From an optimization exercise on the open Yosys and OpenROAD flow, aimed at small area; shortcuts taken in it are not production practice.
At most, simulation tests tie the RTL to the original design; equivalence was not proved.
The series may have gaps, and a smaller design here may also do less where the tests do not look.
For runs 2 and 5 to 7, only the layout was checked, not whether the RTL still works.
No activity file was given, so power comes from the tool's default toggle rates.

==> flow/run.sh <==
#!/bin/bash
# synth_recipe.tcl (not shown) runs the flow's synth.tcl, then flattens the netlist and writes it again
# the make line also repeats each setting of config.mk as NAME=value (left out here)
make -C /OpenROAD-flow-scripts/flow DESIGN_CONFIG=/design/flow/config.mk WORK_HOME=/design/flow/orfs CLKGATE_MAP_FILE= SYNTH_SCRIPT=/design/flow/synth_recipe.tcl finish
==> flow/config.mk <==
export PLATFORM = sky130hd
export DESIGN_NAME = rgb_led
export DESIGN_NICKNAME = rgb_led
export VERILOG_FILES = /design/flow/design.v
export SDC_FILE = /design/flow/constraint.sdc
export NUM_CORES = 4
export LEC_CHECK = 0
export CAP_MARGIN = 20
export CORE_MARGIN = 2
export CORE_UTILIZATION = 40
export PLACE_DENSITY = 0.6
export SLEW_MARGIN = 20
==> flow/constraint.sdc <==
create_clock -name core_clock -period 5.0 [get_ports {clk}]
set_input_delay 1.0000 -clock core_clock [delete_from_list [all_inputs] [get_ports {clk}]]
set_output_delay 1.0000 -clock core_clock [all_outputs]
set_load 0.01 [all_outputs]
==> flow/design.v <==
`default_nettype none
module led_mux(
	input clk,
	input rst,
	input [10:0] ledir,
	input [10:0] ledig,
	input [10:0] ledib,
	output [10:0] ledc,
	output [2:0] leda
);
	reg prev_tim;
	reg [10:0] timer;
	reg [1:0] color;
	reg [10:0] led_out_latch;
	always @(posedge clk) begin
		if (rst) begin
			prev_tim <= 0;
			timer <= 0;
			color <= 0;
			led_out_latch <= 0;
		end else begin
			timer <= timer + 1;
			prev_tim <= timer[10];
			if (prev_tim != timer[10]) begin
				case (color)
					0: color <= 1;
					1: color <= 2;
					2: color <= 0;
				endcase
			end
			case (color)
				0: begin
					led_out_latch[0] <= ledir[0];
					led_out_latch[1] <= ledib[1];
					led_out_latch[2] <= ledir[2];
					led_out_latch[3] <= ledib[3];
					led_out_latch[4] <= ledir[4];
					led_out_latch[5] <= ledib[5];
					led_out_latch[6] <= ledib[6];
					led_out_latch[7] <= ledig[7];
					led_out_latch[8] <= ledig[8];
					led_out_latch[9] <= ledir[9];
					led_out_latch[10] <= ledir[10];
				end
				1: begin
					led_out_latch[0] <= ledig[0];
					led_out_latch[1] <= ledig[1];
					led_out_latch[2] <= ledig[2];
					led_out_latch[3] <= ledig[3];
					led_out_latch[4] <= ledig[4];
					led_out_latch[5] <= ledig[5];
					led_out_latch[6] <= ledig[6];
					led_out_latch[7] <= ledir[7];
					led_out_latch[8] <= ledir[8];
					led_out_latch[9] <= ledig[9];
					led_out_latch[10] <= ledig[10];
				end
				2: begin
					led_out_latch[0] <= ledib[0];
					led_out_latch[1] <= ledir[1];
					led_out_latch[2] <= ledib[2];
					led_out_latch[3] <= ledir[3];
					led_out_latch[4] <= ledib[4];
					led_out_latch[5] <= ledir[5];
					led_out_latch[6] <= ledir[6];
					led_out_latch[7] <= ledib[7];
					led_out_latch[8] <= ledib[8];
					led_out_latch[9] <= ledib[9];
					led_out_latch[10] <= ledib[10];
				end
			endcase
		end
	end
	assign ledc = led_out_latch;
	assign leda = 3'b001 << color;
endmodule
module led_pdm(
	input clk,
	input rst,
	input [16-1:0] pdm_level,
	output pdm_out
);
	reg [16+1:0] pdm_sigma;
	always @(posedge clk) begin
		if (rst)
			pdm_sigma <= 0;
		else
        	pdm_sigma <= pdm_sigma + {pdm_out, pdm_out, pdm_level};
	end
	assign pdm_out = ~pdm_sigma[16+1];
endmodule
module led_cycler(
	input clk,
	input rst,
	input tick,
	output [2:0] rgb
);
parameter SOFFSET = 0;
parameter SSTART = 0;
	reg [15:0] red;
	reg [15:0] grn;
	reg [15:0] blu;
	reg [16:0] counter;
	reg [2:0] rgb_s;
	always @(posedge clk) begin
			if (rst) begin
				red <= 0;
				grn <= 0;
				blu <= 0;
				counter <= SOFFSET;
				rgb_s <= SSTART;
			end else if (tick) begin
				case (rgb_s)
					0: begin
						if (counter[16] == 0) begin
							red <= 0;
							grn <= grn - 1;
							blu <= blu + 1;
							counter <= counter + 1;
						end else begin
							red <= 0;
							grn <= 0;
							blu <= 16'hFFFF;
							counter <= 0;
							rgb_s <= 1;
						end
					end
					1: begin
						if (counter[16] == 0) begin
							red <= red + 1;
							grn <= 0;
							blu <= blu - 1;
							counter <= counter + 1;
						end else begin
							red <= 16'hFFFF;
							grn <= 0;
							blu <= 0;
							counter <= 0;
							rgb_s <= 2;
						end
					end
					2: begin
						if (counter[16] == 0) begin
							red <= red - 1;
							grn <= grn + 1;
							blu <= 0;
							counter <= counter + 1;
						end else begin
							red <= 0;
							grn <= 16'hFFFF;
							blu <= 0;
							counter <= 0;
							rgb_s <= 0;
						end
					end
				endcase  
			end
	end
	wire redo;
	led_pdm led_pdm_red_inst (
		clk,
		rst,
		red,
		redo
	);
	wire grno;
	led_pdm led_pdm_grn_inst (
		clk,
		rst,
		grn,
		grno
	);
	wire bluo;
	led_pdm led_pdm_blu_inst (
		clk,
		rst,
		blu,
		bluo
	);
	assign rgb = {bluo, grno, redo};
endmodule
module rgb_led(
	input  clk,
	input  rst,
	input  tick,
	output [10:0] ledc,
	output [2:0] leda
);
	wire [10:0] lcred;
	wire [10:0] lcgrn;
	wire [10:0] lcblu;
	led_cycler #(
		.SOFFSET(0),
		.SSTART(0)
	) ledcyc0 (
		clk,
		rst,
		tick,
		{lcblu[0], lcred[0], lcgrn[0]}
	);
	led_cycler #(
		.SOFFSET(17873),
		.SSTART(0)
	) ledcyc1 (
		clk,
		rst,
		tick,
		{lcblu[1], lcred[1], lcgrn[1]}
	);
	led_cycler #(
		.SOFFSET(35746),
		.SSTART(0)
	) ledcyc2 (
		clk,
		rst,
		tick,
		{lcblu[2], lcred[2], lcgrn[2]}
	);
	led_cycler #(
		.SOFFSET(53619),
		.SSTART(0)
	) ledcyc3 (
		clk,
		rst,
		tick,
		{lcblu[3], lcred[3], lcgrn[3]}
	);
	led_cycler #(
		.SOFFSET(5957),
		.SSTART(1)
	) ledcyc4 (
		clk,
		rst,
		tick,
		{lcblu[4], lcred[4], lcgrn[4]}
	);
	led_cycler #(
		.SOFFSET(23830),
		.SSTART(1)
	) ledcyc5 (
		clk,
		rst,
		tick,
		{lcblu[5], lcred[5], lcgrn[5]}
	);
	led_cycler #(
		.SOFFSET(41704),
		.SSTART(1)
	) ledcyc6 (
		clk,
		rst,
		tick,
		{lcblu[6], lcred[6], lcgrn[6]}
	);
	led_cycler #(
		.SOFFSET(59577),
		.SSTART(1)
	) ledcyc7 (
		clk,
		rst,
		tick,
		{lcblu[7], lcred[7], lcgrn[7]}
	);
	led_cycler #(
		.SOFFSET(11915),
		.SSTART(2)
	) ledcyc8 (
		clk,
		rst,
		tick,
		{lcblu[8], lcred[8], lcgrn[8]}
	);
	led_cycler #(
		.SOFFSET(29788),
		.SSTART(2)
	) ledcyc9 (
		clk,
		rst,
		tick,
		{lcblu[9], lcred[9], lcgrn[9]}
	);
	led_cycler #(
		.SOFFSET(47661),
		.SSTART(2)
	) ledcyc10 (
		clk,
		rst,
		tick,
		{lcblu[10], lcred[10], lcgrn[10]}
	);
	led_mux led_mux_inst (
		clk,
		rst,
		lcred,
		lcgrn,
		lcblu,
		ledc,
		leda
	);
endmodule  
**Run 1: placement by cell class**

Bar = 100 um. Fill, decap, tap and diode cells in gray.
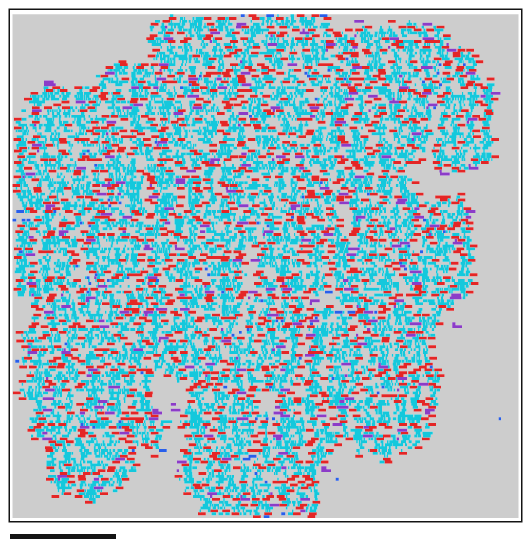
- clock drivers and dummy loads: purple (cells 302; share of their area 5.9%)
- remaining logic cells: cyan (cells 10018; share of their area 65%)
- registers: red (cells 1356; share of their area 28%)
- remaining buffers and delay cells: blue (cells 99; share of their area 0.90%)
Final Util: 43.7%
Rows: 175
total core area: 227000 um^2
Seq/total area: 27.3%
Finished Cell Area: 99300 um^2

**Run 1: placed standard cells**

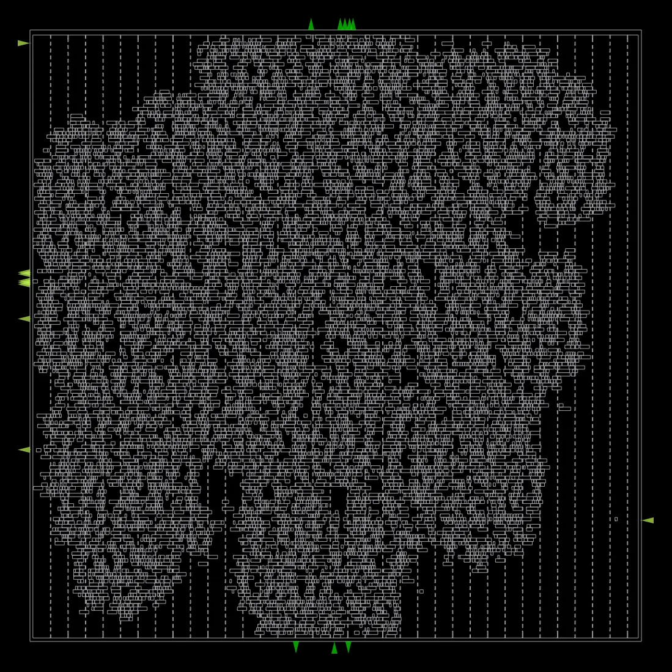
sequential cells: 1356
Filler Cell Count: 22400
Post-Layout Cell Count: 14800

**Run 1: clock network drawn from the DEF**

Bar = 100 um.
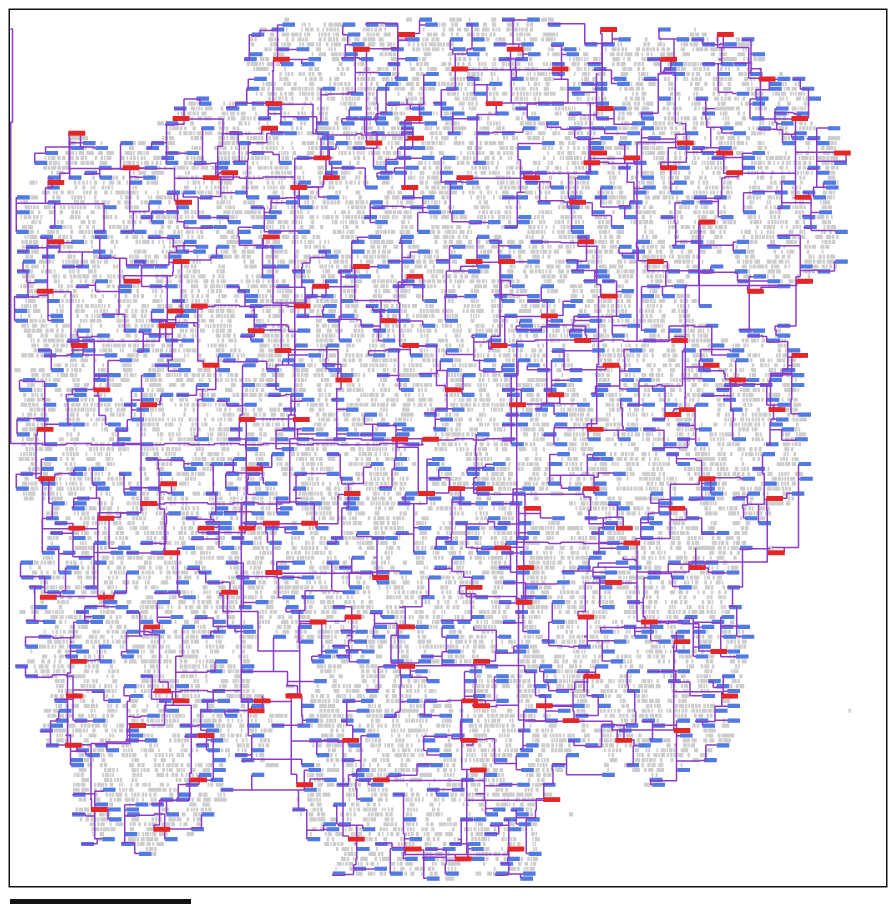
- flip-flops: blue (count 1356)
- clock wires: purple (length 21.3 mm)
- clock-net drivers: red (count 165)
- flops lie: spread over the die

==> notes.md, run 1 <==
- FF-to-FF setup slack: 1.68 ns
- Clock Tree Root: clkbuf_16
- WL per Instance: 15.9 um
- H-Tree Depth: 4
- Mux share of post-synthesis cell area: 0.938%
- Initial antenna violation count: 1
- Starting Density: 40.3%
- CP Class: reg2out
- Largest family of logic cells by synthesized area: simple AND/OR/NAND/NOR gates
- Drt pass-1 iters: 6
- Library cells used by synthesis: 97
- Synthesized flop and latch total: 1356
- # clock sinks: 1356
- Seq/Total Area, Yosys: 29.6%
- Final net count: 12400
- Actual slew at the worst max-slew pin: 1.08 ns
- Worst-path cell chain: inv_1, ha_2, clkdlybuf4s50_1
- Synth Area in Adders: 10.1%
- Worst-case reg-to-reg path depth: 10
- Remaining DRCs: 0
- DP Wirelength: 156000 um
- Global-route layer with the greatest usage: met2
- Routed WL: 234000 um
- Layout area overhead: 8.36%
- Post-synthesis simple-gate area fraction: 24.0%
- Critical-path top delay cell: ha_2
- Cts bufs inserted: 165
- Worst endpoint data arrival time: 2.74 ns
- Slew headroom: 27.7%
- CTS tree: done
- Synth Area in Compound Gates: 23.9%
- FMAX: 0.268 GHz
- All-Layer GR Usage: 19.5%
- Initial DRC Count: 6355
- CP startpoint kind: flop
- Vias/cell: 5.79
- Total die area: 233000 um^2
- Worst r2r src: ledcyc5.rgb_s[1]$_SDFFE_PP0P_
- TNS Setup: 0 ns
- Worst Setup End Kind: primary output
- Syn Area/Cell: 7.59 um^2
- FF-to-FF End: ledcyc5.blu[7]$_SDFFE_PP0P_
- Unrepaired setup endpoints after global routing: no
- Setup Skew: 0.0333 ns
- Die Ht: 483 um
- Mapped Area: 91700 um^2
- Outcome: complete, no violations
- Tmin final: 3.74 ns
- I/O pins: 17
- GR Util met3: 2.24%
- Tcrit/Tclk final: 74.7%
- Fraction of registers with async set/reset: 0%
- Setup Fix Bufs, Post-CTS: 0
- Cells after DPL: 14500
- Post-CTS Resized: 0
- Final Slew Violations: 0
- Max Root-Sink Buffers: 3
- DR vias: 85600
- Vias in the first global route: 81000
- Leakage power: 40.1 nW
- Hold endpoint: led_mux_inst.timer[0]$_SDFF_PP0_
- CP delay by family, top: adder cells
- Clock latency on the worst-skew pair: 0.81 ns
- CP Buf/Inv Count: 2
- Power per cell area: 327 nW/um^2
-- run 1: worst max path at each step --
| stage | from | cells past startpoint | slack [ns] | to |
|---|---|---|---|---|
| floorplan | ledcyc9.blu[0]$_SDFFE_PP0P_ | 10 | 2.39 | ledcyc9.led_pdm_blu_inst.pdm_sigma[16]$_SDFF_PP0_ |
| global placement | tick | 8 | 1.21 | ledcyc6.blu[8]$_SDFFE_PP0P_ |
| CTS | led_mux_inst.color[1]$_SDFFE_PP0P_ | 3 | 1.17 | leda[1] |
| finish | led_mux_inst.color[0]$_SDFFE_PP0P_ | 3 | 1.26 | leda[2] |
| detailed placement | tick | 8 | 1.16 | ledcyc6.blu[8]$_SDFFE_PP0P_ |
| global route | led_mux_inst.color[1]$_SDFFE_PP0P_ | 3 | 1.19 | leda[1] |
-- run 1: final cells by class --
class | count | area (um^2) | area share [%]
multi-input combinational | 9627 | 60500 | 60.9
sequential | 1356 | 27100 | 27.3
clock buffer | 249 | 4940 | 4.98
tap | 3009 | 3760 | 3.79
inverter | 391 | 1480 | 1.49
timing repair buffer | 99 | 858 | 0.864
clock inverter | 53 | 676 | 0.680
antenna | 2 | 5.00 | 0.00504
-- run 1: layout by cell type (no fill, tap or decap), types with 41 or more instances in the layout --
master     netlist  layout
xnor2_1        375     375
nand2b_1        84      83
o221ai_1        64      64
a31oi_1        178     178
nor2_1        1487    1487
o21ai_0       1055    1055
o22ai_1         85      85
and3_1         219     219
nor2b_1        191     180
o21a_1         140     140
o211ai_1        68      68
a22oi_1        111     111
a211oi_1       122     122
dfxtp_1       1356    1355
or4_1           46      46
nand2_1        934     934
nor4_1         150     150
a21o_1         189     189
a21oi_1        945     945
or3_1          105     105
a221oi_1        54      54
ha_1           687     683
buf_4            6      77
o31ai_1         50      50
inv_1          384     383
clkbuf_1       603      41
o21bai_1        58      58
nand4_1        154     154
nand3_1        401     401
xor2_1         353     353
a211o_1         42      42
nor3_1         497     497
and2_1          61      61
mux2_2          45      45
and4_1          46      46
clkbuf_16        0     171
-- run 1: through the flow --
| step | area [um^2] | power, mW | util, % | hold WS [ns] | setup slack, ns |
|---|---|---|---|---|---|
| floorplan | 91700 | 18.6 | - | 0.413 | 2.39 |
| global placement | 93700 | 19.9 | 41.2 | 0.429 | 1.21 |
| detailed placement | 93700 | 20.1 | 41.2 | 0.442 | 1.16 |
| CTS | 99300 | 32.8 | 43.7 | 0.451 | 1.17 |
| global route | 99300 | 34.4 | 43.7 | 0.475 | 1.19 |
| finish | 99300 | 32.5 | 43.7 | 0.449 | 1.26 |
-- run 1: cells in the mapped netlist (58+ instances only) --
cell / number
a21o_1: 189
nor2_1: 1487
or3_1: 105
nor3_1: 497
o211ai_1: 68
dfxtp_1: 1356
xor2_1: 353
and2_1: 61
o21ai_0: 1055
xnor2_1: 375
nand3_1: 401
a21oi_1: 945
nand4_1: 154
o21a_1: 140
a22oi_1: 111
nand2b_1: 84
nor2b_1: 191
ha_1: 687
nand2_1: 934
clkbuf_1: 603
a31oi_1: 178
nor4_1: 150
o22ai_1: 85
o221ai_1: 64
a211oi_1: 122
buf_1: 73
and3_1: 219
inv_1: 384
o21bai_1: 58
-- run 1: cells by family (layout without fill, tap and decap cells) --
family          after synthesis  in the layout
simple gates               4572           4572
compound gates             3528           3528
flops                      1356           1356
buf+inv                    1086            792
xor+xnor                    728            728
fa+ha+maj                   720            720
mux                          79             79
other cells                   0              2
-- run 1: power by group --
| part | total [mW] | switching [mW] | internal (mW) |
|---|---|---|---|
| registers | 12.9 | 1.06 | 11.9 |
| clock network | 12.5 | 4.98 | 7.49 |
| logic | 7.08 | 4.10 | 2.98 |
| total | 32.5 | 10.1 | 22.3 |
-- run 1: per-layer routing --
| layer | routed length (um) | vias to the layer above |
|---|---|---|
| li1 | - | 42900 |
| met1 | 112000 | 40500 |
| met2 | 108000 | 1917 |
| met3 | 9960 | 307 |
| met4 | 4230 | 0 |
| met5 | 0 | - |
--- run 2 (changed files replaced; the others as in run 1) ---
==> flow/design.v <==
`default_nettype none
module led_rca #(parameter N = 8) (
	input [N-1:0] a,
	input [N-1:0] b,
	input ci,
	output [N-1:0] s,
	output co
);
	wire [N:0] c;
	assign c[0] = ci;
	genvar i;
	generate for (i = 0; i < N; i = i + 1) begin : g
		assign s[i] = a[i] ^ b[i] ^ c[i];
		assign c[i+1] = (a[i] & b[i]) | (c[i] & (a[i] ^ b[i]));
	end endgenerate
	assign co = c[N];
endmodule
module led_pdm #(parameter LO = 8) (
	input clk,
	input rst,                 
	input rst_d,               
	input [LO-1:0] lvl_lo,     
	input ci_lo,
	input [15-LO:0] lvl_hi,    
	output co
);
	reg [LO-1:0] acc_lo;
	reg [15-LO:0] acc_hi;
	reg c_mid;
	wire [LO-1:0] s_lo;
	wire [15-LO:0] s_hi;
	wire c_lo;
	led_rca #(LO) add_lo (acc_lo, lvl_lo, ci_lo, s_lo, c_lo);
	led_rca #(16-LO) add_hi (acc_hi, lvl_hi, c_mid, s_hi, co);
	always @(posedge clk) begin
		acc_lo <= rst ? {LO{1'b0}} : s_lo;
		c_mid <= c_lo;
		acc_hi <= rst_d ? {(16-LO){1'b0}} : s_hi;
	end
endmodule
module led_cycler(
	input clk,
	input rst,
	input rst_d,
	input tick_d,
	output [2:0] rgb
);
parameter SOFFSET = 0;
parameter SSTART = 0;
	localparam LO = 8;
	localparam [16:0] FIRST_END = 17'd65536 - SOFFSET;
	reg [16:0] q;
	reg [1:0] ph;
	reg first;
	wire done = first ? (q == FIRST_END) : q[16];
	wire [17:0] ic;
	wire [16:0] qinc;
	assign ic[0] = 1'b1;
	genvar i;
	generate for (i = 0; i < 17; i = i + 1) begin : ginc
		assign qinc[i] = q[i] ^ ic[i];
		assign ic[i+1] = q[i] & ic[i];
	end endgenerate
	reg [16:0] q_n;
	reg [1:0] ph_n;
	reg first_n;
	always @(*) begin
		q_n = q;
		ph_n = ph;
		first_n = first;
		if (rst_d) begin
			q_n = 17'd0;
			ph_n = SSTART;
			first_n = 1'b1;
		end else if (tick_d) begin
			if (done) begin
				q_n = 17'd0;
				ph_n = (ph == 2'd2) ? 2'd0 : ph + 2'd1;
				first_n = 1'b0;
			end else begin
				q_n = qinc;
			end
		end
	end
	always @(posedge clk) begin
		q <= q_n;
		ph <= ph_n;
		first <= first_n;
	end
	wire [2:0] up_n = {ph_n == 2'd0, ph_n == 2'd2, ph_n == 2'd1};
	wire [2:0] dn_n = {ph_n == 2'd1, ph_n == 2'd0, ph_n == 2'd2};
	wire [2:0] up = {ph == 2'd0, ph == 2'd2, ph == 2'd1};
	wire [2:0] dn = {ph == 2'd1, ph == 2'd0, ph == 2'd2};
	wire zf = first & ~|q[15:0];
	wire [2:0] co;
	genvar k;
	generate for (k = 0; k < 3; k = k + 1) begin : gp
		wire [LO-1:0] lvl_lo = {LO{up_n[k]}} & q_n[LO-1:0] | {LO{dn_n[k]}} & ~q_n[LO-1:0];
		wire [15-LO:0] lvl_hi = {(16-LO){up[k]}} & q[15:LO] | {(16-LO){dn[k]}} & ~q[15:LO];
		led_pdm #(LO) pdm (clk, rst, rst_d, lvl_lo, dn_n[k] & first_n, lvl_hi, co[k]);
	end endgenerate
	assign rgb = co & {3{~zf}};
endmodule
module rgb_led(
	input  clk,
	input  rst,
	input  tick,
	output [10:0] ledc,
	output [2:0] leda
);
	reg rst_d, tick_d;
	always @(posedge clk) begin
		rst_d <= rst;
		tick_d <= tick;
	end
	wire [2:0] c0, c1, c2, c3, c4, c5, c6, c7, c8, c9, c10;
	led_cycler #(.SOFFSET(0),     .SSTART(0)) ledcyc0  (clk, rst, rst_d, tick_d, c0);
	led_cycler #(.SOFFSET(17873), .SSTART(0)) ledcyc1  (clk, rst, rst_d, tick_d, c1);
	led_cycler #(.SOFFSET(35746), .SSTART(0)) ledcyc2  (clk, rst, rst_d, tick_d, c2);
	led_cycler #(.SOFFSET(53619), .SSTART(0)) ledcyc3  (clk, rst, rst_d, tick_d, c3);
	led_cycler #(.SOFFSET(5957),  .SSTART(1)) ledcyc4  (clk, rst, rst_d, tick_d, c4);
	led_cycler #(.SOFFSET(23830), .SSTART(1)) ledcyc5  (clk, rst, rst_d, tick_d, c5);
	led_cycler #(.SOFFSET(41704), .SSTART(1)) ledcyc6  (clk, rst, rst_d, tick_d, c6);
	led_cycler #(.SOFFSET(59577), .SSTART(1)) ledcyc7  (clk, rst, rst_d, tick_d, c7);
	led_cycler #(.SOFFSET(11915), .SSTART(2)) ledcyc8  (clk, rst, rst_d, tick_d, c8);
	led_cycler #(.SOFFSET(29788), .SSTART(2)) ledcyc9  (clk, rst, rst_d, tick_d, c9);
	led_cycler #(.SOFFSET(47661), .SSTART(2)) ledcyc10 (clk, rst, rst_d, tick_d, c10);
	wire [10:0] lcred = {c10[1], c9[1], c8[1], c7[1], c6[1], c5[1], c4[1], c3[1], c2[1], c1[1], c0[1]};
	wire [10:0] lcgrn = {c10[0], c9[0], c8[0], c7[0], c6[0], c5[0], c4[0], c3[0], c2[0], c1[0], c0[0]};
	wire [10:0] lcblu = {c10[2], c9[2], c8[2], c7[2], c6[2], c5[2], c4[2], c3[2], c2[2], c1[2], c0[2]};
	wire [10:0] ledir = lcred | {11{rst_d}};
	wire [10:0] ledig = lcgrn | {11{rst_d}};
	wire [10:0] ledib = lcblu | {11{rst_d}};
	reg [9:0] timer;
	reg [1:0] col;
	reg [10:0] led_out_latch;
	always @(posedge clk) begin
		if (rst) begin
			timer <= 0;
			col <= 2'd3;
			led_out_latch <= 0;
		end else begin
			timer <= timer + 1'b1;
			case (col)
				2'd3: col <= 2'd0;
				2'd0: if (timer == 0) col <= 2'd1;
				2'd1: if (timer == 0) col <= 2'd2;
				default: if (timer == 0) col <= 2'd0;
			endcase
			case (col)
				2'd1: begin
					led_out_latch[0] <= ledig[0];
					led_out_latch[1] <= ledig[1];
					led_out_latch[2] <= ledig[2];
					led_out_latch[3] <= ledig[3];
					led_out_latch[4] <= ledig[4];
					led_out_latch[5] <= ledig[5];
					led_out_latch[6] <= ledig[6];
					led_out_latch[7] <= ledir[7];
					led_out_latch[8] <= ledir[8];
					led_out_latch[9] <= ledig[9];
					led_out_latch[10] <= ledig[10];
				end
				2'd2: begin
					led_out_latch[0] <= ledib[0];
					led_out_latch[1] <= ledir[1];
					led_out_latch[2] <= ledib[2];
					led_out_latch[3] <= ledir[3];
					led_out_latch[4] <= ledib[4];
					led_out_latch[5] <= ledir[5];
					led_out_latch[6] <= ledir[6];
					led_out_latch[7] <= ledib[7];
					led_out_latch[8] <= ledib[8];
					led_out_latch[9] <= ledib[9];
					led_out_latch[10] <= ledib[10];
				end
				default: begin
					led_out_latch[0] <= ledir[0];
					led_out_latch[1] <= ledib[1];
					led_out_latch[2] <= ledir[2];
					led_out_latch[3] <= ledib[3];
					led_out_latch[4] <= ledir[4];
					led_out_latch[5] <= ledib[5];
					led_out_latch[6] <= ledib[6];
					led_out_latch[7] <= ledig[7];
					led_out_latch[8] <= ledig[8];
					led_out_latch[9] <= ledir[9];
					led_out_latch[10] <= ledir[10];
				end
			endcase
		end
	end
	assign ledc = led_out_latch;
	assign leda = {col == 2'd2, col == 2'd1, col[1] == col[0]};
endmodule  
**Run 2: clock network drawn from the DEF**

Bar = 100 um.
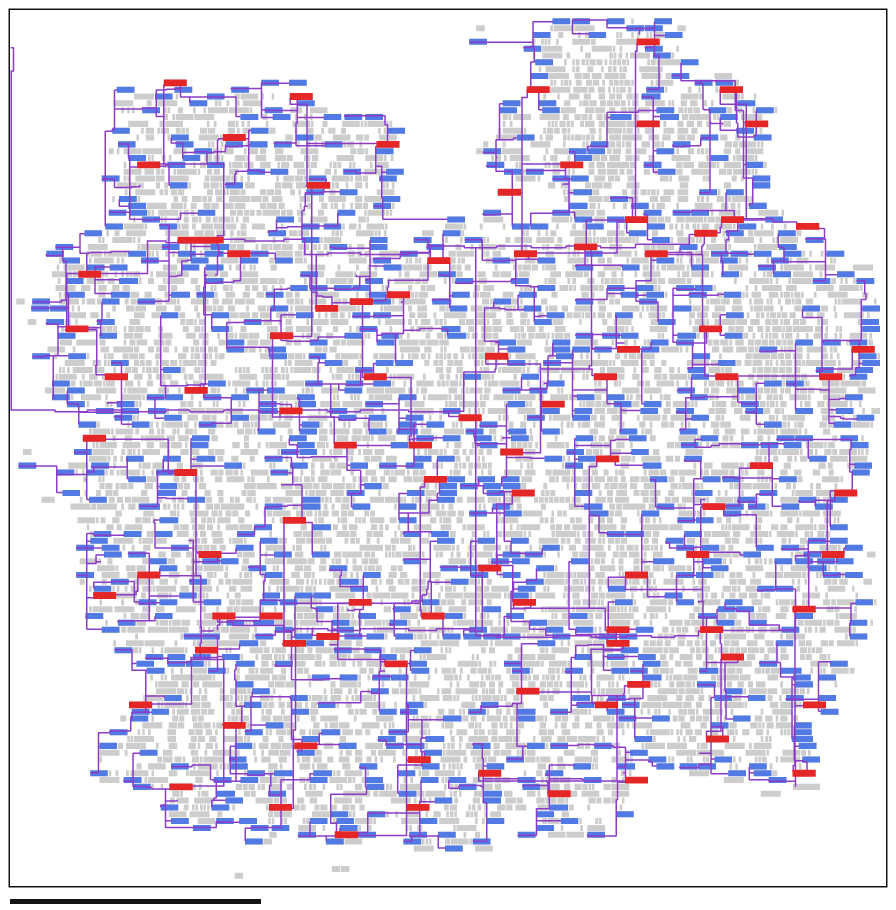
- flip-flops: blue (count 806)
- clock-net drivers: red (count 93)
- clock wires: purple (length 11800 um)
- routed clock nets: 94
- flops lie: spread over the die

**Run 2: placed standard cells**

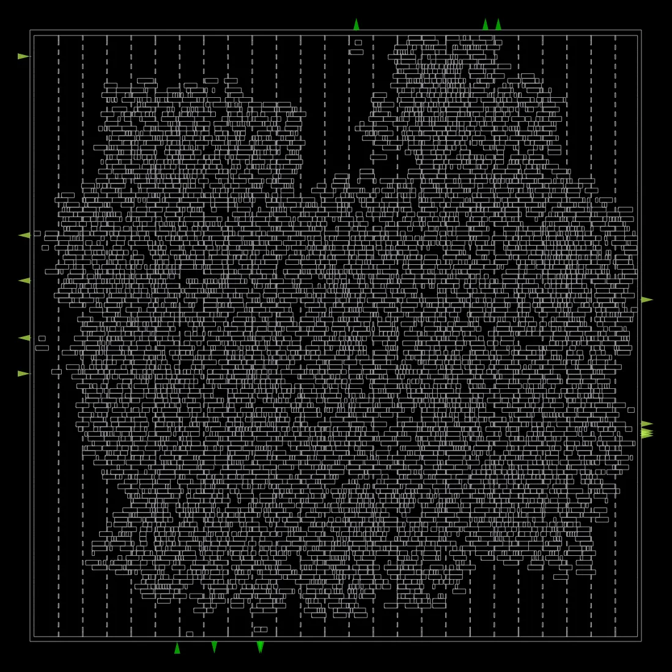
Post-Layout Cell Count: 6961
Rows: 126
total core area: 118000 um^2
Final Util: 49.0%
Seq/total area: 28.0%

==> notes.md, run 2 <==
- Initial DRC Count: 1324
- Worst Setup End Kind: flop
- Vias in the first global route: 33900
- Remaining DRCs: 0
- Cts bufs inserted: 93
- Final net count: 6070
- WL per Instance: 14.3 um
- Most common cell after layout, fill and taps aside: nor2_1
- Power per cell area: 297 nW/um^2
- CP Class: reg2reg
- # clock sinks: 806
- Synthesized flop and latch total: 806
- FMAX: 0.190 GHz
- Setup WS post-layout: -0.257 ns
- Slew headroom: 52.0%
- Total area of sequential cells: 16200 um^2
- Top cells by count, synth: dfxtp_1, nor2_1, inv_1, fa_1, nand2_1
- Drt pass-1 iters: 5
- Mapped Area: 47500 um^2
- DP Wirelength: 70500 um
- Initial antenna violation count: 0
- CP startpoint kind: flop
- Outcome: complete, but fails checks
- GP Congestion: 0.834
- Actual slew at the worst max-slew pin: 0.721 ns
- Vias/cell: 4.65
- Tmin final: 5.26 ns
- Synth area leader: dfxtp_1
- Total die area: 122000 um^2
- Die Ht: 349 um
- Area of the multi-input gates: 29200 um^2
- Filler Cell Count: 10900
- All-Layer GR Usage: 16.8%
- Unrepaired setup endpoints after global routing: yes
- Starting Density: 40.3%
- # diodes: 0
- Clock latency on the worst-skew pair: 0.66 ns
- Fraction of registers with async set/reset: 0%
- Worst endpoint data arrival time: 5.80 ns
- CTS tree: done
- Leakage power: 24.5 nW
- Max Root-Sink Buffers: 3
- TNS Setup: -0.897 ns
- DP Worst Slack: -0.407 ns
- H-Tree Depth: 3
- Final Slew Violations: 0
- DR vias: 32400
- Setup Skew: 0.0251 ns
- Clock Tree Root: clkbuf_16
- Fail Reasons: setup timing
- Cell with the most instances after synthesis: dfxtp_1
- Power Total: 17.2 mW
- Syn Area/Cell: 9.54 um^2
- Tcrit/Tclk final: 105%
- Most frequent cells in the layout: nor2_1, dfxtp_1, inv_1
- I/O pins: 17
- Library cells used by synthesis: 85
- Layout area overhead: 21.7%
- Final setup violation count: 8
**Run 2: placement by cell class**

Bar = 100 um. Fill, decap, tap and diode cells in gray.
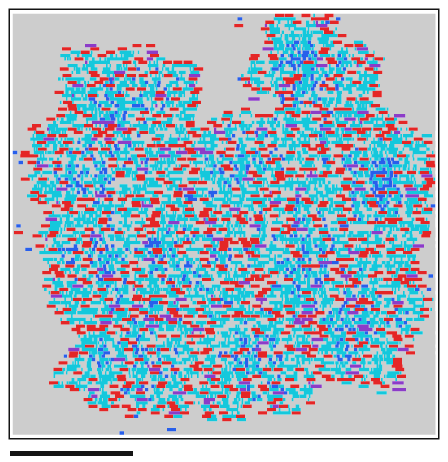
- remaining logic cells: cyan (cells 3860; share of their area 57%)
- registers: red (cells 806; share of their area 29%)
- remaining buffers and delay cells: blue (cells 592; share of their area 8.5%)
- clock drivers and dummy loads: purple (cells 167; share of their area 5.7%)
Finished Cell Area: 57800 um^2

## run 2: cell count changes after synthesis, moves of 501 or more
cell / change
nand2_1: -663
nor2_1: -717
a21oi_1: -801
dfxtp_1: -550
ha_1: -501
o21ai_0: -982
## run 2: stage by stage
stage	instance area (um^2)	hold WS (ns)
after floorplan	48400	0.430
after global placement	52700	0.447
after detailed placement	52700	0.449
after CTS	57100	0.461
after global routing	57800	0.487
final	57800	0.454
## run 2: final timing paths
kind / slack [ns] / end / startpoint / cells after the start
setup reg to reg: -0.26 / ledcyc8.gp[2].pdm.acc_lo[7]$_SDFF_PP0_ / ledcyc8.q[13]$_SDFFE_PP0P_ / 18
setup / recovery: -0.26 / ledcyc8.gp[2].pdm.acc_lo[7]$_SDFF_PP0_ / ledcyc8.q[13]$_SDFFE_PP0P_ / 18
hold reg to reg: 0.45 / timer[0]$_SDFF_PP0_ / timer[0]$_SDFF_PP0_ / 1
hold / removal: 0.45 / timer[0]$_SDFF_PP0_ / timer[0]$_SDFF_PP0_ / 1
## run 2: power by group
group	switching (mW)	leakage, nW	internal (mW)
combinational	1.53	16.4	1.27
sequential	0.207	6.55	7.05
clock	2.79	1.57	4.33
total	4.53	24.5	12.7
## run 2: final cells by class
class,count,area share (%)
clock inverters,28,0.725
flip-flops and latches,806,28.0
multi-input cells,3178,50.4
repair buffers,592,8.23
inverters,682,4.46
clock buffers,139,4.80
well taps,1536,3.32
## run 2: logic make-up (layout without fill, tap and decap cells)
kind of cell	Yosys count	in the layout	share of synthesized area, %
simple gates	1557	1557	15.2
buf+inv	995	1441	8.01
flops	806	806	34.0
fa+ha+maj	714	714	27.2
compound gates	338	338	4.34
xor+xnor	298	298	5.50
mux	271	271	5.87
## run 2: critical path, cell delays in order (launching register included)
cell,delay [ns]
dfxtp_2,0.32
or4_4,0.55
buf_6,0.14
o41ai_4,0.40
nand2_1,0.15
xor2_1,0.16
or4_4,0.51
fa_2,0.35
fa_2,0.34
fa_2,0.34
fa_2,0.34
fa_2,0.34
inv_2,0.06
fa_2,0.18
inv_2,0.04
fa_2,0.32
inv_2,0.06
fa_1,0.39
nor2b_1,0.13
## run 2: what timing repair did
action	4_1_cts	5_1_grt
buffers inserted	76	27
resized for setup	215	189
hold buffers	0	0
endpoints found under the setup margin	37	47
endpoints found under the hold margin	0	0
pin swaps	192	159
## run 2: metal layers
metal / wire (um) / track usage [%] / vias up
met2: 46900 / 27.9 / 332
met4: 2480 / 4.98 / 0
li1: - / - / 16100
met3: 2840 / 2.38 / 156
met5: 0 / 0 / -
met1: 47200 / 22.7 / 15800
## Run 3: files that changed since run 2, shown whole
==> flow/design.v <==
`default_nettype none
module led_rca #(parameter N = 8) (
	input [N-1:0] a,
	input [N-1:0] b,
	input ci,
	output [N-1:0] s,
	output co
);
	wire [N:0] c;
	assign c[0] = ci;
	genvar i;
	generate for (i = 0; i < N; i = i + 1) begin : g
		assign s[i] = a[i] ^ b[i] ^ c[i];
		assign c[i+1] = (a[i] & b[i]) | (c[i] & (a[i] ^ b[i]));
	end endgenerate
	assign co = c[N];
endmodule
module led_cycler(
	input clk,
	input rst,
	input tick,
	input rst_d,
	input tick_d,
	output [2:0] rgb
);
parameter SOFFSET = 0;
parameter SSTART = 0;
	localparam LO = 8;
	localparam HI = 16 - LO;
	localparam [16:0] FIRST_END = 17'd65536 - SOFFSET;
	reg [16:0] q;
	reg [1:0] ph;
	reg first;
	reg done;     
	wire [17:0] ic;
	wire [16:0] qinc;
	assign ic[0] = 1'b1;
	genvar i;
	generate for (i = 0; i < 17; i = i + 1) begin : ginc
		assign qinc[i] = q[i] ^ ic[i];
		assign ic[i+1] = q[i] & ic[i];
	end endgenerate
	reg [16:0] q_n;
	reg [1:0] ph_n;
	reg first_n;
	always @(*) begin
		q_n = q;
		ph_n = ph;
		first_n = first;
		if (rst_d) begin
			q_n = 17'd0;
			ph_n = SSTART;
			first_n = 1'b1;
		end else if (tick_d) begin
			if (done) begin
				q_n = 17'd0;
				ph_n = (ph == 2'd2) ? 2'd0 : ph + 2'd1;
				first_n = 1'b0;
			end else begin
				q_n = qinc;
			end
		end
	end
	always @(posedge clk) begin
		q <= q_n;
		ph <= ph_n;
		first <= first_n;
		done <= done_n;
	end
	wire chg = ~rst_d & tick_d & done;
	wire done_n = first_n ? (q_n == FIRST_END) : q_n[16];
	wire chg_n = ~rst & tick & done_n;
	reg [LO-1:0] u_lo, d_lo, z_lo;
	reg [HI-1:0] u_hi, d_hi, z_hi;
	reg cu_mid, cd_mid;
	wire [LO-1:0] su_lo, sd_lo;
	wire [HI-1:0] su_hi, sd_hi;
	wire cu_lo, cd_lo, cu, cd;
	led_rca #(LO) add_u_lo (u_lo, q_n[LO-1:0], 1'b0, su_lo, cu_lo);
	led_rca #(LO) add_d_lo (d_lo, ~q_n[LO-1:0], first_n, sd_lo, cd_lo);
	led_rca #(HI) add_u_hi (u_hi, q[15:LO], cu_mid, su_hi, cu);
	led_rca #(HI) add_d_hi (d_hi, ~q[15:LO], cd_mid, sd_hi, cd);
	wire lo_rot = chg_n;
	wire lo_run = ~rst & ~chg_n;
	wire lo_keep = ~rst & chg_n;
	wire hi_rot = chg;
	wire hi_run = ~rst_d & ~chg;
	wire hi_keep = ~rst_d & chg;
	always @(posedge clk) begin
		cu_mid <= cu_lo;
		cd_mid <= cd_lo;
		u_lo <= {LO{lo_keep}} & z_lo | {LO{lo_run}} & su_lo;
		d_lo <= {LO{lo_keep}} & su_lo | {LO{lo_run}} & sd_lo;
		z_lo <= {LO{lo_keep}} & sd_lo | {LO{lo_run}} & z_lo;
		u_hi <= {HI{hi_keep}} & z_hi | {HI{hi_run}} & su_hi;
		d_hi <= {HI{hi_keep}} & su_hi | {HI{hi_run}} & sd_hi;
		z_hi <= {HI{hi_keep}} & sd_hi | {HI{hi_run}} & z_hi;
	end
	wire zf = first & ~|q[15:0];
	wire ou = cu;
	wire od = cd & ~zf;
	wire r = (ph == 2'd1) ? ou : (ph == 2'd2) ? od : 1'b0;
	wire g = (ph == 2'd2) ? ou : (ph == 2'd0) ? od : 1'b0;
	wire b = (ph == 2'd0) ? ou : (ph == 2'd1) ? od : 1'b0;
	assign rgb = {b, g, r};
endmodule
module rgb_led(
	input  clk,
	input  rst,
	input  tick,
	output [10:0] ledc,
	output [2:0] leda
);
	reg rst_d, tick_d;
	always @(posedge clk) begin
		rst_d <= rst;
		tick_d <= tick;
	end
	wire [2:0] c0, c1, c2, c3, c4, c5, c6, c7, c8, c9, c10;
	led_cycler #(.SOFFSET(0),     .SSTART(0)) ledcyc0  (clk, rst, tick, rst_d, tick_d, c0);
	led_cycler #(.SOFFSET(17873), .SSTART(0)) ledcyc1  (clk, rst, tick, rst_d, tick_d, c1);
	led_cycler #(.SOFFSET(35746), .SSTART(0)) ledcyc2  (clk, rst, tick, rst_d, tick_d, c2);
	led_cycler #(.SOFFSET(53619), .SSTART(0)) ledcyc3  (clk, rst, tick, rst_d, tick_d, c3);
	led_cycler #(.SOFFSET(5957),  .SSTART(1)) ledcyc4  (clk, rst, tick, rst_d, tick_d, c4);
	led_cycler #(.SOFFSET(23830), .SSTART(1)) ledcyc5  (clk, rst, tick, rst_d, tick_d, c5);
	led_cycler #(.SOFFSET(41704), .SSTART(1)) ledcyc6  (clk, rst, tick, rst_d, tick_d, c6);
	led_cycler #(.SOFFSET(59577), .SSTART(1)) ledcyc7  (clk, rst, tick, rst_d, tick_d, c7);
	led_cycler #(.SOFFSET(11915), .SSTART(2)) ledcyc8  (clk, rst, tick, rst_d, tick_d, c8);
	led_cycler #(.SOFFSET(29788), .SSTART(2)) ledcyc9  (clk, rst, tick, rst_d, tick_d, c9);
	led_cycler #(.SOFFSET(47661), .SSTART(2)) ledcyc10 (clk, rst, tick, rst_d, tick_d, c10);
	wire [10:0] lcred = {c10[1], c9[1], c8[1], c7[1], c6[1], c5[1], c4[1], c3[1], c2[1], c1[1], c0[1]};
	wire [10:0] lcgrn = {c10[0], c9[0], c8[0], c7[0], c6[0], c5[0], c4[0], c3[0], c2[0], c1[0], c0[0]};
	wire [10:0] lcblu = {c10[2], c9[2], c8[2], c7[2], c6[2], c5[2], c4[2], c3[2], c2[2], c1[2], c0[2]};
	wire [10:0] ledir = lcred | {11{rst_d}};
	wire [10:0] ledig = lcgrn | {11{rst_d}};
	wire [10:0] ledib = lcblu | {11{rst_d}};
	reg [9:0] timer;
	reg [1:0] col;
	reg [10:0] led_out_latch;
	always @(posedge clk) begin
		if (rst) begin
			timer <= 0;
			col <= 2'd3;
			led_out_latch <= 0;
		end else begin
			timer <= timer + 1'b1;
			case (col)
				2'd3: col <= 2'd0;
				2'd0: if (timer == 0) col <= 2'd1;
				2'd1: if (timer == 0) col <= 2'd2;
				default: if (timer == 0) col <= 2'd0;
			endcase
			case (col)
				2'd1: begin
					led_out_latch[0] <= ledig[0];
					led_out_latch[1] <= ledig[1];
					led_out_latch[2] <= ledig[2];
					led_out_latch[3] <= ledig[3];
					led_out_latch[4] <= ledig[4];
					led_out_latch[5] <= ledig[5];
					led_out_latch[6] <= ledig[6];
					led_out_latch[7] <= ledir[7];
					led_out_latch[8] <= ledir[8];
					led_out_latch[9] <= ledig[9];
					led_out_latch[10] <= ledig[10];
				end
				2'd2: begin
					led_out_latch[0] <= ledib[0];
					led_out_latch[1] <= ledir[1];
					led_out_latch[2] <= ledib[2];
					led_out_latch[3] <= ledir[3];
					led_out_latch[4] <= ledib[4];
					led_out_latch[5] <= ledir[5];
					led_out_latch[6] <= ledir[6];
					led_out_latch[7] <= ledib[7];
					led_out_latch[8] <= ledib[8];
					led_out_latch[9] <= ledib[9];
					led_out_latch[10] <= ledib[10];
				end
				default: begin
					led_out_latch[0] <= ledir[0];
					led_out_latch[1] <= ledib[1];
					led_out_latch[2] <= ledir[2];
					led_out_latch[3] <= ledib[3];
					led_out_latch[4] <= ledir[4];
					led_out_latch[5] <= ledib[5];
					led_out_latch[6] <= ledib[6];
					led_out_latch[7] <= ledig[7];
					led_out_latch[8] <= ledig[8];
					led_out_latch[9] <= ledir[9];
					led_out_latch[10] <= ledir[10];
				end
			endcase
		end
	end
	assign ledc = led_out_latch;
	assign leda = {col == 2'd2, col == 2'd1, col[1] == col[0]};
endmodule  
==> flow/config.mk <==
export PLATFORM = sky130hd
export DESIGN_NAME = rgb_led
export DESIGN_NICKNAME = rgb_led
export VERILOG_FILES = /design/flow/design.v
export SDC_FILE = /design/flow/constraint.sdc
export NUM_CORES = 4
export LEC_CHECK = 0
export CAP_MARGIN = 20
export CORE_MARGIN = 2
export CORE_UTILIZATION = 60
export CTS_BUF_LIST = sky130_fd_sc_hd__clkbuf_4 sky130_fd_sc_hd__clkbuf_8
export GPL_TIMING_DRIVEN = 0
export PLACE_DENSITY = 0.7
export SLEW_MARGIN = 20
**Run 3: placement by cell class**

Bar = 100 um. Fill, decap, tap and diode cells in gray.
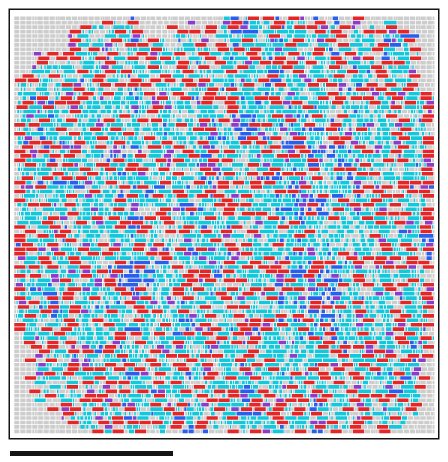
- remaining buffers and delay cells: blue (cells 363; share of their area 7.4%)
- clock drivers and dummy loads: purple (cells 247; share of their area 6.4%)
- remaining logic cells: cyan (cells 2989; share of their area 52%)
- registers: red (cells 806; share of their area 34%)

**Run 3: placed standard cells**

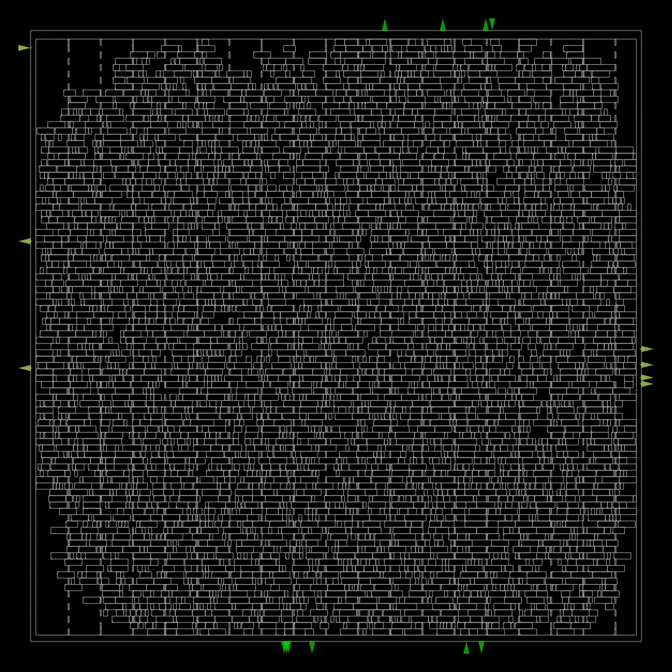
tap cell count: 864
Filler Cell Count: 4667
Final Util: 72.9%
sequential cells: 806

==> notes.md, run 3 <==
- Worst Setup End Kind: flop
- Worst hold path class: reg2reg
- Port-buffer cells: 16
- Starting Density: 60.7%
- Final ANT Viol Nets: 0
- Remaining DRCs: 0
- Power per cell area: 343 nW/um^2
- Final hold violations: 0
- Drt pass-1 iters: 5
- Largest net degree at the start of global routing: 18
- Worst-case reg-to-reg path depth: 30
- Post-synth EDFFs: 0
- CTS tree: done
- FF-to-FF End: ledcyc6.q[14]$_DFF_P_
- CP Buf/Inv Count: 14
- Tmin final: 4.93 ns
- Setup Skew: 0.0355 ns
- Seq/Total Area, Yosys: 40.4%
- Syn Area/Cell: 10.0 um^2
- Worst r2r src: ledcyc6.q[0]$_DFF_P_
- Worst path most repeated cell: buf_4
- Slew headroom: 10.3%
- Actual slew at the worst max-slew pin: 1.35 ns
- Final Slew Violations: 0
- Fraction of registers with async set/reset: 0%
- Total area of sequential cells: 16200 um^2
- Hold endpoint: ledcyc7.u_hi[2]$_DFF_P_
- Die width: 262 um
- GP Congestion: 0.894
- Synth area leader: dfxtp_1
- Met2 Routed Length: 49800 um
- Die Ht: 262 um
- Met3 wire len: 8800 um
- Clock latency on the worst-skew pair: 0.80 ns
- Max Root-Sink Buffers: 3
- Layout cells sized above 1: 20.6%
- Initial DRC Count: 2334
- H-Tree Depth: 4
- TNS Setup: 0 ns
- Leakage power: 20.2 nW
- Required @ worst endpoint: 5.72 ns
- Max_cap viols: 0
- Library cells used by synthesis: 76
- Clock Tree Root: clkbuf_8
- Hold Path Origin: ledcyc7.z_hi[2]$_DFF_P_
- CP startpoint kind: flop
- Routed WL: 109000 um
- FF-to-FF setup slack: 0.07 ns
- Initial antenna violation count: 2
- WL per Instance: 20.8 um
- Area fraction of the dominant cell type after synthesis: 40.4%
- Synth Instances: 3983
- FMAX: 0.203 GHz
- Synthesized flop and latch total: 806
- Cells after DPL: 4864
- First-pass GRT wire length: 169000 um
- Outcome: complete, no violations
- DP Wirelength: 71900 um
- Ys flop type: dfxtp_1
- Power Total: 16.5 mW
- Layout area overhead: 20.2%
- CP delay by family, top: adder cells
- Most common cell after layout, fill and taps aside: dfxtp_1
- Area post-placement: 41500 um^2
- CP Max Fanout: 2
- Worst-path clk slew: 0.06 ns
- Vias/cell: 5.68
- CP Class: reg2reg
- Rows: 94
- Final net count: 4837
- Final setup violation count: 0
- Area of the multi-input gates: 22400 um^2
- All-Layer GR Usage: 32.2%
- DR top layer: met4
- Worst endpoint data arrival time: 5.65 ns
- Routed length on met1: 46000 um
- Total die area: 68700 um^2
- I/O pins: 17
- Yosys warning total: 12
- Synth top area cells: dfxtp_1, fa_1, ha_1, inv_1, mux2i_1
- Total core area: 65900 um^2
- Worst vdd ir: 0.279 mV
- Hold Path Cell Cnt: 2
- DR vias: 29900
- Cell with the most instances after synthesis: dfxtp_1
- Top cells by count, synth: dfxtp_1, inv_1, nand2_1, fa_1, nor2_1
- Mapped Area: 40000 um^2
- Largest stage delay, worst path: 0.36 ns
- Vias in the first global route: 30300
- Gr ovfl total: 0
- # clock sinks: 806
- Syn nets: 4520
- Critical-path top delay cell: dfxtp_4
- Cts bufs inserted: 140
- Tcrit/Tclk final: 98.6%
- Most frequent cells in the layout: dfxtp_1, inv_1, nand2_1
**Run 3: cell sizes after repair**

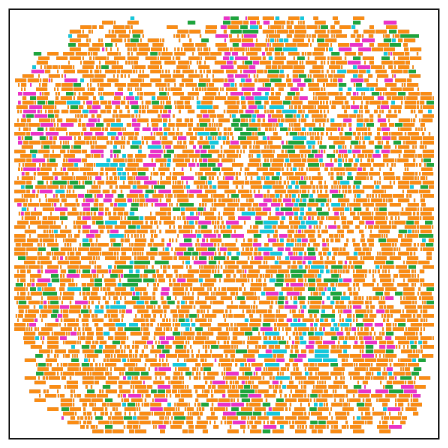
- x3 and x4: cyan (cells 268; share 6.1%)
- x1 and smaller: orange (cells 3499; share 79%)
- x6 and larger: green (cells 301; share 6.8%)
- x2: magenta (cells 337; share 7.7%)
Finished Cell Area: 48000 um^2
Setup WS post-layout: 0.0703 ns

**Run 3: gate families picked out**

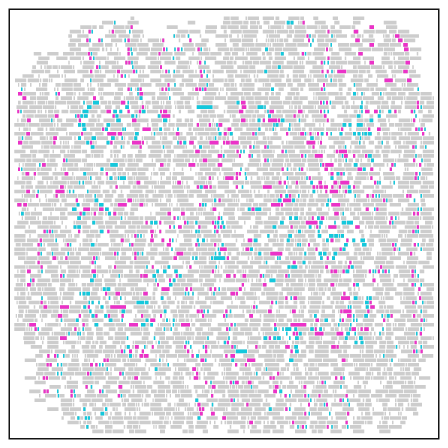
- aoi and oai cells: magenta (cells 531; where spread over the die)
- nand cells: cyan (cells 569; where spread over the die)
multi-input combinational area share: 46.5%
Post-Layout Cell Count: 5270

## run 3: cell types whose count changed after synthesis, sizes merged, moves of 123 or more
cell / change
clkbuf: -123
fa: -187
xnor2: -176
o21ai: +145
nor2: -503
inv: -167
## run 3: how the worst max path moves through the flow
stage,start,end,slack [ns],cells past startpoint
after floorplan,tick_d$_DFF_P_,ledcyc4.z_lo[7]$_DFF_P_,-0.08,22
after global placement,rst_d$_DFF_P_,ledcyc8.z_lo[7]$_DFF_P_,-2.26,19
after detailed placement,rst_d$_DFF_P_,ledcyc7.z_lo[7]$_DFF_P_,-2.35,18
after CTS,tick_d$_DFF_P_,ledcyc0.d_lo[7]$_DFF_P_,-0.12,22
after global routing,ledcyc5.q[0]$_DFF_P_,ledcyc5.d_lo[3]$_DFF_P_,-0.08,23
final,ledcyc6.q[0]$_DFF_P_,ledcyc6.q[14]$_DFF_P_,0.07,30
## run 3: cells by family (layout without fill, tap and decap cells)
| logic type | after synthesis | after routing | synth area share [%] |
|---|---|---|---|
| flops | 806 | 806 | 40.4 |
| compound gates | 681 | 683 | 11.3 |
| simple gates | 1036 | 1037 | 12.7 |
| mux | 203 | 203 | 5.19 |
| buf+inv | 705 | 1124 | 6.93 |
| fa+ha+maj | 534 | 534 | 23.1 |
| xor+xnor | 18 | 18 | 0.394 |
| other cells | 0 | 1 | 0 |
## run 3: repair_timing
action	4_1_cts	5_1_grt
cloned	10	9
buffers inserted	110	42
endpoints found under the setup margin	278	265
pin swaps	80	82
hold buffers	0	0
resized for setup	350	254
## run 3: cell type report
cell class | instances | area share (%)
clock inverters | 16 | 0.206
diodes | 1 | 0.00521
inverters | 514 | 4.03
well taps | 864 | 2.25
multi-input cells | 2475 | 46.5
plain buffers | 177 | 3.49
clock buffers | 231 | 6.05
flip-flops and latches | 806 | 33.7
repair buffers | 186 | 3.76
## run 3: power by group
group | switching [mW] | leakage (nW) | internal (mW)
Clock | 2.74 | 1.59 | 3.65
Sequential | 0.259 | 6.54 | 6.95
Combinational | 1.64 | 12.0 | 1.26
## run 3: worst min-delay path, delay by kind of cell (launching register included)
kind             cells  cell delay [ns]
AO/OA/AOI/OAI        1             0.05
flip-flops           1             0.33
AND/OR/NAND/NOR      1             0.05
## run 3: per-layer routing
| layer | track usage, % | vias up |
|---|---|---|
| li1 | - | 13900 |
| met1 | 43.2 | 14600 |
| met2 | 50.5 | 1106 |
| met3 | 6.66 | 276 |
| met4 | 14.4 | 0 |
| met5 | 0 | - |
## run 3: stage by stage
| stage | setup slack [ns] | util [%] | hold slack [ns] |
|---|---|---|---|
| final | 0.0703 | 72.9 | 0.437 |
| after global routing | -0.0806 | 72.9 | 0.473 |
| after CTS | -0.118 | 71.0 | 0.446 |
| after detailed placement | -2.35 | 63.0 | 0.439 |
| after global placement | -2.26 | 63.0 | 0.425 |
| after floorplan | -0.0761 | - | 0.410 |
**Run 3: clock network drawn from the DEF**

Bar = 100 um.
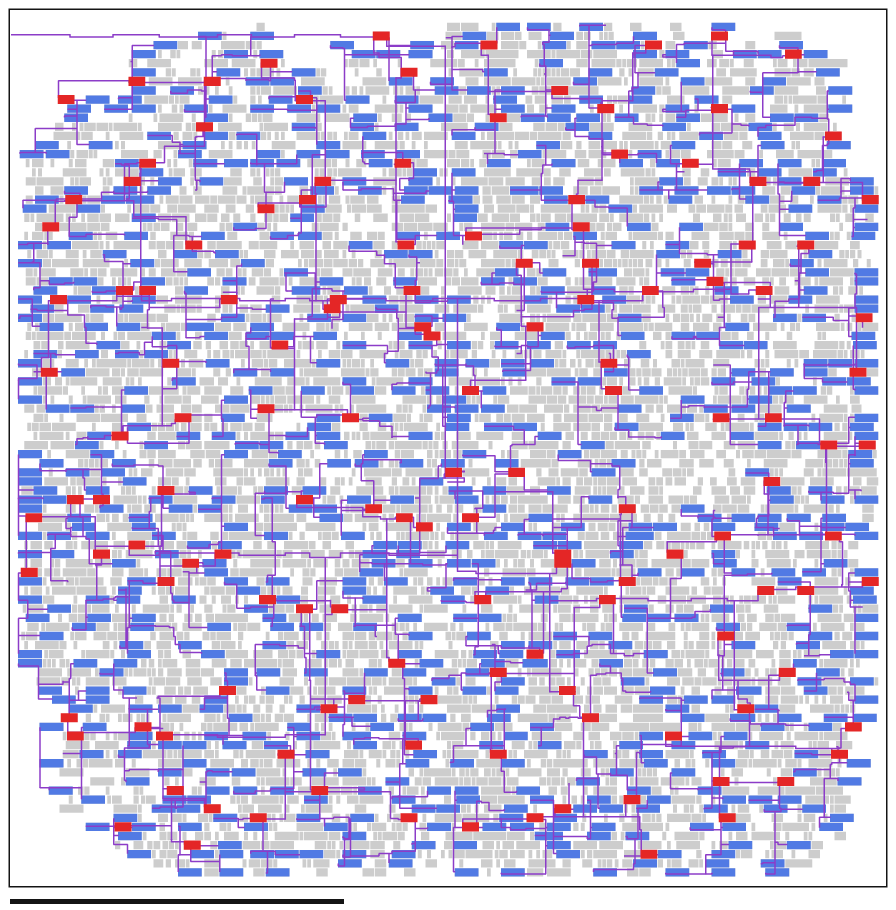

--- run 4 (diff from run 3) ---
--- a/flow/config.mk
+++ b/flow/config.mk
@@ -8,7 +8,6 @@
 export CAP_MARGIN = 20
 export CORE_MARGIN = 2
-export CORE_UTILIZATION = 60
-export CTS_BUF_LIST = sky130_fd_sc_hd__clkbuf_4 sky130_fd_sc_hd__clkbuf_8
+export CORE_UTILIZATION = 40
 export GPL_TIMING_DRIVEN = 0
-export PLACE_DENSITY = 0.7
+export PLACE_DENSITY = 0.6
 export SLEW_MARGIN = 20
**Run 4: clock network drawn from the DEF**

Bar = 100 um.
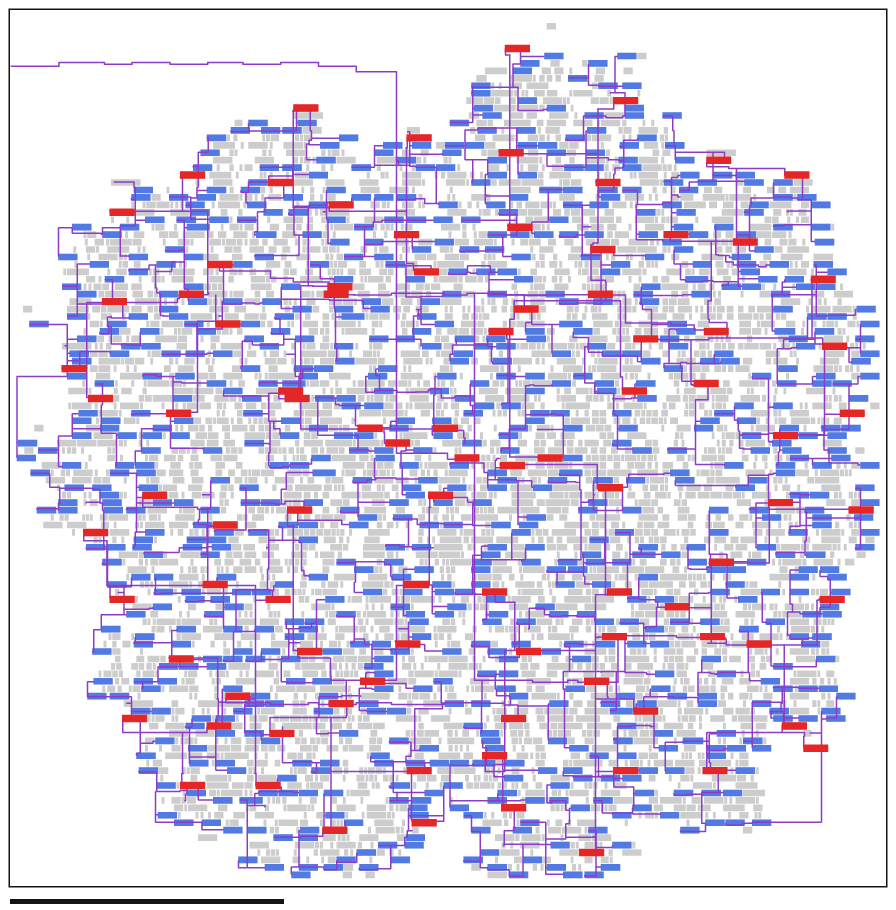
- flip-flops: blue (count 806)
- clock-net drivers: red (count 91)
- clock wires: purple (length 11200 um)
- flops lie: spread over the die

**Run 4: cell sizes after repair**

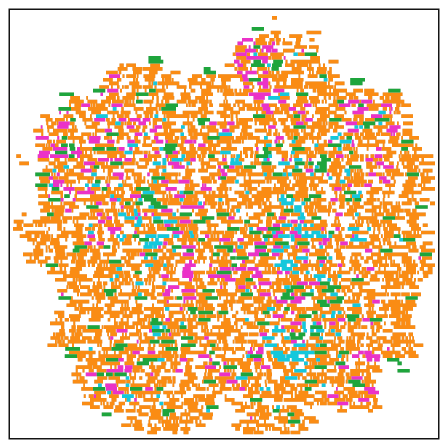
- x3 and x4: cyan (cells 243; share 5.6%)
- x2: magenta (cells 361; share 8.3%)
- x6 and larger: green (cells 243; share 5.6%)
- x1 and smaller: orange (cells 3492; share 80%)

==> notes.md, run 4 <==
- Clock latency on the worst-skew pair: 0.67 ns
- Outcome: complete, no violations
- Worst-path cell chain: buf_12, buf_4, buf_8, buf_12, buf_12, a21o_4, fa_2, fa_2, fa_2, fa_2, fa_2, inv_2, fa_2, inv_2, fa_2, inv_2, fa_1, or2_4, a21oi_2
- Seq/Total Area, Yosys: 40.4%
- Hold_buf cts: 0
- Area fraction of the dominant cell type after synthesis: 40.4%
- Largest net degree at the start of global routing: 20
- Smallest hold slack: 0.449 ns
- Drt pass-1 iters: 5
- CP delay by family, top: adder cells
- Most frequent cells in the layout: dfxtp_1, inv_1, nand2_1
- First-pass GRT wire length: 174000 um
- Sw Share: 27.5%
- Setup WS post-layout: 0.0991 ns
- Final net count: 4801
- CP startpoint kind: flop
- Vias/cell: 5.21
- Logic pwr share: 17.1%
- Slew headroom: 21.4%
- Largest stage delay, worst path: 0.42 ns
- Worst path most repeated cell: fa_2
- Tcrit/Tclk final: 98.0%
- Top cells by count, synth: dfxtp_1, inv_1, nand2_1, fa_1, nor2_1
- Setup Skew: 0.0294 ns
- DR vias: 29300
- CTS tree: done
- Final setup violation count: 0
- Worst vdd ir: 0.264 mV
- GP Congestion: 0.851
- Reg power frac: 41.7%
- Port-buffer cells: 16
- Actual slew at the worst max-slew pin: 1.18 ns
- Tmin final: 4.90 ns
- NetSw: 4.75 mW
- Layout area overhead: 22.5%
- Remaining DRCs: 0
- Routed WL: 113000 um
- Total die area: 102000 um^2
- Leakage power: 20.2 nW
- CP Class: reg2reg
- Synth Instances: 3983
- I/O pins: 17
- Worst endpoint data arrival time: 5.49 ns
**Run 4: placement by cell class**

Bar = 100 um. Fill, decap, tap and diode cells in gray.
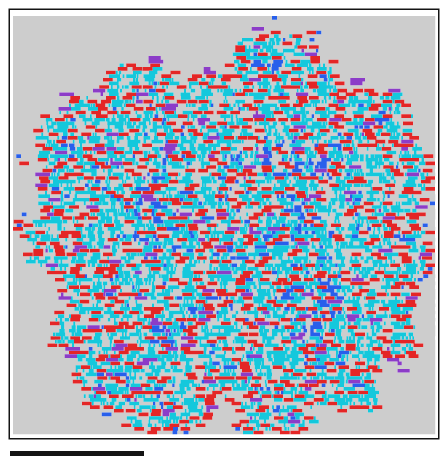
- clock drivers and dummy loads: purple (cells 168; share of their area 6.7%)
- remaining logic cells: cyan (cells 2989; share of their area 51%)
- remaining buffers and delay cells: blue (cells 376; share of their area 7.6%)
- registers: red (cells 806; share of their area 34%)
Rows: 115
Finished Cell Area: 48900 um^2
total core area: 98700 um^2
Seq/total area: 33.1%

**Run 4: placed standard cells**

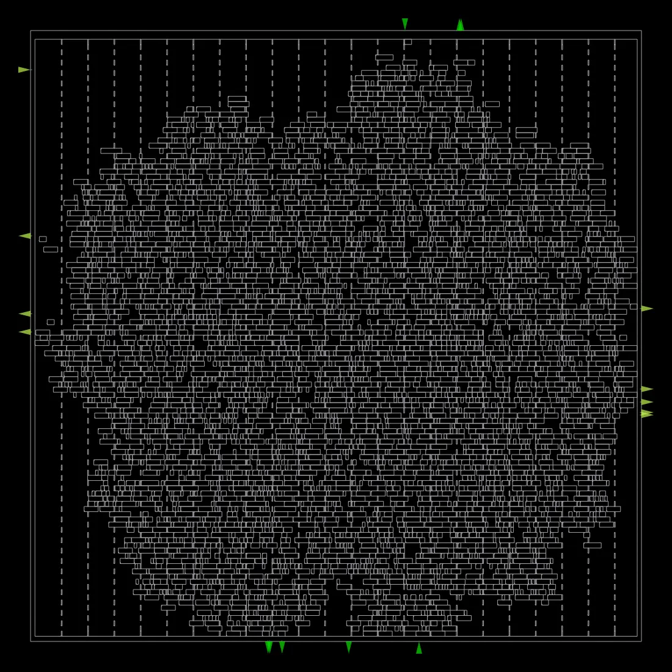
tap cell count: 1287
Post-Layout Cell Count: 5628
Final Util: 49.6%
Filler Cell Count: 8953

[run 4: cell counts after synthesis]
Identical to the previous run, type by type.
[run 4: timing repair]
action	4_1_cts	5_1_grt
pin swaps	77	92
gates resized for setup	372	258
endpoints found under the setup margin	281	262
cloned	16	6
setup buffers	103	68
[run 4: through the flow]
| stage | power [mW] | cells | instance area [um^2] |
|---|---|---|---|
| CTS | 17.3 | 5568 | 47500 |
| global placement | 9.92 | 5286 | 42000 |
| floorplan | 9.13 | 3983 | 40300 |
| global route | 18.1 | 5626 | 48900 |
| finish | 17.3 | 5628 | 48900 |
| detailed placement | 10.0 | 5287 | 42100 |
[run 4: layout make-up]
cell class | count | area [um^2] | share of cell area, %
Inverter | 514 | 1930 | 3.95
Multi-Input combinational cell | 2475 | 22400 | 45.8
Buffer | 171 | 1660 | 3.39
Antenna cell | 2 | 5.00 | 0.0102
Tap cell | 1287 | 1610 | 3.29
Clock inverter | 35 | 474 | 0.969
Timing Repair Buffer | 205 | 1950 | 3.98
Clock buffer | 133 | 2720 | 5.55
Sequential cell | 806 | 16200 | 33.1
[run 4: worst reg2reg max path, cell delays in order (launching register included)]
cell,delay (ns)
dfxtp_4,0.35
buf_12,0.14
buf_4,0.14
buf_8,0.15
buf_12,0.15
buf_12,0.15
a21o_4,0.20
fa_2,0.39
fa_2,0.41
fa_2,0.41
fa_2,0.41
fa_2,0.39
inv_2,0.07
fa_2,0.19
inv_2,0.05
fa_2,0.38
inv_2,0.06
fa_1,0.42
or2_4,0.24
a21oi_2,0.12
[run 4: path summary, 6_finish.rpt]
check                                    startpoint                      end  slack, ns  depth (start not counted)
worst max register to register        rst_d$_DFF_P_  ledcyc5.z_lo[7]$_DFF_P_        0.1                         19
worst min register to register  timer[0]$_SDFF_PP0_      timer[0]$_SDFF_PP0_       0.45                          1
worst min-delay path            timer[0]$_SDFF_PP0_      timer[0]$_SDFF_PP0_       0.45                          1
worst max-delay path                  rst_d$_DFF_P_  ledcyc5.z_lo[7]$_DFF_P_        0.1                         19
[run 4: logic make-up (layout without fill, tap and decap cells)]
family                   count (synthesis)  count (layout)  share of synthesized area [%]
flip-flops                             806             806                           40.4
other                                    0               2                              0
buffers and inverters                  705            1058                           6.93
adder cells (fa/ha/maj)                534             534                           23.1
XOR/XNOR                                18              18                          0.394
AO/OA/AOI/OAI                          681             683                           11.3
AND/OR/NAND/NOR                       1036            1037                           12.7
multiplexers                           203             203                           5.19
[run 4: power by group through the flow]
stage	combinational [mW]	sequential (mW)	clock (mW)
floorplan	1.83	7.31	0
global placement	2.60	7.33	0
detailed placement	2.65	7.35	0
CTS	2.86	7.21	7.24
global route	3.34	7.26	7.51
finish	2.95	7.20	7.12
[run 4: metal layers]
metal	GRT usage (%)	wire length, um
met5	0	13
met4	8.38	4330
met3	3.63	7230
met2	34.0	49800
met1	30.8	51200
**Run 4: gate families picked out**

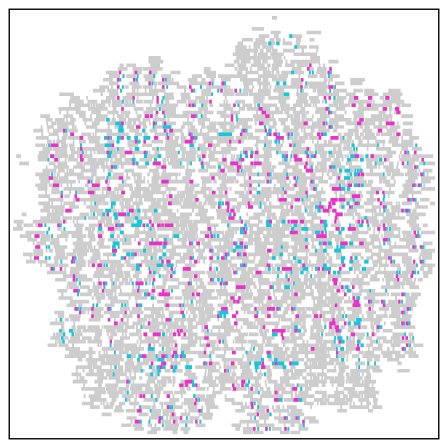

## Run 5: files that changed since run 4, shown whole
==> flow/design.v <==
`default_nettype none
module led_rca #(parameter N = 8) (
	input [N-1:0] a,
	input [N-1:0] b,
	input ci,
	output [N-1:0] s,
	output co
);
	wire [N:0] c;
	assign c[0] = ci;
	genvar i;
	generate for (i = 0; i < N; i = i + 1) begin : g
		assign s[i] = a[i] ^ b[i] ^ c[i];
		assign c[i+1] = (a[i] & b[i]) | (c[i] & (a[i] ^ b[i]));
	end endgenerate
	assign co = c[N];
endmodule
module led_cycler(
	input clk,
	input rst,
	input tick,
	input rst_d,
	input tick_d,
	input [16:0] g,        
	input [16:0] g_n,      
	input g0,              
	output [2:0] rgb
);
parameter SOFFSET = 0;
parameter SSTART = 0;
	localparam LO = 8;
	localparam HI = 16 - LO;
	localparam [16:0] LAST = 17'd65536 - SOFFSET;    
	localparam [15:0] K1 = SOFFSET;                   
	localparam [15:0] K2 = SOFFSET - 1;               
	reg [1:0] ph;
	reg first;    
	reg w;        
	wire done = (g == LAST);
	wire done_n = (g_n == LAST);
	reg [1:0] ph_n;
	reg first_n, w_n;
	always @(*) begin
		ph_n = ph;
		first_n = first;
		w_n = w;
		if (rst_d) begin
			ph_n = SSTART;
			first_n = 1'b1;
			w_n = 1'b0;
		end else if (tick_d) begin
			if (done) begin
				ph_n = (ph == 2'd2) ? 2'd0 : ph + 2'd1;
				first_n = 1'b0;
				w_n = (SOFFSET != 0);
			end else if (g[16]) begin
				w_n = 1'b0;
			end
		end
	end
	always @(posedge clk) begin
		ph <= ph_n;
		first <= first_n;
		w <= w_n;
	end
	wire chg = ~rst_d & tick_d & done;
	wire chg_n = ~rst & tick & done_n;
	wire [15:0] k_n = {16{~first_n}} & (w_n ? K2 : K1);
	wire [15:0] k = {16{~first}} & (w ? K2 : K1);
	reg cl_mid;
	wire [LO-1:0] l_lo;
	wire [HI-1:0] l_hi;
	wire cl_lo, cl_unused;
	led_rca #(LO) add_l_lo (g_n[LO-1:0], k_n[LO-1:0], 1'b0, l_lo, cl_lo);
	led_rca #(HI) add_l_hi (g[15:LO], k[15:LO], cl_mid, l_hi, cl_unused);
	reg [LO-1:0] u_lo, d_lo, z_lo;
	reg [HI-1:0] u_hi, d_hi, z_hi;
	reg cu_mid, cd_mid;
	wire [LO-1:0] su_lo, sd_lo;
	wire [HI-1:0] su_hi, sd_hi;
	wire cu_lo, cd_lo, cu, cd;
	led_rca #(LO) add_u_lo (u_lo, l_lo, 1'b0, su_lo, cu_lo);
	led_rca #(LO) add_d_lo (d_lo, ~l_lo, first_n, sd_lo, cd_lo);
	led_rca #(HI) add_u_hi (u_hi, l_hi, cu_mid, su_hi, cu);
	led_rca #(HI) add_d_hi (d_hi, ~l_hi, cd_mid, sd_hi, cd);
	wire lo_run = ~rst & ~chg_n;
	wire lo_rot = ~rst & chg_n;
	wire hi_run = ~rst_d & ~chg;
	wire hi_rot = ~rst_d & chg;
	always @(posedge clk) begin
		cl_mid <= cl_lo;
		cu_mid <= cu_lo;
		cd_mid <= cd_lo;
		u_lo <= {LO{lo_rot}} & z_lo | {LO{lo_run}} & su_lo;
		d_lo <= {LO{lo_rot}} & su_lo | {LO{lo_run}} & sd_lo;
		z_lo <= {LO{lo_rot}} & sd_lo | {LO{lo_run}} & z_lo;
		u_hi <= {HI{hi_rot}} & z_hi | {HI{hi_run}} & su_hi;
		d_hi <= {HI{hi_rot}} & su_hi | {HI{hi_run}} & sd_hi;
		z_hi <= {HI{hi_rot}} & sd_hi | {HI{hi_run}} & z_hi;
	end
	wire zf = first & g0;
	wire ou = cu;
	wire od = cd & ~zf;
	wire r = (ph == 2'd1) ? ou : (ph == 2'd2) ? od : 1'b0;
	wire gr = (ph == 2'd2) ? ou : (ph == 2'd0) ? od : 1'b0;
	wire b = (ph == 2'd0) ? ou : (ph == 2'd1) ? od : 1'b0;
	assign rgb = {b, gr, r};
endmodule
module rgb_led(
	input  clk,
	input  rst,
	input  tick,
	output [10:0] ledc,
	output [2:0] leda
);
	reg rst_d, tick_d;
	always @(posedge clk) begin
		rst_d <= rst;
		tick_d <= tick;
	end
	reg [16:0] g;
	wire [16:0] g_n = rst_d ? 17'd0 : ~tick_d ? g : g[16] ? 17'd0 : g + 17'd1;
	always @(posedge clk)
		g <= g_n;
	wire g0 = ~|g[15:0];
	wire [2:0] c0, c1, c2, c3, c4, c5, c6, c7, c8, c9, c10;
	led_cycler #(.SOFFSET(0),     .SSTART(0)) ledcyc0  (clk, rst, tick, rst_d, tick_d, g, g_n, g0, c0);
	led_cycler #(.SOFFSET(17873), .SSTART(0)) ledcyc1  (clk, rst, tick, rst_d, tick_d, g, g_n, g0, c1);
	led_cycler #(.SOFFSET(35746), .SSTART(0)) ledcyc2  (clk, rst, tick, rst_d, tick_d, g, g_n, g0, c2);
	led_cycler #(.SOFFSET(53619), .SSTART(0)) ledcyc3  (clk, rst, tick, rst_d, tick_d, g, g_n, g0, c3);
	led_cycler #(.SOFFSET(5957),  .SSTART(1)) ledcyc4  (clk, rst, tick, rst_d, tick_d, g, g_n, g0, c4);
	led_cycler #(.SOFFSET(23830), .SSTART(1)) ledcyc5  (clk, rst, tick, rst_d, tick_d, g, g_n, g0, c5);
	led_cycler #(.SOFFSET(41704), .SSTART(1)) ledcyc6  (clk, rst, tick, rst_d, tick_d, g, g_n, g0, c6);
	led_cycler #(.SOFFSET(59577), .SSTART(1)) ledcyc7  (clk, rst, tick, rst_d, tick_d, g, g_n, g0, c7);
	led_cycler #(.SOFFSET(11915), .SSTART(2)) ledcyc8  (clk, rst, tick, rst_d, tick_d, g, g_n, g0, c8);
	led_cycler #(.SOFFSET(29788), .SSTART(2)) ledcyc9  (clk, rst, tick, rst_d, tick_d, g, g_n, g0, c9);
	led_cycler #(.SOFFSET(47661), .SSTART(2)) ledcyc10 (clk, rst, tick, rst_d, tick_d, g, g_n, g0, c10);
	wire [10:0] lcred = {c10[1], c9[1], c8[1], c7[1], c6[1], c5[1], c4[1], c3[1], c2[1], c1[1], c0[1]};
	wire [10:0] lcgrn = {c10[0], c9[0], c8[0], c7[0], c6[0], c5[0], c4[0], c3[0], c2[0], c1[0], c0[0]};
	wire [10:0] lcblu = {c10[2], c9[2], c8[2], c7[2], c6[2], c5[2], c4[2], c3[2], c2[2], c1[2], c0[2]};
	wire [10:0] ledir = lcred | {11{rst_d}};
	wire [10:0] ledig = lcgrn | {11{rst_d}};
	wire [10:0] ledib = lcblu | {11{rst_d}};
	reg [9:0] timer;
	reg [1:0] col;
	reg [10:0] led_out_latch;
	always @(posedge clk) begin
		if (rst) begin
			timer <= 0;
			col <= 2'd3;
			led_out_latch <= 0;
		end else begin
			timer <= timer + 1'b1;
			case (col)
				2'd3: col <= 2'd0;
				2'd0: if (timer == 0) col <= 2'd1;
				2'd1: if (timer == 0) col <= 2'd2;
				default: if (timer == 0) col <= 2'd0;
			endcase
			case (col)
				2'd1: begin
					led_out_latch[0] <= ledig[0];
					led_out_latch[1] <= ledig[1];
					led_out_latch[2] <= ledig[2];
					led_out_latch[3] <= ledig[3];
					led_out_latch[4] <= ledig[4];
					led_out_latch[5] <= ledig[5];
					led_out_latch[6] <= ledig[6];
					led_out_latch[7] <= ledir[7];
					led_out_latch[8] <= ledir[8];
					led_out_latch[9] <= ledig[9];
					led_out_latch[10] <= ledig[10];
				end
				2'd2: begin
					led_out_latch[0] <= ledib[0];
					led_out_latch[1] <= ledir[1];
					led_out_latch[2] <= ledib[2];
					led_out_latch[3] <= ledir[3];
					led_out_latch[4] <= ledib[4];
					led_out_latch[5] <= ledir[5];
					led_out_latch[6] <= ledir[6];
					led_out_latch[7] <= ledib[7];
					led_out_latch[8] <= ledib[8];
					led_out_latch[9] <= ledib[9];
					led_out_latch[10] <= ledib[10];
				end
				default: begin
					led_out_latch[0] <= ledir[0];
					led_out_latch[1] <= ledib[1];
					led_out_latch[2] <= ledir[2];
					led_out_latch[3] <= ledib[3];
					led_out_latch[4] <= ledir[4];
					led_out_latch[5] <= ledib[5];
					led_out_latch[6] <= ledib[6];
					led_out_latch[7] <= ledig[7];
					led_out_latch[8] <= ledig[8];
					led_out_latch[9] <= ledir[9];
					led_out_latch[10] <= ledir[10];
				end
			endcase
		end
	end
	assign ledc = led_out_latch;
	assign leda = {col == 2'd2, col == 2'd1, col[1] == col[0]};
endmodule  
**Run 5: gate families picked out**

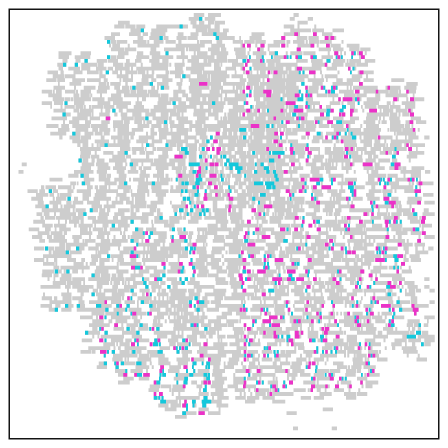
- nand cells: cyan (cells 527)
- aoi and oai cells: magenta (cells 439)
multi-input combinational area share: 50.4%
Post-Layout Cell Count: 5161

**Run 5: placed standard cells**

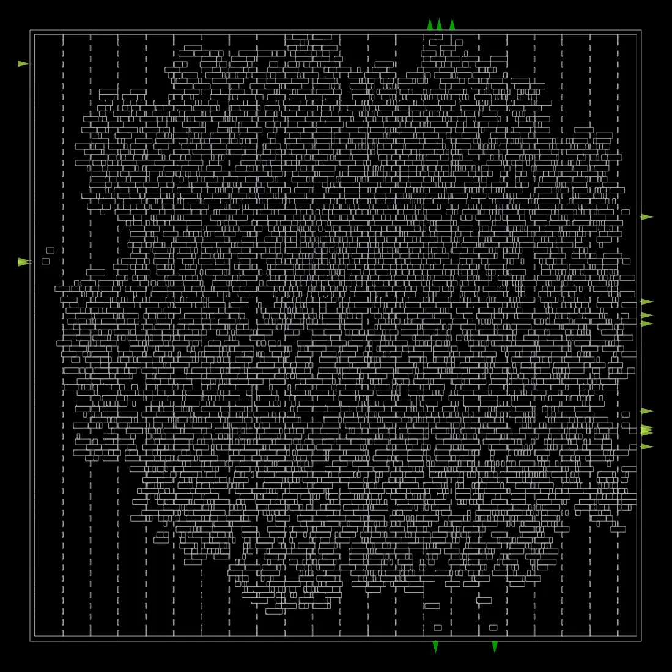
total core area: 89600 um^2
tap cell count: 1176

==> notes.md, run 5 <==
- Fraction of registers with async set/reset: 0%
- Total die area: 92500 um^2
- Tcrit/Tclk final: 113%
- Power per cell area: 340 nW/um^2
- Setup WS post-layout: -0.657 ns
- Ys flop type: dfxtp_1
- Vias in the first global route: 26700
- Fail Reasons: setup timing
- DR vias: 26200
- Syn nets: 4177
- H-Tree Depth: 3
- Final setup violation count: 64
- Cell with the most instances after synthesis: dfxtp_1
- Smallest hold slack: 0.440 ns
- Synth area leader: dfxtp_1
- Max reg flops: 17
- All-Layer GR Usage: 22.7%
- Top cells by count, synth: dfxtp_1, inv_1, fa_1, nand2_1, nor2_1
- Post-synthesis simple-gate area fraction: 13.9%
- Synth Instances: 3647
- Worst hold path class: reg2reg
- Starting Density: 40.2%
- Area post-placement: 38600 um^2
- CP startpoint kind: flop
- Max_cap viols: 0
- Rows: 110
- Library cells used by synthesis: 64
- Final net count: 4453
- DP Worst Slack: -1.76 ns
- Seq/Total Area, Yosys: 36.0%
- Leakage power: 17.6 nW
- Largest net degree at the start of global routing: 16
- Final ANT Viol Nets: 0
- Post-synth EDFFs: 0
- Routed WL: 105000 um
- Gr ovfl total: 0
- Port-buffer cells: 16
- Worst r2r src: g[6]$_DFF_P_
- Die Ht: 304 um
- Synth top area cells: dfxtp_1, fa_1, inv_1, ha_1, mux2_2
- Worst vdd ir: 0.226 mV
- FMAX: 0.177 GHz
- Vias/cell: 5.07
- Setup Skew: 0.0232 ns
- Layout cells sized above 1: 26.0%
- CP Class: reg2reg
- GP Congestion: 0.919
- Die width: 304 um
- Yosys warning total: 12
- Tmin final: 5.66 ns
- Layout area overhead: 22.7%
- # diodes: 0
- Initial antenna violation count: 6
- Worst endpoint data arrival time: 6.17 ns
- # clock sinks: 647
- Final Util: 49.3%
- First-pass GRT wire length: 160000 um
- DP Wirelength: 72300 um
- Hold Path Origin: ledcyc4.z_lo[6]$_DFF_P_
- Drt pass-1 iters: 6
- Synthesized flop and latch total: 647
- I/O pins: 17
- Cells after DPL: 4839
- Final hold violations: 0
- Clock Tree Root: clkbuf_16
- Remaining DRCs: 0
- Finished Cell Area: 44200 um^2
- WL per Instance: 20.4 um
- Outcome: complete, but fails checks
- XOR/XNOR share of the synthesized area: 0.972%
- Unrepaired setup endpoints after global routing: yes
- Mapped Area: 36000 um^2
- Slew headroom: 19.4%
- Max Root-Sink Buffers: 3
- Clock latency on the worst-skew pair: 0.64 ns
- Mux share of post-synthesis cell area: 6.51%
- CP startpoint: g[6]$_DFF_P_
- Final Slew Violations: 0
- Cts bufs inserted: 76
- Largest family of logic cells by synthesized area: adder cells
- Area fraction of the dominant cell type after synthesis: 36.0%
- CTS tree: done
- Syn Area/Cell: 9.88 um^2
- CP Max Fanout: 3
- Synth Area in Adders: 27.1%
- Actual slew at the worst max-slew pin: 1.21 ns
- Required @ worst endpoint: 5.52 ns
- Most frequent cells in the layout: dfxtp_1, inv_1, nand2_1
- Synth Area in Compound Gates: 8.05%
- Worst-path clk slew: 0.06 ns
- Initial DRC Count: 1882
- Worst Setup End Kind: flop
- Most common cell after layout, fill and taps aside: dfxtp_1
**Run 5: clock network drawn from the DEF**

Bar = 100 um.
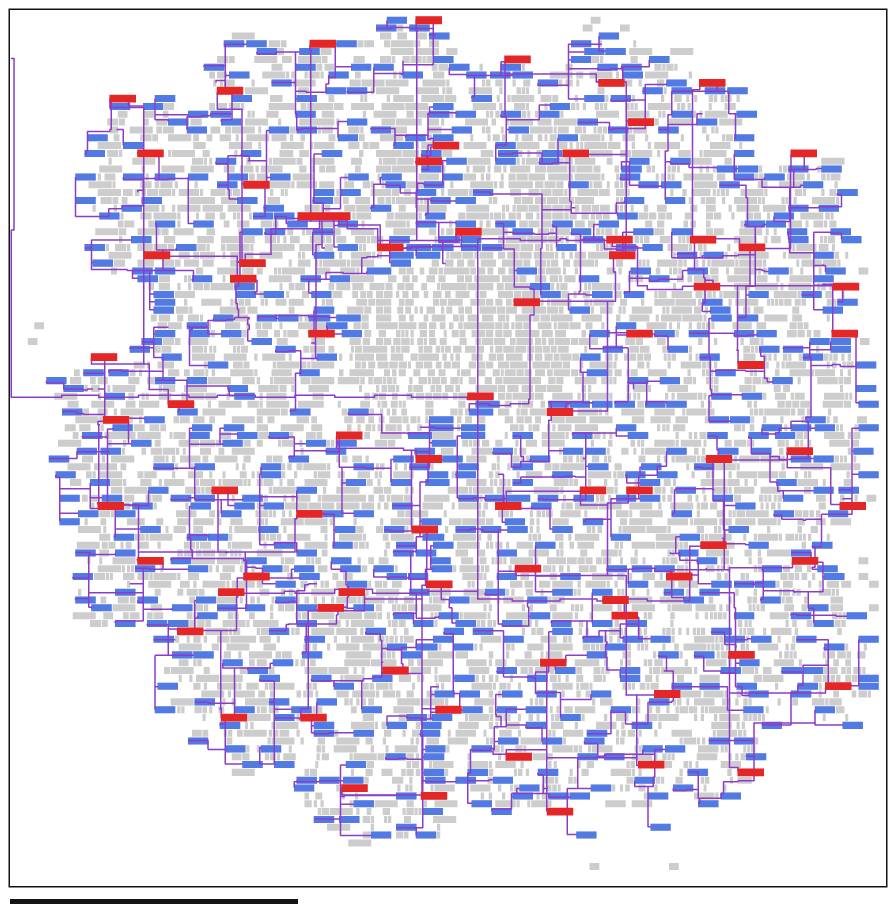
- flip-flops: blue (count 647)
- clock-net drivers: red (count 76)
- clock wires: purple (length 9540 um)
- routed clock nets: 77
- flops lie: spread over the die

**Run 5: placement by cell class**

Bar = 100 um. Fill, decap, tap and diode cells in gray.
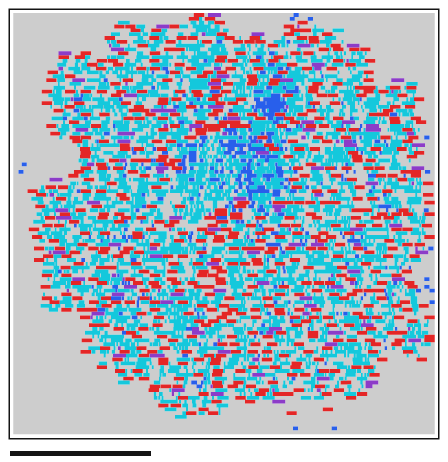
- registers: red (cells 647; share of their area 30%)
- remaining logic cells: cyan (cells 2793; share of their area 56%)
- remaining buffers and delay cells: blue (cells 405; share of their area 7.3%)
- clock drivers and dummy loads: purple (cells 140; share of their area 5.8%)

[run 5: cell count changes in the layout (fill, tap and decap cells not counted), sizes merged, moves of 49 or more]
cell,previous run,this run
o21ai,229,55
dfxtp,806,647
a22o,95,2
ha,193,105
fa,341,422
mux2,35,115
a21oi,140,207
mux2i,168,105
nor2,270,327
a211oi,57,106
[run 5: cell type report]
| cell class | count | area [um^2] |
|---|---|---|
| sequential | 647 | 13000 |
| multi-input combinational | 2301 | 22300 |
| clock inverter | 32 | 309 |
| inverter | 492 | 1880 |
| clock buffer | 108 | 2170 |
| buffer | 180 | 1070 |
| fill | 8076 | 45400 |
| timing repair buffer | 225 | 2040 |
| tap | 1176 | 1470 |
[run 5: power by group]
group	switching (mW)	total (mW)	internal [mW]
clock network	2.36	5.61	3.25
registers	0.224	5.94	5.72
logic	1.83	3.47	1.65
total	4.41	15.0	10.6
[run 5: timing repair]
| item | in CTS | in global routing |
|---|---|---|
| gates cloned | 1 | 0 |
| hold endpoints to repair | 0 | 0 |
| hold buffers | 0 | 0 |
| buffers inserted | 181 | 54 |
| pin swaps | 173 | 187 |
| endpoints found under the setup margin | 205 | 127 |
| gates resized for setup | 391 | 187 |
[run 5: logic make-up (layout without fill, tap and decap cells)]
family                   Yosys count  in the layout
buffers and inverters            699           1037
AND/OR/NAND/NOR                 1042           1042
flip-flops                       647            647
XOR/XNOR                          40             40
multiplexers                     220            220
adder cells (fa/ha/maj)          527            527
AO/OA/AOI/OAI                    472            472
[run 5: worst max-delay path, cell delays in order, from the launching register on]
cell	delay, ns
dfxtp_4	0.35
clkbuf_16	0.14
nand2b_4	0.14
or3_4	0.40
buf_6	0.14
or4_4	0.50
clkbuf_16	0.17
a21oi_4	0.25
ha_4	0.18
fa_2	0.47
fa_2	0.36
fa_2	0.35
fa_2	0.35
fa_2	0.34
inv_2	0.07
fa_2	0.19
inv_2	0.04
fa_2	0.33
inv_2	0.06
fa_2	0.44
mux2_4	0.27
[run 5: path summary, 6_finish.rpt]
kind,depth (start not counted),endpoint,slack [ns]
setup reg to reg,20,ledcyc6.z_lo[7]$_DFF_P_,-0.66
hold reg to reg,2,ledcyc4.u_lo[6]$_DFF_P_,0.44
setup / recovery,20,ledcyc6.z_lo[7]$_DFF_P_,-0.66
hold / removal,2,ledcyc4.u_lo[6]$_DFF_P_,0.44
[run 5: per-layer routing]
layer / up-vias / wire, um / track usage, %
li1: 12200 / - / -
met5: - / 23 / 0
met2: 861 / 47500 / 35.5
met3: 231 / 6910 / 4.49
met1: 12800 / 46300 / 30.9
met4: 4 / 4500 / 9.21
[run 5: metrics by stage]
step / setup TNS, ns / total power, mW
6_report: -17.00 / 15.0
5_1_grt: -25.66 / 15.8
4_1_cts: -23.54 / 15.0
3_5_place_dp: -145.40 / 9.12
3_3_place_gp: -182.68 / 9.08
2_1_floorplan: -7.26 / 8.24
**Run 5: cell sizes after repair**

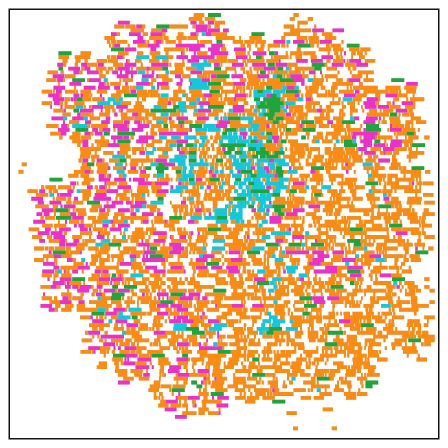

==> run 6: a larger rewrite; changed files in full <==
==> flow/design.v <==
`default_nettype none
module led_rca #(parameter N = 8) (
	input [N-1:0] a,
	input [N-1:0] b,
	input ci,
	output [N-1:0] s,
	output co
);
	wire [N:0] c;
	assign c[0] = ci;
	genvar i;
	generate for (i = 0; i < N; i = i + 1) begin : g
		assign s[i] = a[i] ^ b[i] ^ c[i];
		assign c[i+1] = (a[i] & b[i]) | (c[i] & (a[i] ^ b[i]));
	end endgenerate
	assign co = c[N];
endmodule
module led_cycler(
	input clk,
	input rst,
	input tick,
	input rst_d,
	input tick_d,
	input [16:0] g0,       
	input [16:0] g1,       
	input g1z,             
	output [2:0] rgb       
);
parameter SOFFSET = 0;
parameter SSTART = 0;
	localparam LO = 7;
	localparam HI = 16 - LO;
	localparam [16:0] LAST = 17'd65536 - SOFFSET;    
	localparam [15:0] K1 = SOFFSET;                   
	localparam [15:0] K2 = SOFFSET - 1;               
	reg [1:0] ph;
	reg first;    
	reg w;        
	reg done;     
	wire done_n = (g0 == LAST);
	reg [1:0] ph_n;
	reg first_n, w_n;
	always @(*) begin
		ph_n = ph;
		first_n = first;
		w_n = w;
		if (rst_d) begin
			ph_n = SSTART;
			first_n = 1'b1;
			w_n = 1'b0;
		end else if (tick_d) begin
			if (done) begin
				ph_n = (ph == 2'd2) ? 2'd0 : ph + 2'd1;
				first_n = 1'b0;
				w_n = (SOFFSET != 0);
			end else if (g1[16]) begin
				w_n = 1'b0;
			end
		end
	end
	always @(posedge clk) begin
		ph <= ph_n;
		first <= first_n;
		w <= w_n;
		done <= done_n;
	end
	wire chg = ~rst_d & tick_d & done;
	wire chg_n = ~rst & tick & done_n;
	wire [15:0] k_n = {16{~first_n}} & (w_n ? K2 : K1);
	wire [15:0] k = {16{~first}} & (w ? K2 : K1);
	reg cl_mid;
	wire [LO-1:0] l_lo;
	wire [HI-1:0] l_hi;
	wire cl_lo, cl_unused;
	led_rca #(LO) add_l_lo (g0[LO-1:0], k_n[LO-1:0], 1'b0, l_lo, cl_lo);
	led_rca #(HI) add_l_hi (g1[15:LO], k[15:LO], cl_mid, l_hi, cl_unused);
	reg [LO-1:0] u_lo, d_lo, z_lo;
	reg [HI-1:0] u_hi, d_hi, z_hi;
	reg cu_mid, cd_mid;
	wire [LO-1:0] su_lo, sd_lo;
	wire [HI-1:0] su_hi, sd_hi;
	wire cu_lo, cd_lo, cu, cd;
	led_rca #(LO) add_u_lo (u_lo, l_lo, 1'b0, su_lo, cu_lo);
	led_rca #(LO) add_d_lo (d_lo, ~l_lo, first_n, sd_lo, cd_lo);
	led_rca #(HI) add_u_hi (u_hi, l_hi, cu_mid, su_hi, cu);
	led_rca #(HI) add_d_hi (d_hi, ~l_hi, cd_mid, sd_hi, cd);
	wire lo_run = ~rst & ~chg_n;
	wire lo_rot = ~rst & chg_n;
	wire hi_run = ~rst_d & ~chg;
	wire hi_rot = ~rst_d & chg;
	always @(posedge clk) begin
		cl_mid <= cl_lo;
		cu_mid <= cu_lo;
		cd_mid <= cd_lo;
		u_lo <= {LO{lo_rot}} & z_lo | {LO{lo_run}} & su_lo;
		d_lo <= {LO{lo_rot}} & su_lo | {LO{lo_run}} & sd_lo;
		z_lo <= {LO{lo_rot}} & sd_lo | {LO{lo_run}} & z_lo;
		u_hi <= {HI{hi_rot}} & z_hi | {HI{hi_run}} & su_hi;
		d_hi <= {HI{hi_rot}} & su_hi | {HI{hi_run}} & sd_hi;
		z_hi <= {HI{hi_rot}} & sd_hi | {HI{hi_run}} & z_hi;
	end
	wire od = cd & ~(first & g1z);
	wire [2:0] is_u = {ph == 2'd0, ph == 2'd2, ph == 2'd1};    
	wire [2:0] is_d = {ph == 2'd1, ph == 2'd0, ph == 2'd2};    
	assign rgb = is_u & {3{cu}} | is_d & {3{od}};
endmodule
module rgb_led(
	input  clk,
	input  rst,
	input  tick,
	output [10:0] ledc,
	output [2:0] leda
);
	reg rst_d, tick_d;
	always @(posedge clk) begin
		rst_d <= rst;
		tick_d <= tick;
	end
	reg [16:0] g0, g1;
	always @(posedge clk) begin
		g0 <= rst ? 17'd0 : ~tick ? g0 : g0[16] ? 17'd0 : g0 + 17'd1;
		g1 <= g0;
	end
	wire g1z = ~|g1[15:0];
	wire [2:0] c0, c1, c2, c3, c4, c5, c6, c7, c8, c9, c10;
	led_cycler #(.SOFFSET(0),     .SSTART(0)) ledcyc0  (clk, rst, tick, rst_d, tick_d, g0, g1, g1z, c0);
	led_cycler #(.SOFFSET(17873), .SSTART(0)) ledcyc1  (clk, rst, tick, rst_d, tick_d, g0, g1, g1z, c1);
	led_cycler #(.SOFFSET(35746), .SSTART(0)) ledcyc2  (clk, rst, tick, rst_d, tick_d, g0, g1, g1z, c2);
	led_cycler #(.SOFFSET(53619), .SSTART(0)) ledcyc3  (clk, rst, tick, rst_d, tick_d, g0, g1, g1z, c3);
	led_cycler #(.SOFFSET(5957),  .SSTART(1)) ledcyc4  (clk, rst, tick, rst_d, tick_d, g0, g1, g1z, c4);
	led_cycler #(.SOFFSET(23830), .SSTART(1)) ledcyc5  (clk, rst, tick, rst_d, tick_d, g0, g1, g1z, c5);
	led_cycler #(.SOFFSET(41704), .SSTART(1)) ledcyc6  (clk, rst, tick, rst_d, tick_d, g0, g1, g1z, c6);
	led_cycler #(.SOFFSET(59577), .SSTART(1)) ledcyc7  (clk, rst, tick, rst_d, tick_d, g0, g1, g1z, c7);
	led_cycler #(.SOFFSET(11915), .SSTART(2)) ledcyc8  (clk, rst, tick, rst_d, tick_d, g0, g1, g1z, c8);
	led_cycler #(.SOFFSET(29788), .SSTART(2)) ledcyc9  (clk, rst, tick, rst_d, tick_d, g0, g1, g1z, c9);
	led_cycler #(.SOFFSET(47661), .SSTART(2)) ledcyc10 (clk, rst, tick, rst_d, tick_d, g0, g1, g1z, c10);
	wire [10:0] lcred = {c10[1], c9[1], c8[1], c7[1], c6[1], c5[1], c4[1], c3[1], c2[1], c1[1], c0[1]};
	wire [10:0] lcgrn = {c10[0], c9[0], c8[0], c7[0], c6[0], c5[0], c4[0], c3[0], c2[0], c1[0], c0[0]};
	wire [10:0] lcblu = {c10[2], c9[2], c8[2], c7[2], c6[2], c5[2], c4[2], c3[2], c2[2], c1[2], c0[2]};
	wire [10:0] ledir = lcred | {11{rst_d}};
	wire [10:0] ledig = lcgrn | {11{rst_d}};
	wire [10:0] ledib = lcblu | {11{rst_d}};
	reg [9:0] timer;
	reg [1:0] col;
	reg [10:0] led_out_latch;
	always @(posedge clk) begin
		if (rst) begin
			timer <= 0;
			col <= 2'd3;
			led_out_latch <= 0;
		end else begin
			timer <= timer + 1'b1;
			case (col)
				2'd3: col <= 2'd0;
				2'd0: if (timer == 0) col <= 2'd1;
				2'd1: if (timer == 0) col <= 2'd2;
				default: if (timer == 0) col <= 2'd0;
			endcase
			case (col)
				2'd1: begin
					led_out_latch[0] <= ledig[0];
					led_out_latch[1] <= ledig[1];
					led_out_latch[2] <= ledig[2];
					led_out_latch[3] <= ledig[3];
					led_out_latch[4] <= ledig[4];
					led_out_latch[5] <= ledig[5];
					led_out_latch[6] <= ledig[6];
					led_out_latch[7] <= ledir[7];
					led_out_latch[8] <= ledir[8];
					led_out_latch[9] <= ledig[9];
					led_out_latch[10] <= ledig[10];
				end
				2'd2: begin
					led_out_latch[0] <= ledib[0];
					led_out_latch[1] <= ledir[1];
					led_out_latch[2] <= ledib[2];
					led_out_latch[3] <= ledir[3];
					led_out_latch[4] <= ledib[4];
					led_out_latch[5] <= ledir[5];
					led_out_latch[6] <= ledir[6];
					led_out_latch[7] <= ledib[7];
					led_out_latch[8] <= ledib[8];
					led_out_latch[9] <= ledib[9];
					led_out_latch[10] <= ledib[10];
				end
				default: begin
					led_out_latch[0] <= ledir[0];
					led_out_latch[1] <= ledib[1];
					led_out_latch[2] <= ledir[2];
					led_out_latch[3] <= ledib[3];
					led_out_latch[4] <= ledir[4];
					led_out_latch[5] <= ledib[5];
					led_out_latch[6] <= ledib[6];
					led_out_latch[7] <= ledig[7];
					led_out_latch[8] <= ledig[8];
					led_out_latch[9] <= ledir[9];
					led_out_latch[10] <= ledir[10];
				end
			endcase
		end
	end
	assign ledc = led_out_latch;
	assign leda = {col == 2'd2, col == 2'd1, col[1] == col[0]};
endmodule  
**Run 6: cell sizes after repair**

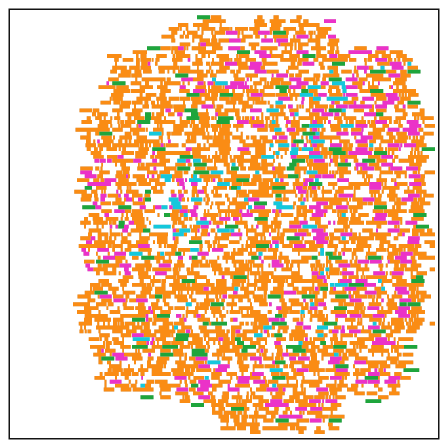
- x1 and smaller: orange (cells 2924; share 82%)
- x2: magenta (cells 417; share 12%)
- x6 and larger: green (cells 134; share 3.7%)
- x3 and x4: cyan (cells 106; share 3.0%)
Buffers, non-clock: 222
Finished Cell Area: 41000 um^2
Setup WS post-layout: -0.0852 ns
Layout area overhead: 16.9%

**Run 6: clock network drawn from the DEF**

Bar = 100 um.
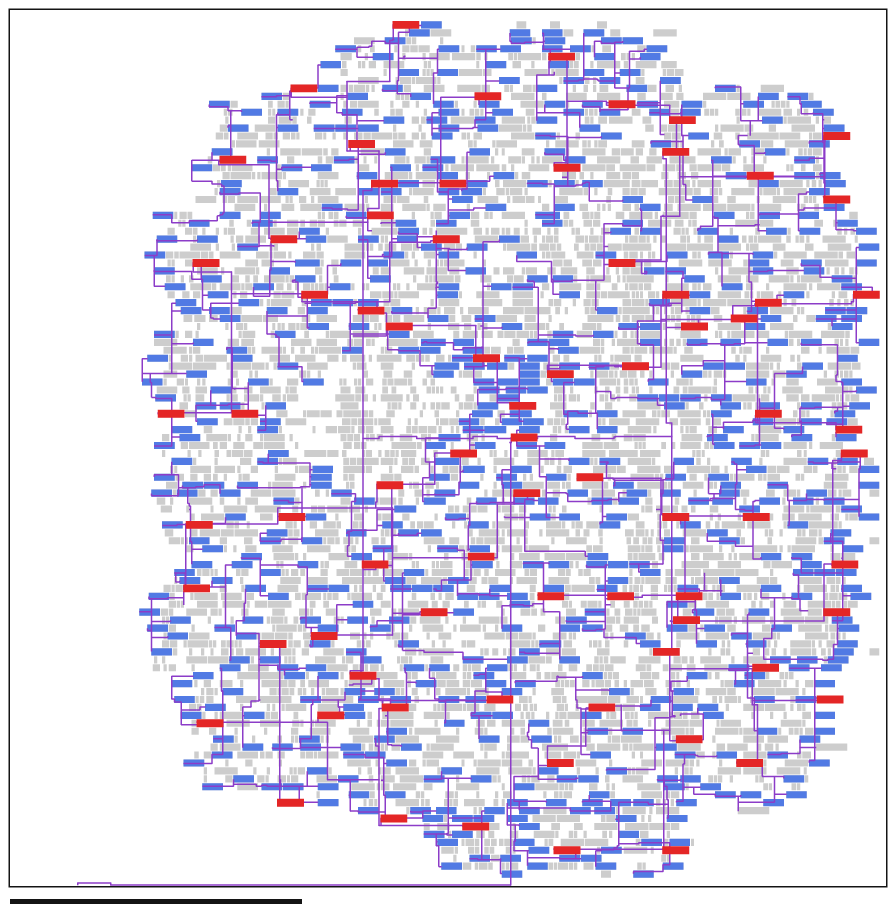
- clock wires: purple (length 9370 um)
- flip-flops: blue (count 675)
- clock-net drivers: red (count 75)
- flops lie: spread over the die
- routed clock nets: 76

==> notes.md, run 6 <==
- Library cells used by synthesis: 74
- Largest net degree at the start of global routing: 19
- Starting Density: 40.4%
- Seq/Total Area, Yosys: 38.5%
- Vias in the first global route: 24500
- Die Ht: 300 um
- Synth Instances: 3388
- Unrepaired setup endpoints after global routing: yes
- Yosys warning total: 12
- Total core area: 86900 um^2
- Tcrit/Tclk final: 102%
- Worst endpoint data arrival time: 5.57 ns
- Synth top area cells: dfxtp_1, fa_1, inv_1, nand2_1, ha_1
- Fail Reasons: setup timing
- Worst-path clk slew: 0.06 ns
- WL per Instance: 19.4 um
- Outcome: complete, but fails checks
- Post-synth EDFFs: 0
- Syn nets: 3918
- Remaining DRCs: 0
- Port-buffer cells: 16
- Cell with the most instances after synthesis: dfxtp_1
- Clock latency on the worst-skew pair: 0.62 ns
- Worst r2r src: g1[7]$_DFF_P_
- FMAX: 0.197 GHz
- Hold Path Origin: g0[7]$_SDFFE_PP0P_
- Die width: 300 um
- Mapped Area: 35100 um^2
- Final ANT Viol Nets: 0
- GP Congestion: 0.882
- Slew headroom: 23.2%
- Power per cell area: 376 nW/um^2
- Total area of sequential cells: 13500 um^2
- H-Tree Depth: 3
- # clock sinks: 675
- CP startpoint: g1[7]$_DFF_P_
- Worst vdd ir: 0.283 mV
- Cells after DPL: 4559
- Rows: 108
- Routed WL: 92100 um
- Layout cells sized above 1: 18.3%
- Top cells by count, synth: dfxtp_1, inv_1, fa_1, nand2_1, o21ai_0
- FF-to-FF End: led_out_latch[7]$_SDFF_PP0_
- FF-to-FF setup slack: -0.09 ns
- All-Layer GR Usage: 20.9%
- Synth area leader: dfxtp_1
- Final Util: 47.2%
- DP Worst Slack: -1.78 ns
- Power Total: 15.4 mW
- Leakage power: 16.9 nW
- Filler Cell Count: 7898
- DR vias: 23800
- DP Wirelength: 64900 um
- Final hold violations: 0
- Max Root-Sink Buffers: 3
- Clock Tree Root: clkbuf_16
- Final Slew Violations: 0
- Total die area: 90100 um^2
- Worst-case reg-to-reg path depth: 19
- Tmin final: 5.09 ns
- Vias/cell: 5.02
- Worst Setup EP: led_out_latch[7]$_SDFF_PP0_
- I/O pins: 17
- Synthesized flop and latch total: 675
- CP Max Fanout: 4
- Area of the multi-input gates: 20100 um^2
- Fraction of registers with async set/reset: 0%
- Worst Setup End Kind: flop
- CP Class: reg2reg
- Ys flop type: dfxtp_1
- Syn Area/Cell: 10.4 um^2
- Most frequent cells in the layout: dfxtp_1, inv_1, nand2_1
- Setup Skew: 0.0173 ns
- Final net count: 4053
- Initial antenna violation count: 1
- Setup WS post-layout: -0.0852 ns
- Area fraction of the dominant cell type after synthesis: 38.5%
- Hold_buf cts: 0
- Actual slew at the worst max-slew pin: 1.15 ns
- Gr ovfl total: 0
- Cts bufs inserted: 75
- TNS Setup: -0.244 ns
- Top Registers: g0 x17, g1 x17, led_out_latch x11
- Required @ worst endpoint: 5.49 ns
- CTS tree: done
- Max_cap viols: 0
- First-pass GRT wire length: 145000 um
- CP startpoint kind: flop
- Final setup violation count: 5
- Initial DRC Count: 1551
- Drt pass-1 iters: 5
- Worst hold path class: reg2reg
**Run 6: gate families picked out**

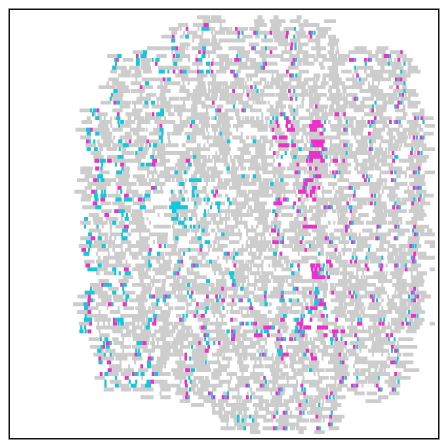
- nand cells: cyan (cells 598; where spread over the die)
- aoi and oai cells: magenta (cells 420; where spread over the die)
Post-Layout Cell Count: 4737
multi-input combinational area share: 48.9%
most common cell after layout, fill and taps aside: dfxtp_1

**Run 6: placement by cell class**

Bar = 100 um. Fill, decap, tap and diode cells in gray.
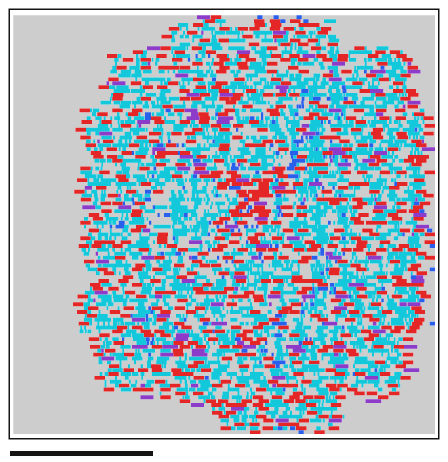
- clock drivers and dummy loads: purple (cells 135; share of their area 6.8%)
- remaining buffers and delay cells: blue (cells 222; share of their area 3.7%)
- remaining logic cells: cyan (cells 2549; share of their area 55%)
- registers: red (cells 675; share of their area 34%)

## run 6: changes by cell type after synthesis, moves of 62 or more
cell and delta:
o21ai_0 +197, clkbuf_1 -85, nand2_1 +68, a211oi_1 -103, mux2i_1 -78, a21oi_1 -158
mux2_2 -105, nand2b_1 -62, nor2_1 -251, a22o_1 +117
## run 6: repair_timing
item	CTS	global route
setup buffers	31	13
pin swaps	91	75
gates cloned	0	0
gates resized for setup	268	133
setup endpoints to repair	222	48
## run 6: worst max-delay path, stage by stage (launching register included)
cell and delay [ns]:
dfxtp_4 0.45, inv_8 0.08, buf_4 0.15, fa_1 0.55, inv_2 0.06, fa_2 0.34
fa_2 0.35, fa_2 0.36, fa_2 0.36, fa_2 0.35, fa_2 0.34, inv_2 0.07
fa_2 0.19, fa_2 0.20, fa_2 0.22, or2_2 0.11, a31oi_1 0.08, o21ai_1 0.18
o41ai_2 0.10, a211oi_2 0.39
## run 6: power breakdown
part / switching (mW) / internal (mW)
Combinational: 1.75 / 1.44
Sequential: 0.230 / 5.98
Clock: 2.34 / 3.70
Total: 4.33 / 11.1
## run 6: how the worst min path moves through the flow
stage | end | slack [ns] | cells past startpoint
3_5_place_dp | g1[7]$_DFF_P_ | 0.33 | 0
6_report | g1[7]$_DFF_P_ | 0.34 | 0
5_1_grt | g1[7]$_DFF_P_ | 0.34 | 0
4_1_cts | g1[7]$_DFF_P_ | 0.34 | 0
3_3_place_gp | g1[7]$_DFF_P_ | 0.33 | 0
2_1_floorplan | g1[7]$_DFF_P_ | 0.32 | 0
## run 6: area by class of cell
cell class	count	area share, %
Antenna cell	1	0.00610
Inverter	478	4.41
Timing Repair Buffer	60	1.28
Sequential cell	675	33.0
Multi-Input combinational cell	2071	48.9
Clock inverter	32	1.11
Clock buffer	103	5.46
Tap cell	1155	3.52
Buffer	162	2.29
## run 6: cells by family (layout without fill, tap and decap cells)
kind of cell / Yosys count / after routing / share of synthesized area [%]
flip-flops: 675 / 675 / 38.5
adder cells (fa/ha/maj): 527 / 527 / 27.6
multiplexers: 49 / 49 / 1.48
other: 0 / 1 / 0
AND/OR/NAND/NOR: 843 / 843 / 12.7
AO/OA/AOI/OAI: 602 / 602 / 11.0
XOR/XNOR: 50 / 50 / 1.25
buffers and inverters: 642 / 835 / 7.41
## run 6: stage by stage
step                      area (um^2)  hold WS (ns)
final                           41000         0.336
after global routing            41000         0.342
after CTS                       40600         0.338
after detailed placement        36800         0.334
after global placement          36800         0.328
after floorplan                 35200         0.325
## run 6: layer usage
metal | wire [um] | global-route usage, %
met5 | 0 | 0
met4 | 3080 | 7.65
met3 | 4790 | 3.03
met2 | 41200 | 32.5
met1 | 43000 | 29.7
**Run 6: placed standard cells**

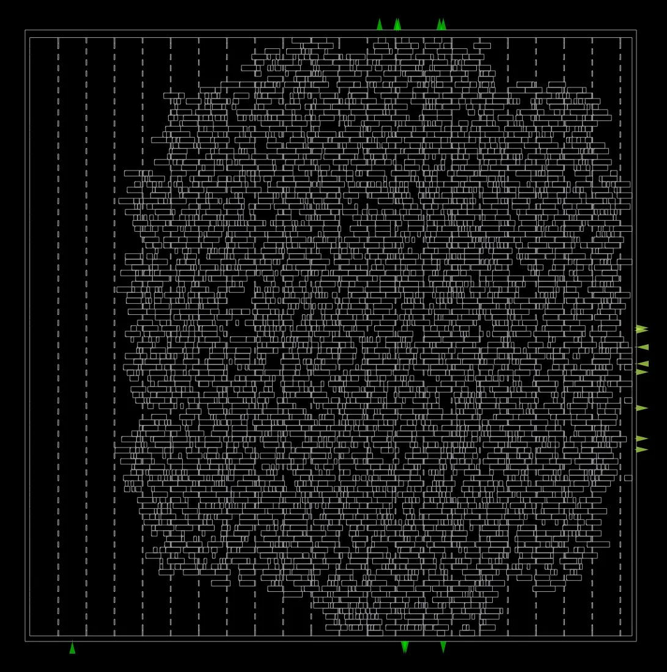

--- run 7 (diff from run 6) ---
--- a/flow/config.mk
+++ b/flow/config.mk
@@ -8,6 +8,8 @@
 export CAP_MARGIN = 20
 export CORE_MARGIN = 2
-export CORE_UTILIZATION = 40
+export CORE_UTILIZATION = 55
+export CTS_CLUSTER_DIAMETER = 120
+export CTS_CLUSTER_SIZE = 30
 export GPL_TIMING_DRIVEN = 0
-export PLACE_DENSITY = 0.6
+export PLACE_DENSITY = 0.65
 export SLEW_MARGIN = 20
**Run 7: placed standard cells**

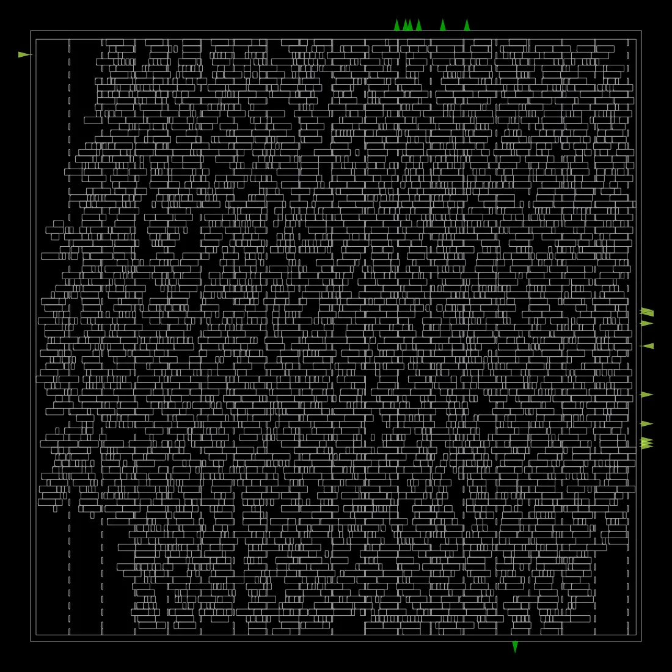
Rows: 92
Seq/total area: 34.9%

**Run 7: gate families picked out**

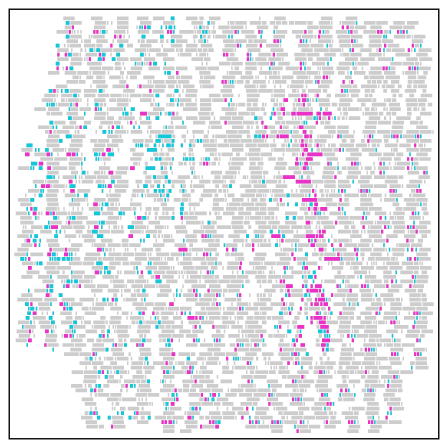
- aoi and oai cells: magenta (cells 420; where spread over the die)
- nand cells: cyan (cells 598; where spread over the die)

**Run 7: cell sizes after repair**

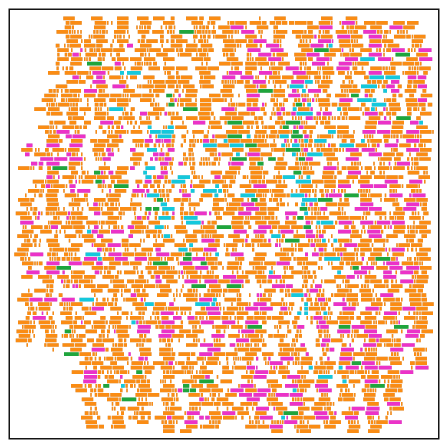
- x6 and larger: green (cells 63; share 1.8%)
- x2: magenta (cells 437; share 13%)
- x3 and x4: cyan (cells 101; share 2.9%)
- x1 and smaller: orange (cells 2881; share 83%)
Setup WS post-layout: -0.163 ns
Buffers, non-clock: 227
Layout area overhead: 10.7%

**Run 7: placement by cell class**

Bar = 100 um. Fill, decap, tap and diode cells in gray.
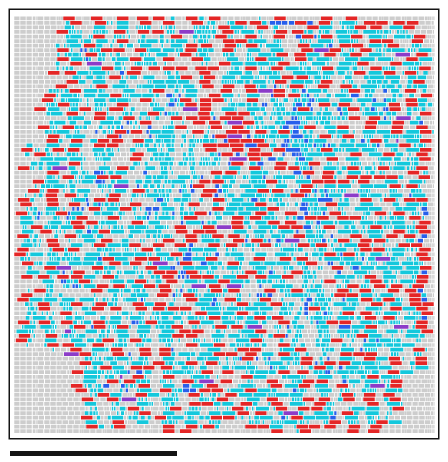
- remaining buffers and delay cells: blue (cells 227; share of their area 4.1%)
- clock drivers and dummy loads: purple (cells 31; share of their area 1.9%)
- remaining logic cells: cyan (cells 2549; share of their area 58%)
- registers: red (cells 675; share of their area 36%)
total core area: 63100 um^2
Final Util: 61.6%

==> notes.md, run 7 <==
- Area of the multi-input gates: 20200 um^2
- Slew headroom: 22.2%
- Ys flop type: dfxtp_1
- Synth area leader: dfxtp_1
- Power Total: 12.2 mW
- Port-buffer cells: 16
- WL per Instance: 22.1 um
- Top cells by count, synth: dfxtp_1, inv_1, fa_1, nand2_1, o21ai_0
- Seq/Total Area, Yosys: 38.5%
- Tcrit/Tclk final: 103%
- Most common cell after layout, fill and taps aside: dfxtp_1
- Initial antenna violation count: 1
- CP Buf/Inv Count: 3
- Worst r2r src: g1[7]$_DFF_P_
- XOR/XNOR share of the synthesized area: 1.25%
- FF-to-FF setup slack: -0.16 ns
- Post-synth EDFFs: 0
- Vias/cell: 5.65
- CP startpoint kind: flop
- Post-Layout Cell Count: 4328
- Worst endpoint data arrival time: 5.67 ns
- CTS tree: done
- Fail Reasons: setup timing
- Actual slew at the worst max-slew pin: 1.17 ns
- Cts bufs inserted: 26
- GP Congestion: 0.923
- Clock Tree Root: clkbuf_16
- Tmin final: 5.16 ns
- Synth top area cells: dfxtp_1, fa_1, inv_1, nand2_1, ha_1
- Setup Skew: 0.0223 ns
- Hold Path Cell Cnt: 0
- Largest stage delay, worst path: 0.39 ns
- Final ANT Viol Nets: 0
- Gr ovfl total: 0
- Area post-placement: 36400 um^2
- Cells after DPL: 4250
- First-pass GRT wire length: 149000 um
- H-Tree Depth: 1
- NetSw: 3.77 mW
- Remaining DRCs: 0
- Mux share of post-synthesis cell area: 1.48%
- Initial DRC Count: 2152
- I/O pins: 17
- Power per cell area: 314 nW/um^2
- Synthesized flop and latch total: 675
- Top Registers: g0 x17, g1 x17, led_out_latch x11
- Final hold violations: 0
- Synth Area in Compound Gates: 11.0%
- Post-synthesis simple-gate area fraction: 12.7%
- Filler Cell Count: 5119
- All-Layer GR Usage: 29.2%
- # clock sinks: 675
- Setup WS post-layout: -0.163 ns
- Syn nets: 3918
- Worst Setup End Kind: flop
- Hold_buf cts: 0
- Mapped Area: 35100 um^2
- CP Class: reg2reg
- Worst hold path class: reg2reg
- CP Max Fanout: 4
- Clock latency on the worst-skew pair: 0.63 ns
- Final setup violation count: 8
- Largest net degree at the start of global routing: 32
- Fraction of registers with async set/reset: 0%
- Max Root-Sink Buffers: 3
- Critical-path top delay cell: fa_2
- Unrepaired setup endpoints after global routing: yes
- Total area of sequential cells: 13600 um^2
- Worst-case reg-to-reg path depth: 27
- DP Wirelength: 68400 um
- Yosys warning total: 12
- Final Slew Violations: 0
- Synth Instances: 3388
- Worst-path clk slew: 0.11 ns
- FMAX: 0.194 GHz
- Hold endpoint: g1[12]$_DFF_P_
- Die Ht: 257 um
- Most frequent cells in the layout: dfxtp_1, inv_1, nand2_1
- Syn Area/Cell: 10.4 um^2
- Max_cap viols: 0
- Largest family of logic cells by synthesized area: adder cells
- Clock share of power: 22.1%
- Sw Share: 31.0%
- Hold Path Origin: g0[12]$_SDFFE_PP0P_
- Cell with the most instances after synthesis: dfxtp_1
- Required @ worst endpoint: 5.50 ns
- Logic pwr share: 26.9%
- Outcome: complete, but fails checks
- Total die area: 65900 um^2
- Area fraction of the dominant cell type after synthesis: 38.5%
- Reg power frac: 51.0%
- Vias in the first global route: 26000
- # diodes: 0
- Drt pass-1 iters: 5
- Worst path most repeated cell: a21o_1
run 7: cell count changes in the layout (fill, tap and decap cells not counted), sizes merged:
cell / previous run / this run
diode: 1 / 0
clkinv: 16 / 3
bufinv: 11 / 0
clkinvlp: 7 / 3
inv: 476 / 475
buf: 127 / 128
clkbuf: 182 / 111
run 7: cell families (layout without fill, tap and decap cells):
family                     after synthesis  after routing
AOI/OAI and AO/OA                      602            602
and+or+nand+nor                        843            843
adders and majority gates              527            527
xor gates and xnor gates                50             50
buffers and inverters                  642            736
muxes                                   49             49
DFF                                    675            675
run 7: area by class of cell:
class | instances | area share, %
multi-input cells | 2071 | 51.9
flip-flops and latches | 675 | 34.9
inverters | 478 | 4.68
well taps | 846 | 2.72
plain buffers | 162 | 2.42
clock buffers | 28 | 1.75
repair buffers | 65 | 1.53
clock inverters | 3 | 0.0547
run 7: what timing repair did:
action | 4_1_cts | 5_1_grt
setup endpoints to repair | 254 | 54
gates resized for setup | 277 | 169
setup buffers | 28 | 21
gates cloned | 0 | 1
pin swaps | 81 | 140
run 7: stage by stage:
| step | hold WS [ns] | utilization [%] | TNS (ns) |
|---|---|---|---|
| 2_1_floorplan | 0.325 | - | -0.0736 |
| 3_3_place_gp | 0.330 | 57.7 | -159.81 |
| 3_5_place_dp | 0.332 | 57.7 | -179.11 |
| 4_1_cts | 0.356 | 60.6 | -0.270 |
| 5_1_grt | 0.363 | 61.6 | -2.59 |
| 6_report | 0.351 | 61.6 | -0.522 |
run 7: power by group through the flow:
stage / logic (mW) / registers, mW / clock network, mW
6_report: 3.28 / 6.22 / 2.69
5_1_grt: 3.70 / 6.28 / 2.93
4_1_cts: 3.12 / 6.22 / 2.75
3_5_place_dp: 2.89 / 6.34 / 0
3_3_place_gp: 2.72 / 6.31 / 0
2_1_floorplan: 2.05 / 6.27 / 0
run 7: worst max path at each step:
stage	from	endpoint	slack, ns	cells after the start
6_report	g1[7]$_DFF_P_	led_out_latch[0]$_SDFF_PP0_	-0.16	27
2_1_floorplan	ledcyc0.first$_DFF_P_	led_out_latch[0]$_SDFF_PP0_	-0.07	20
5_1_grt	g1[7]$_DFF_P_	led_out_latch[0]$_SDFF_PP0_	-0.27	27
3_5_place_dp	rst_d$_DFF_P_	ledcyc4.d_lo[6]$_DFF_P_	-1.74	18
4_1_cts	ledcyc0.w$_DFF_P_	led_out_latch[0]$_SDFF_PP0_	-0.11	27
3_3_place_gp	rst_d$_DFF_P_	ledcyc4.d_lo[6]$_DFF_P_	-1.64	18
run 7: layer usage:
| metal | vias to the layer above | part of all wire (%) | track usage (%) |
|---|---|---|---|
| met5 | - | 0 | 0 |
| met4 | 0 | 3.9 | 9.16 |
| met3 | 196 | 6.8 | 3.95 |
| met2 | 867 | 47 | 47.9 |
| met1 | 12300 | 42 | 40.3 |
| li1 | 11100 | - | - |

-- port drivers added, routing unchanged --
How much do the figures lean on ideal ports? The routed layouts below were timed once more, with nothing changed but the port constraints.
Step 1 assumes that a clkbuf_16 drives the clock port and a buf_2 every other input.
Step 2 adds t to the input delays and takes it off the output delays; t is the mean of the earliest and latest rising clock arrival at the registers after step 1. Input paths then give back, and output paths get back, about the clock's delay inside the block.
a / b / c = ideal ports / drivers / drivers and shift; a / b = the first two.
| run | t, ns | setup WS [ns] | worst setup path at the end | pins driven straight from the clock port |
|---|---|---|---|---|
| run 1 | 0.887 | 1.263 / 1.176 / 1.169 | input to register | 1 |
| run 2 | 0.717 | -0.257 / -0.257 / -0.257 | register to register | 1 |
| run 3 | 0.843 | 0.070 / 0.070 / 0.070 | register to register | 1 |
| run 4 | 0.725 | 0.099 / 0.099 / 0.099 | register to register | 1 |
| run 5 | 0.691 | -0.657 / -0.657 / -0.657 | register to register | 1 |
| run 6 | 0.679 | -0.085 / -0.085 / -0.085 | register to register | 1 |
| run 7 | 0.684 | -0.163 / -0.163 / -0.163 | register to register | 1 |
For run 1, which loses most, drivers alone change the setup slack by -0.087 ns; drivers and shift together by -0.094 ns.
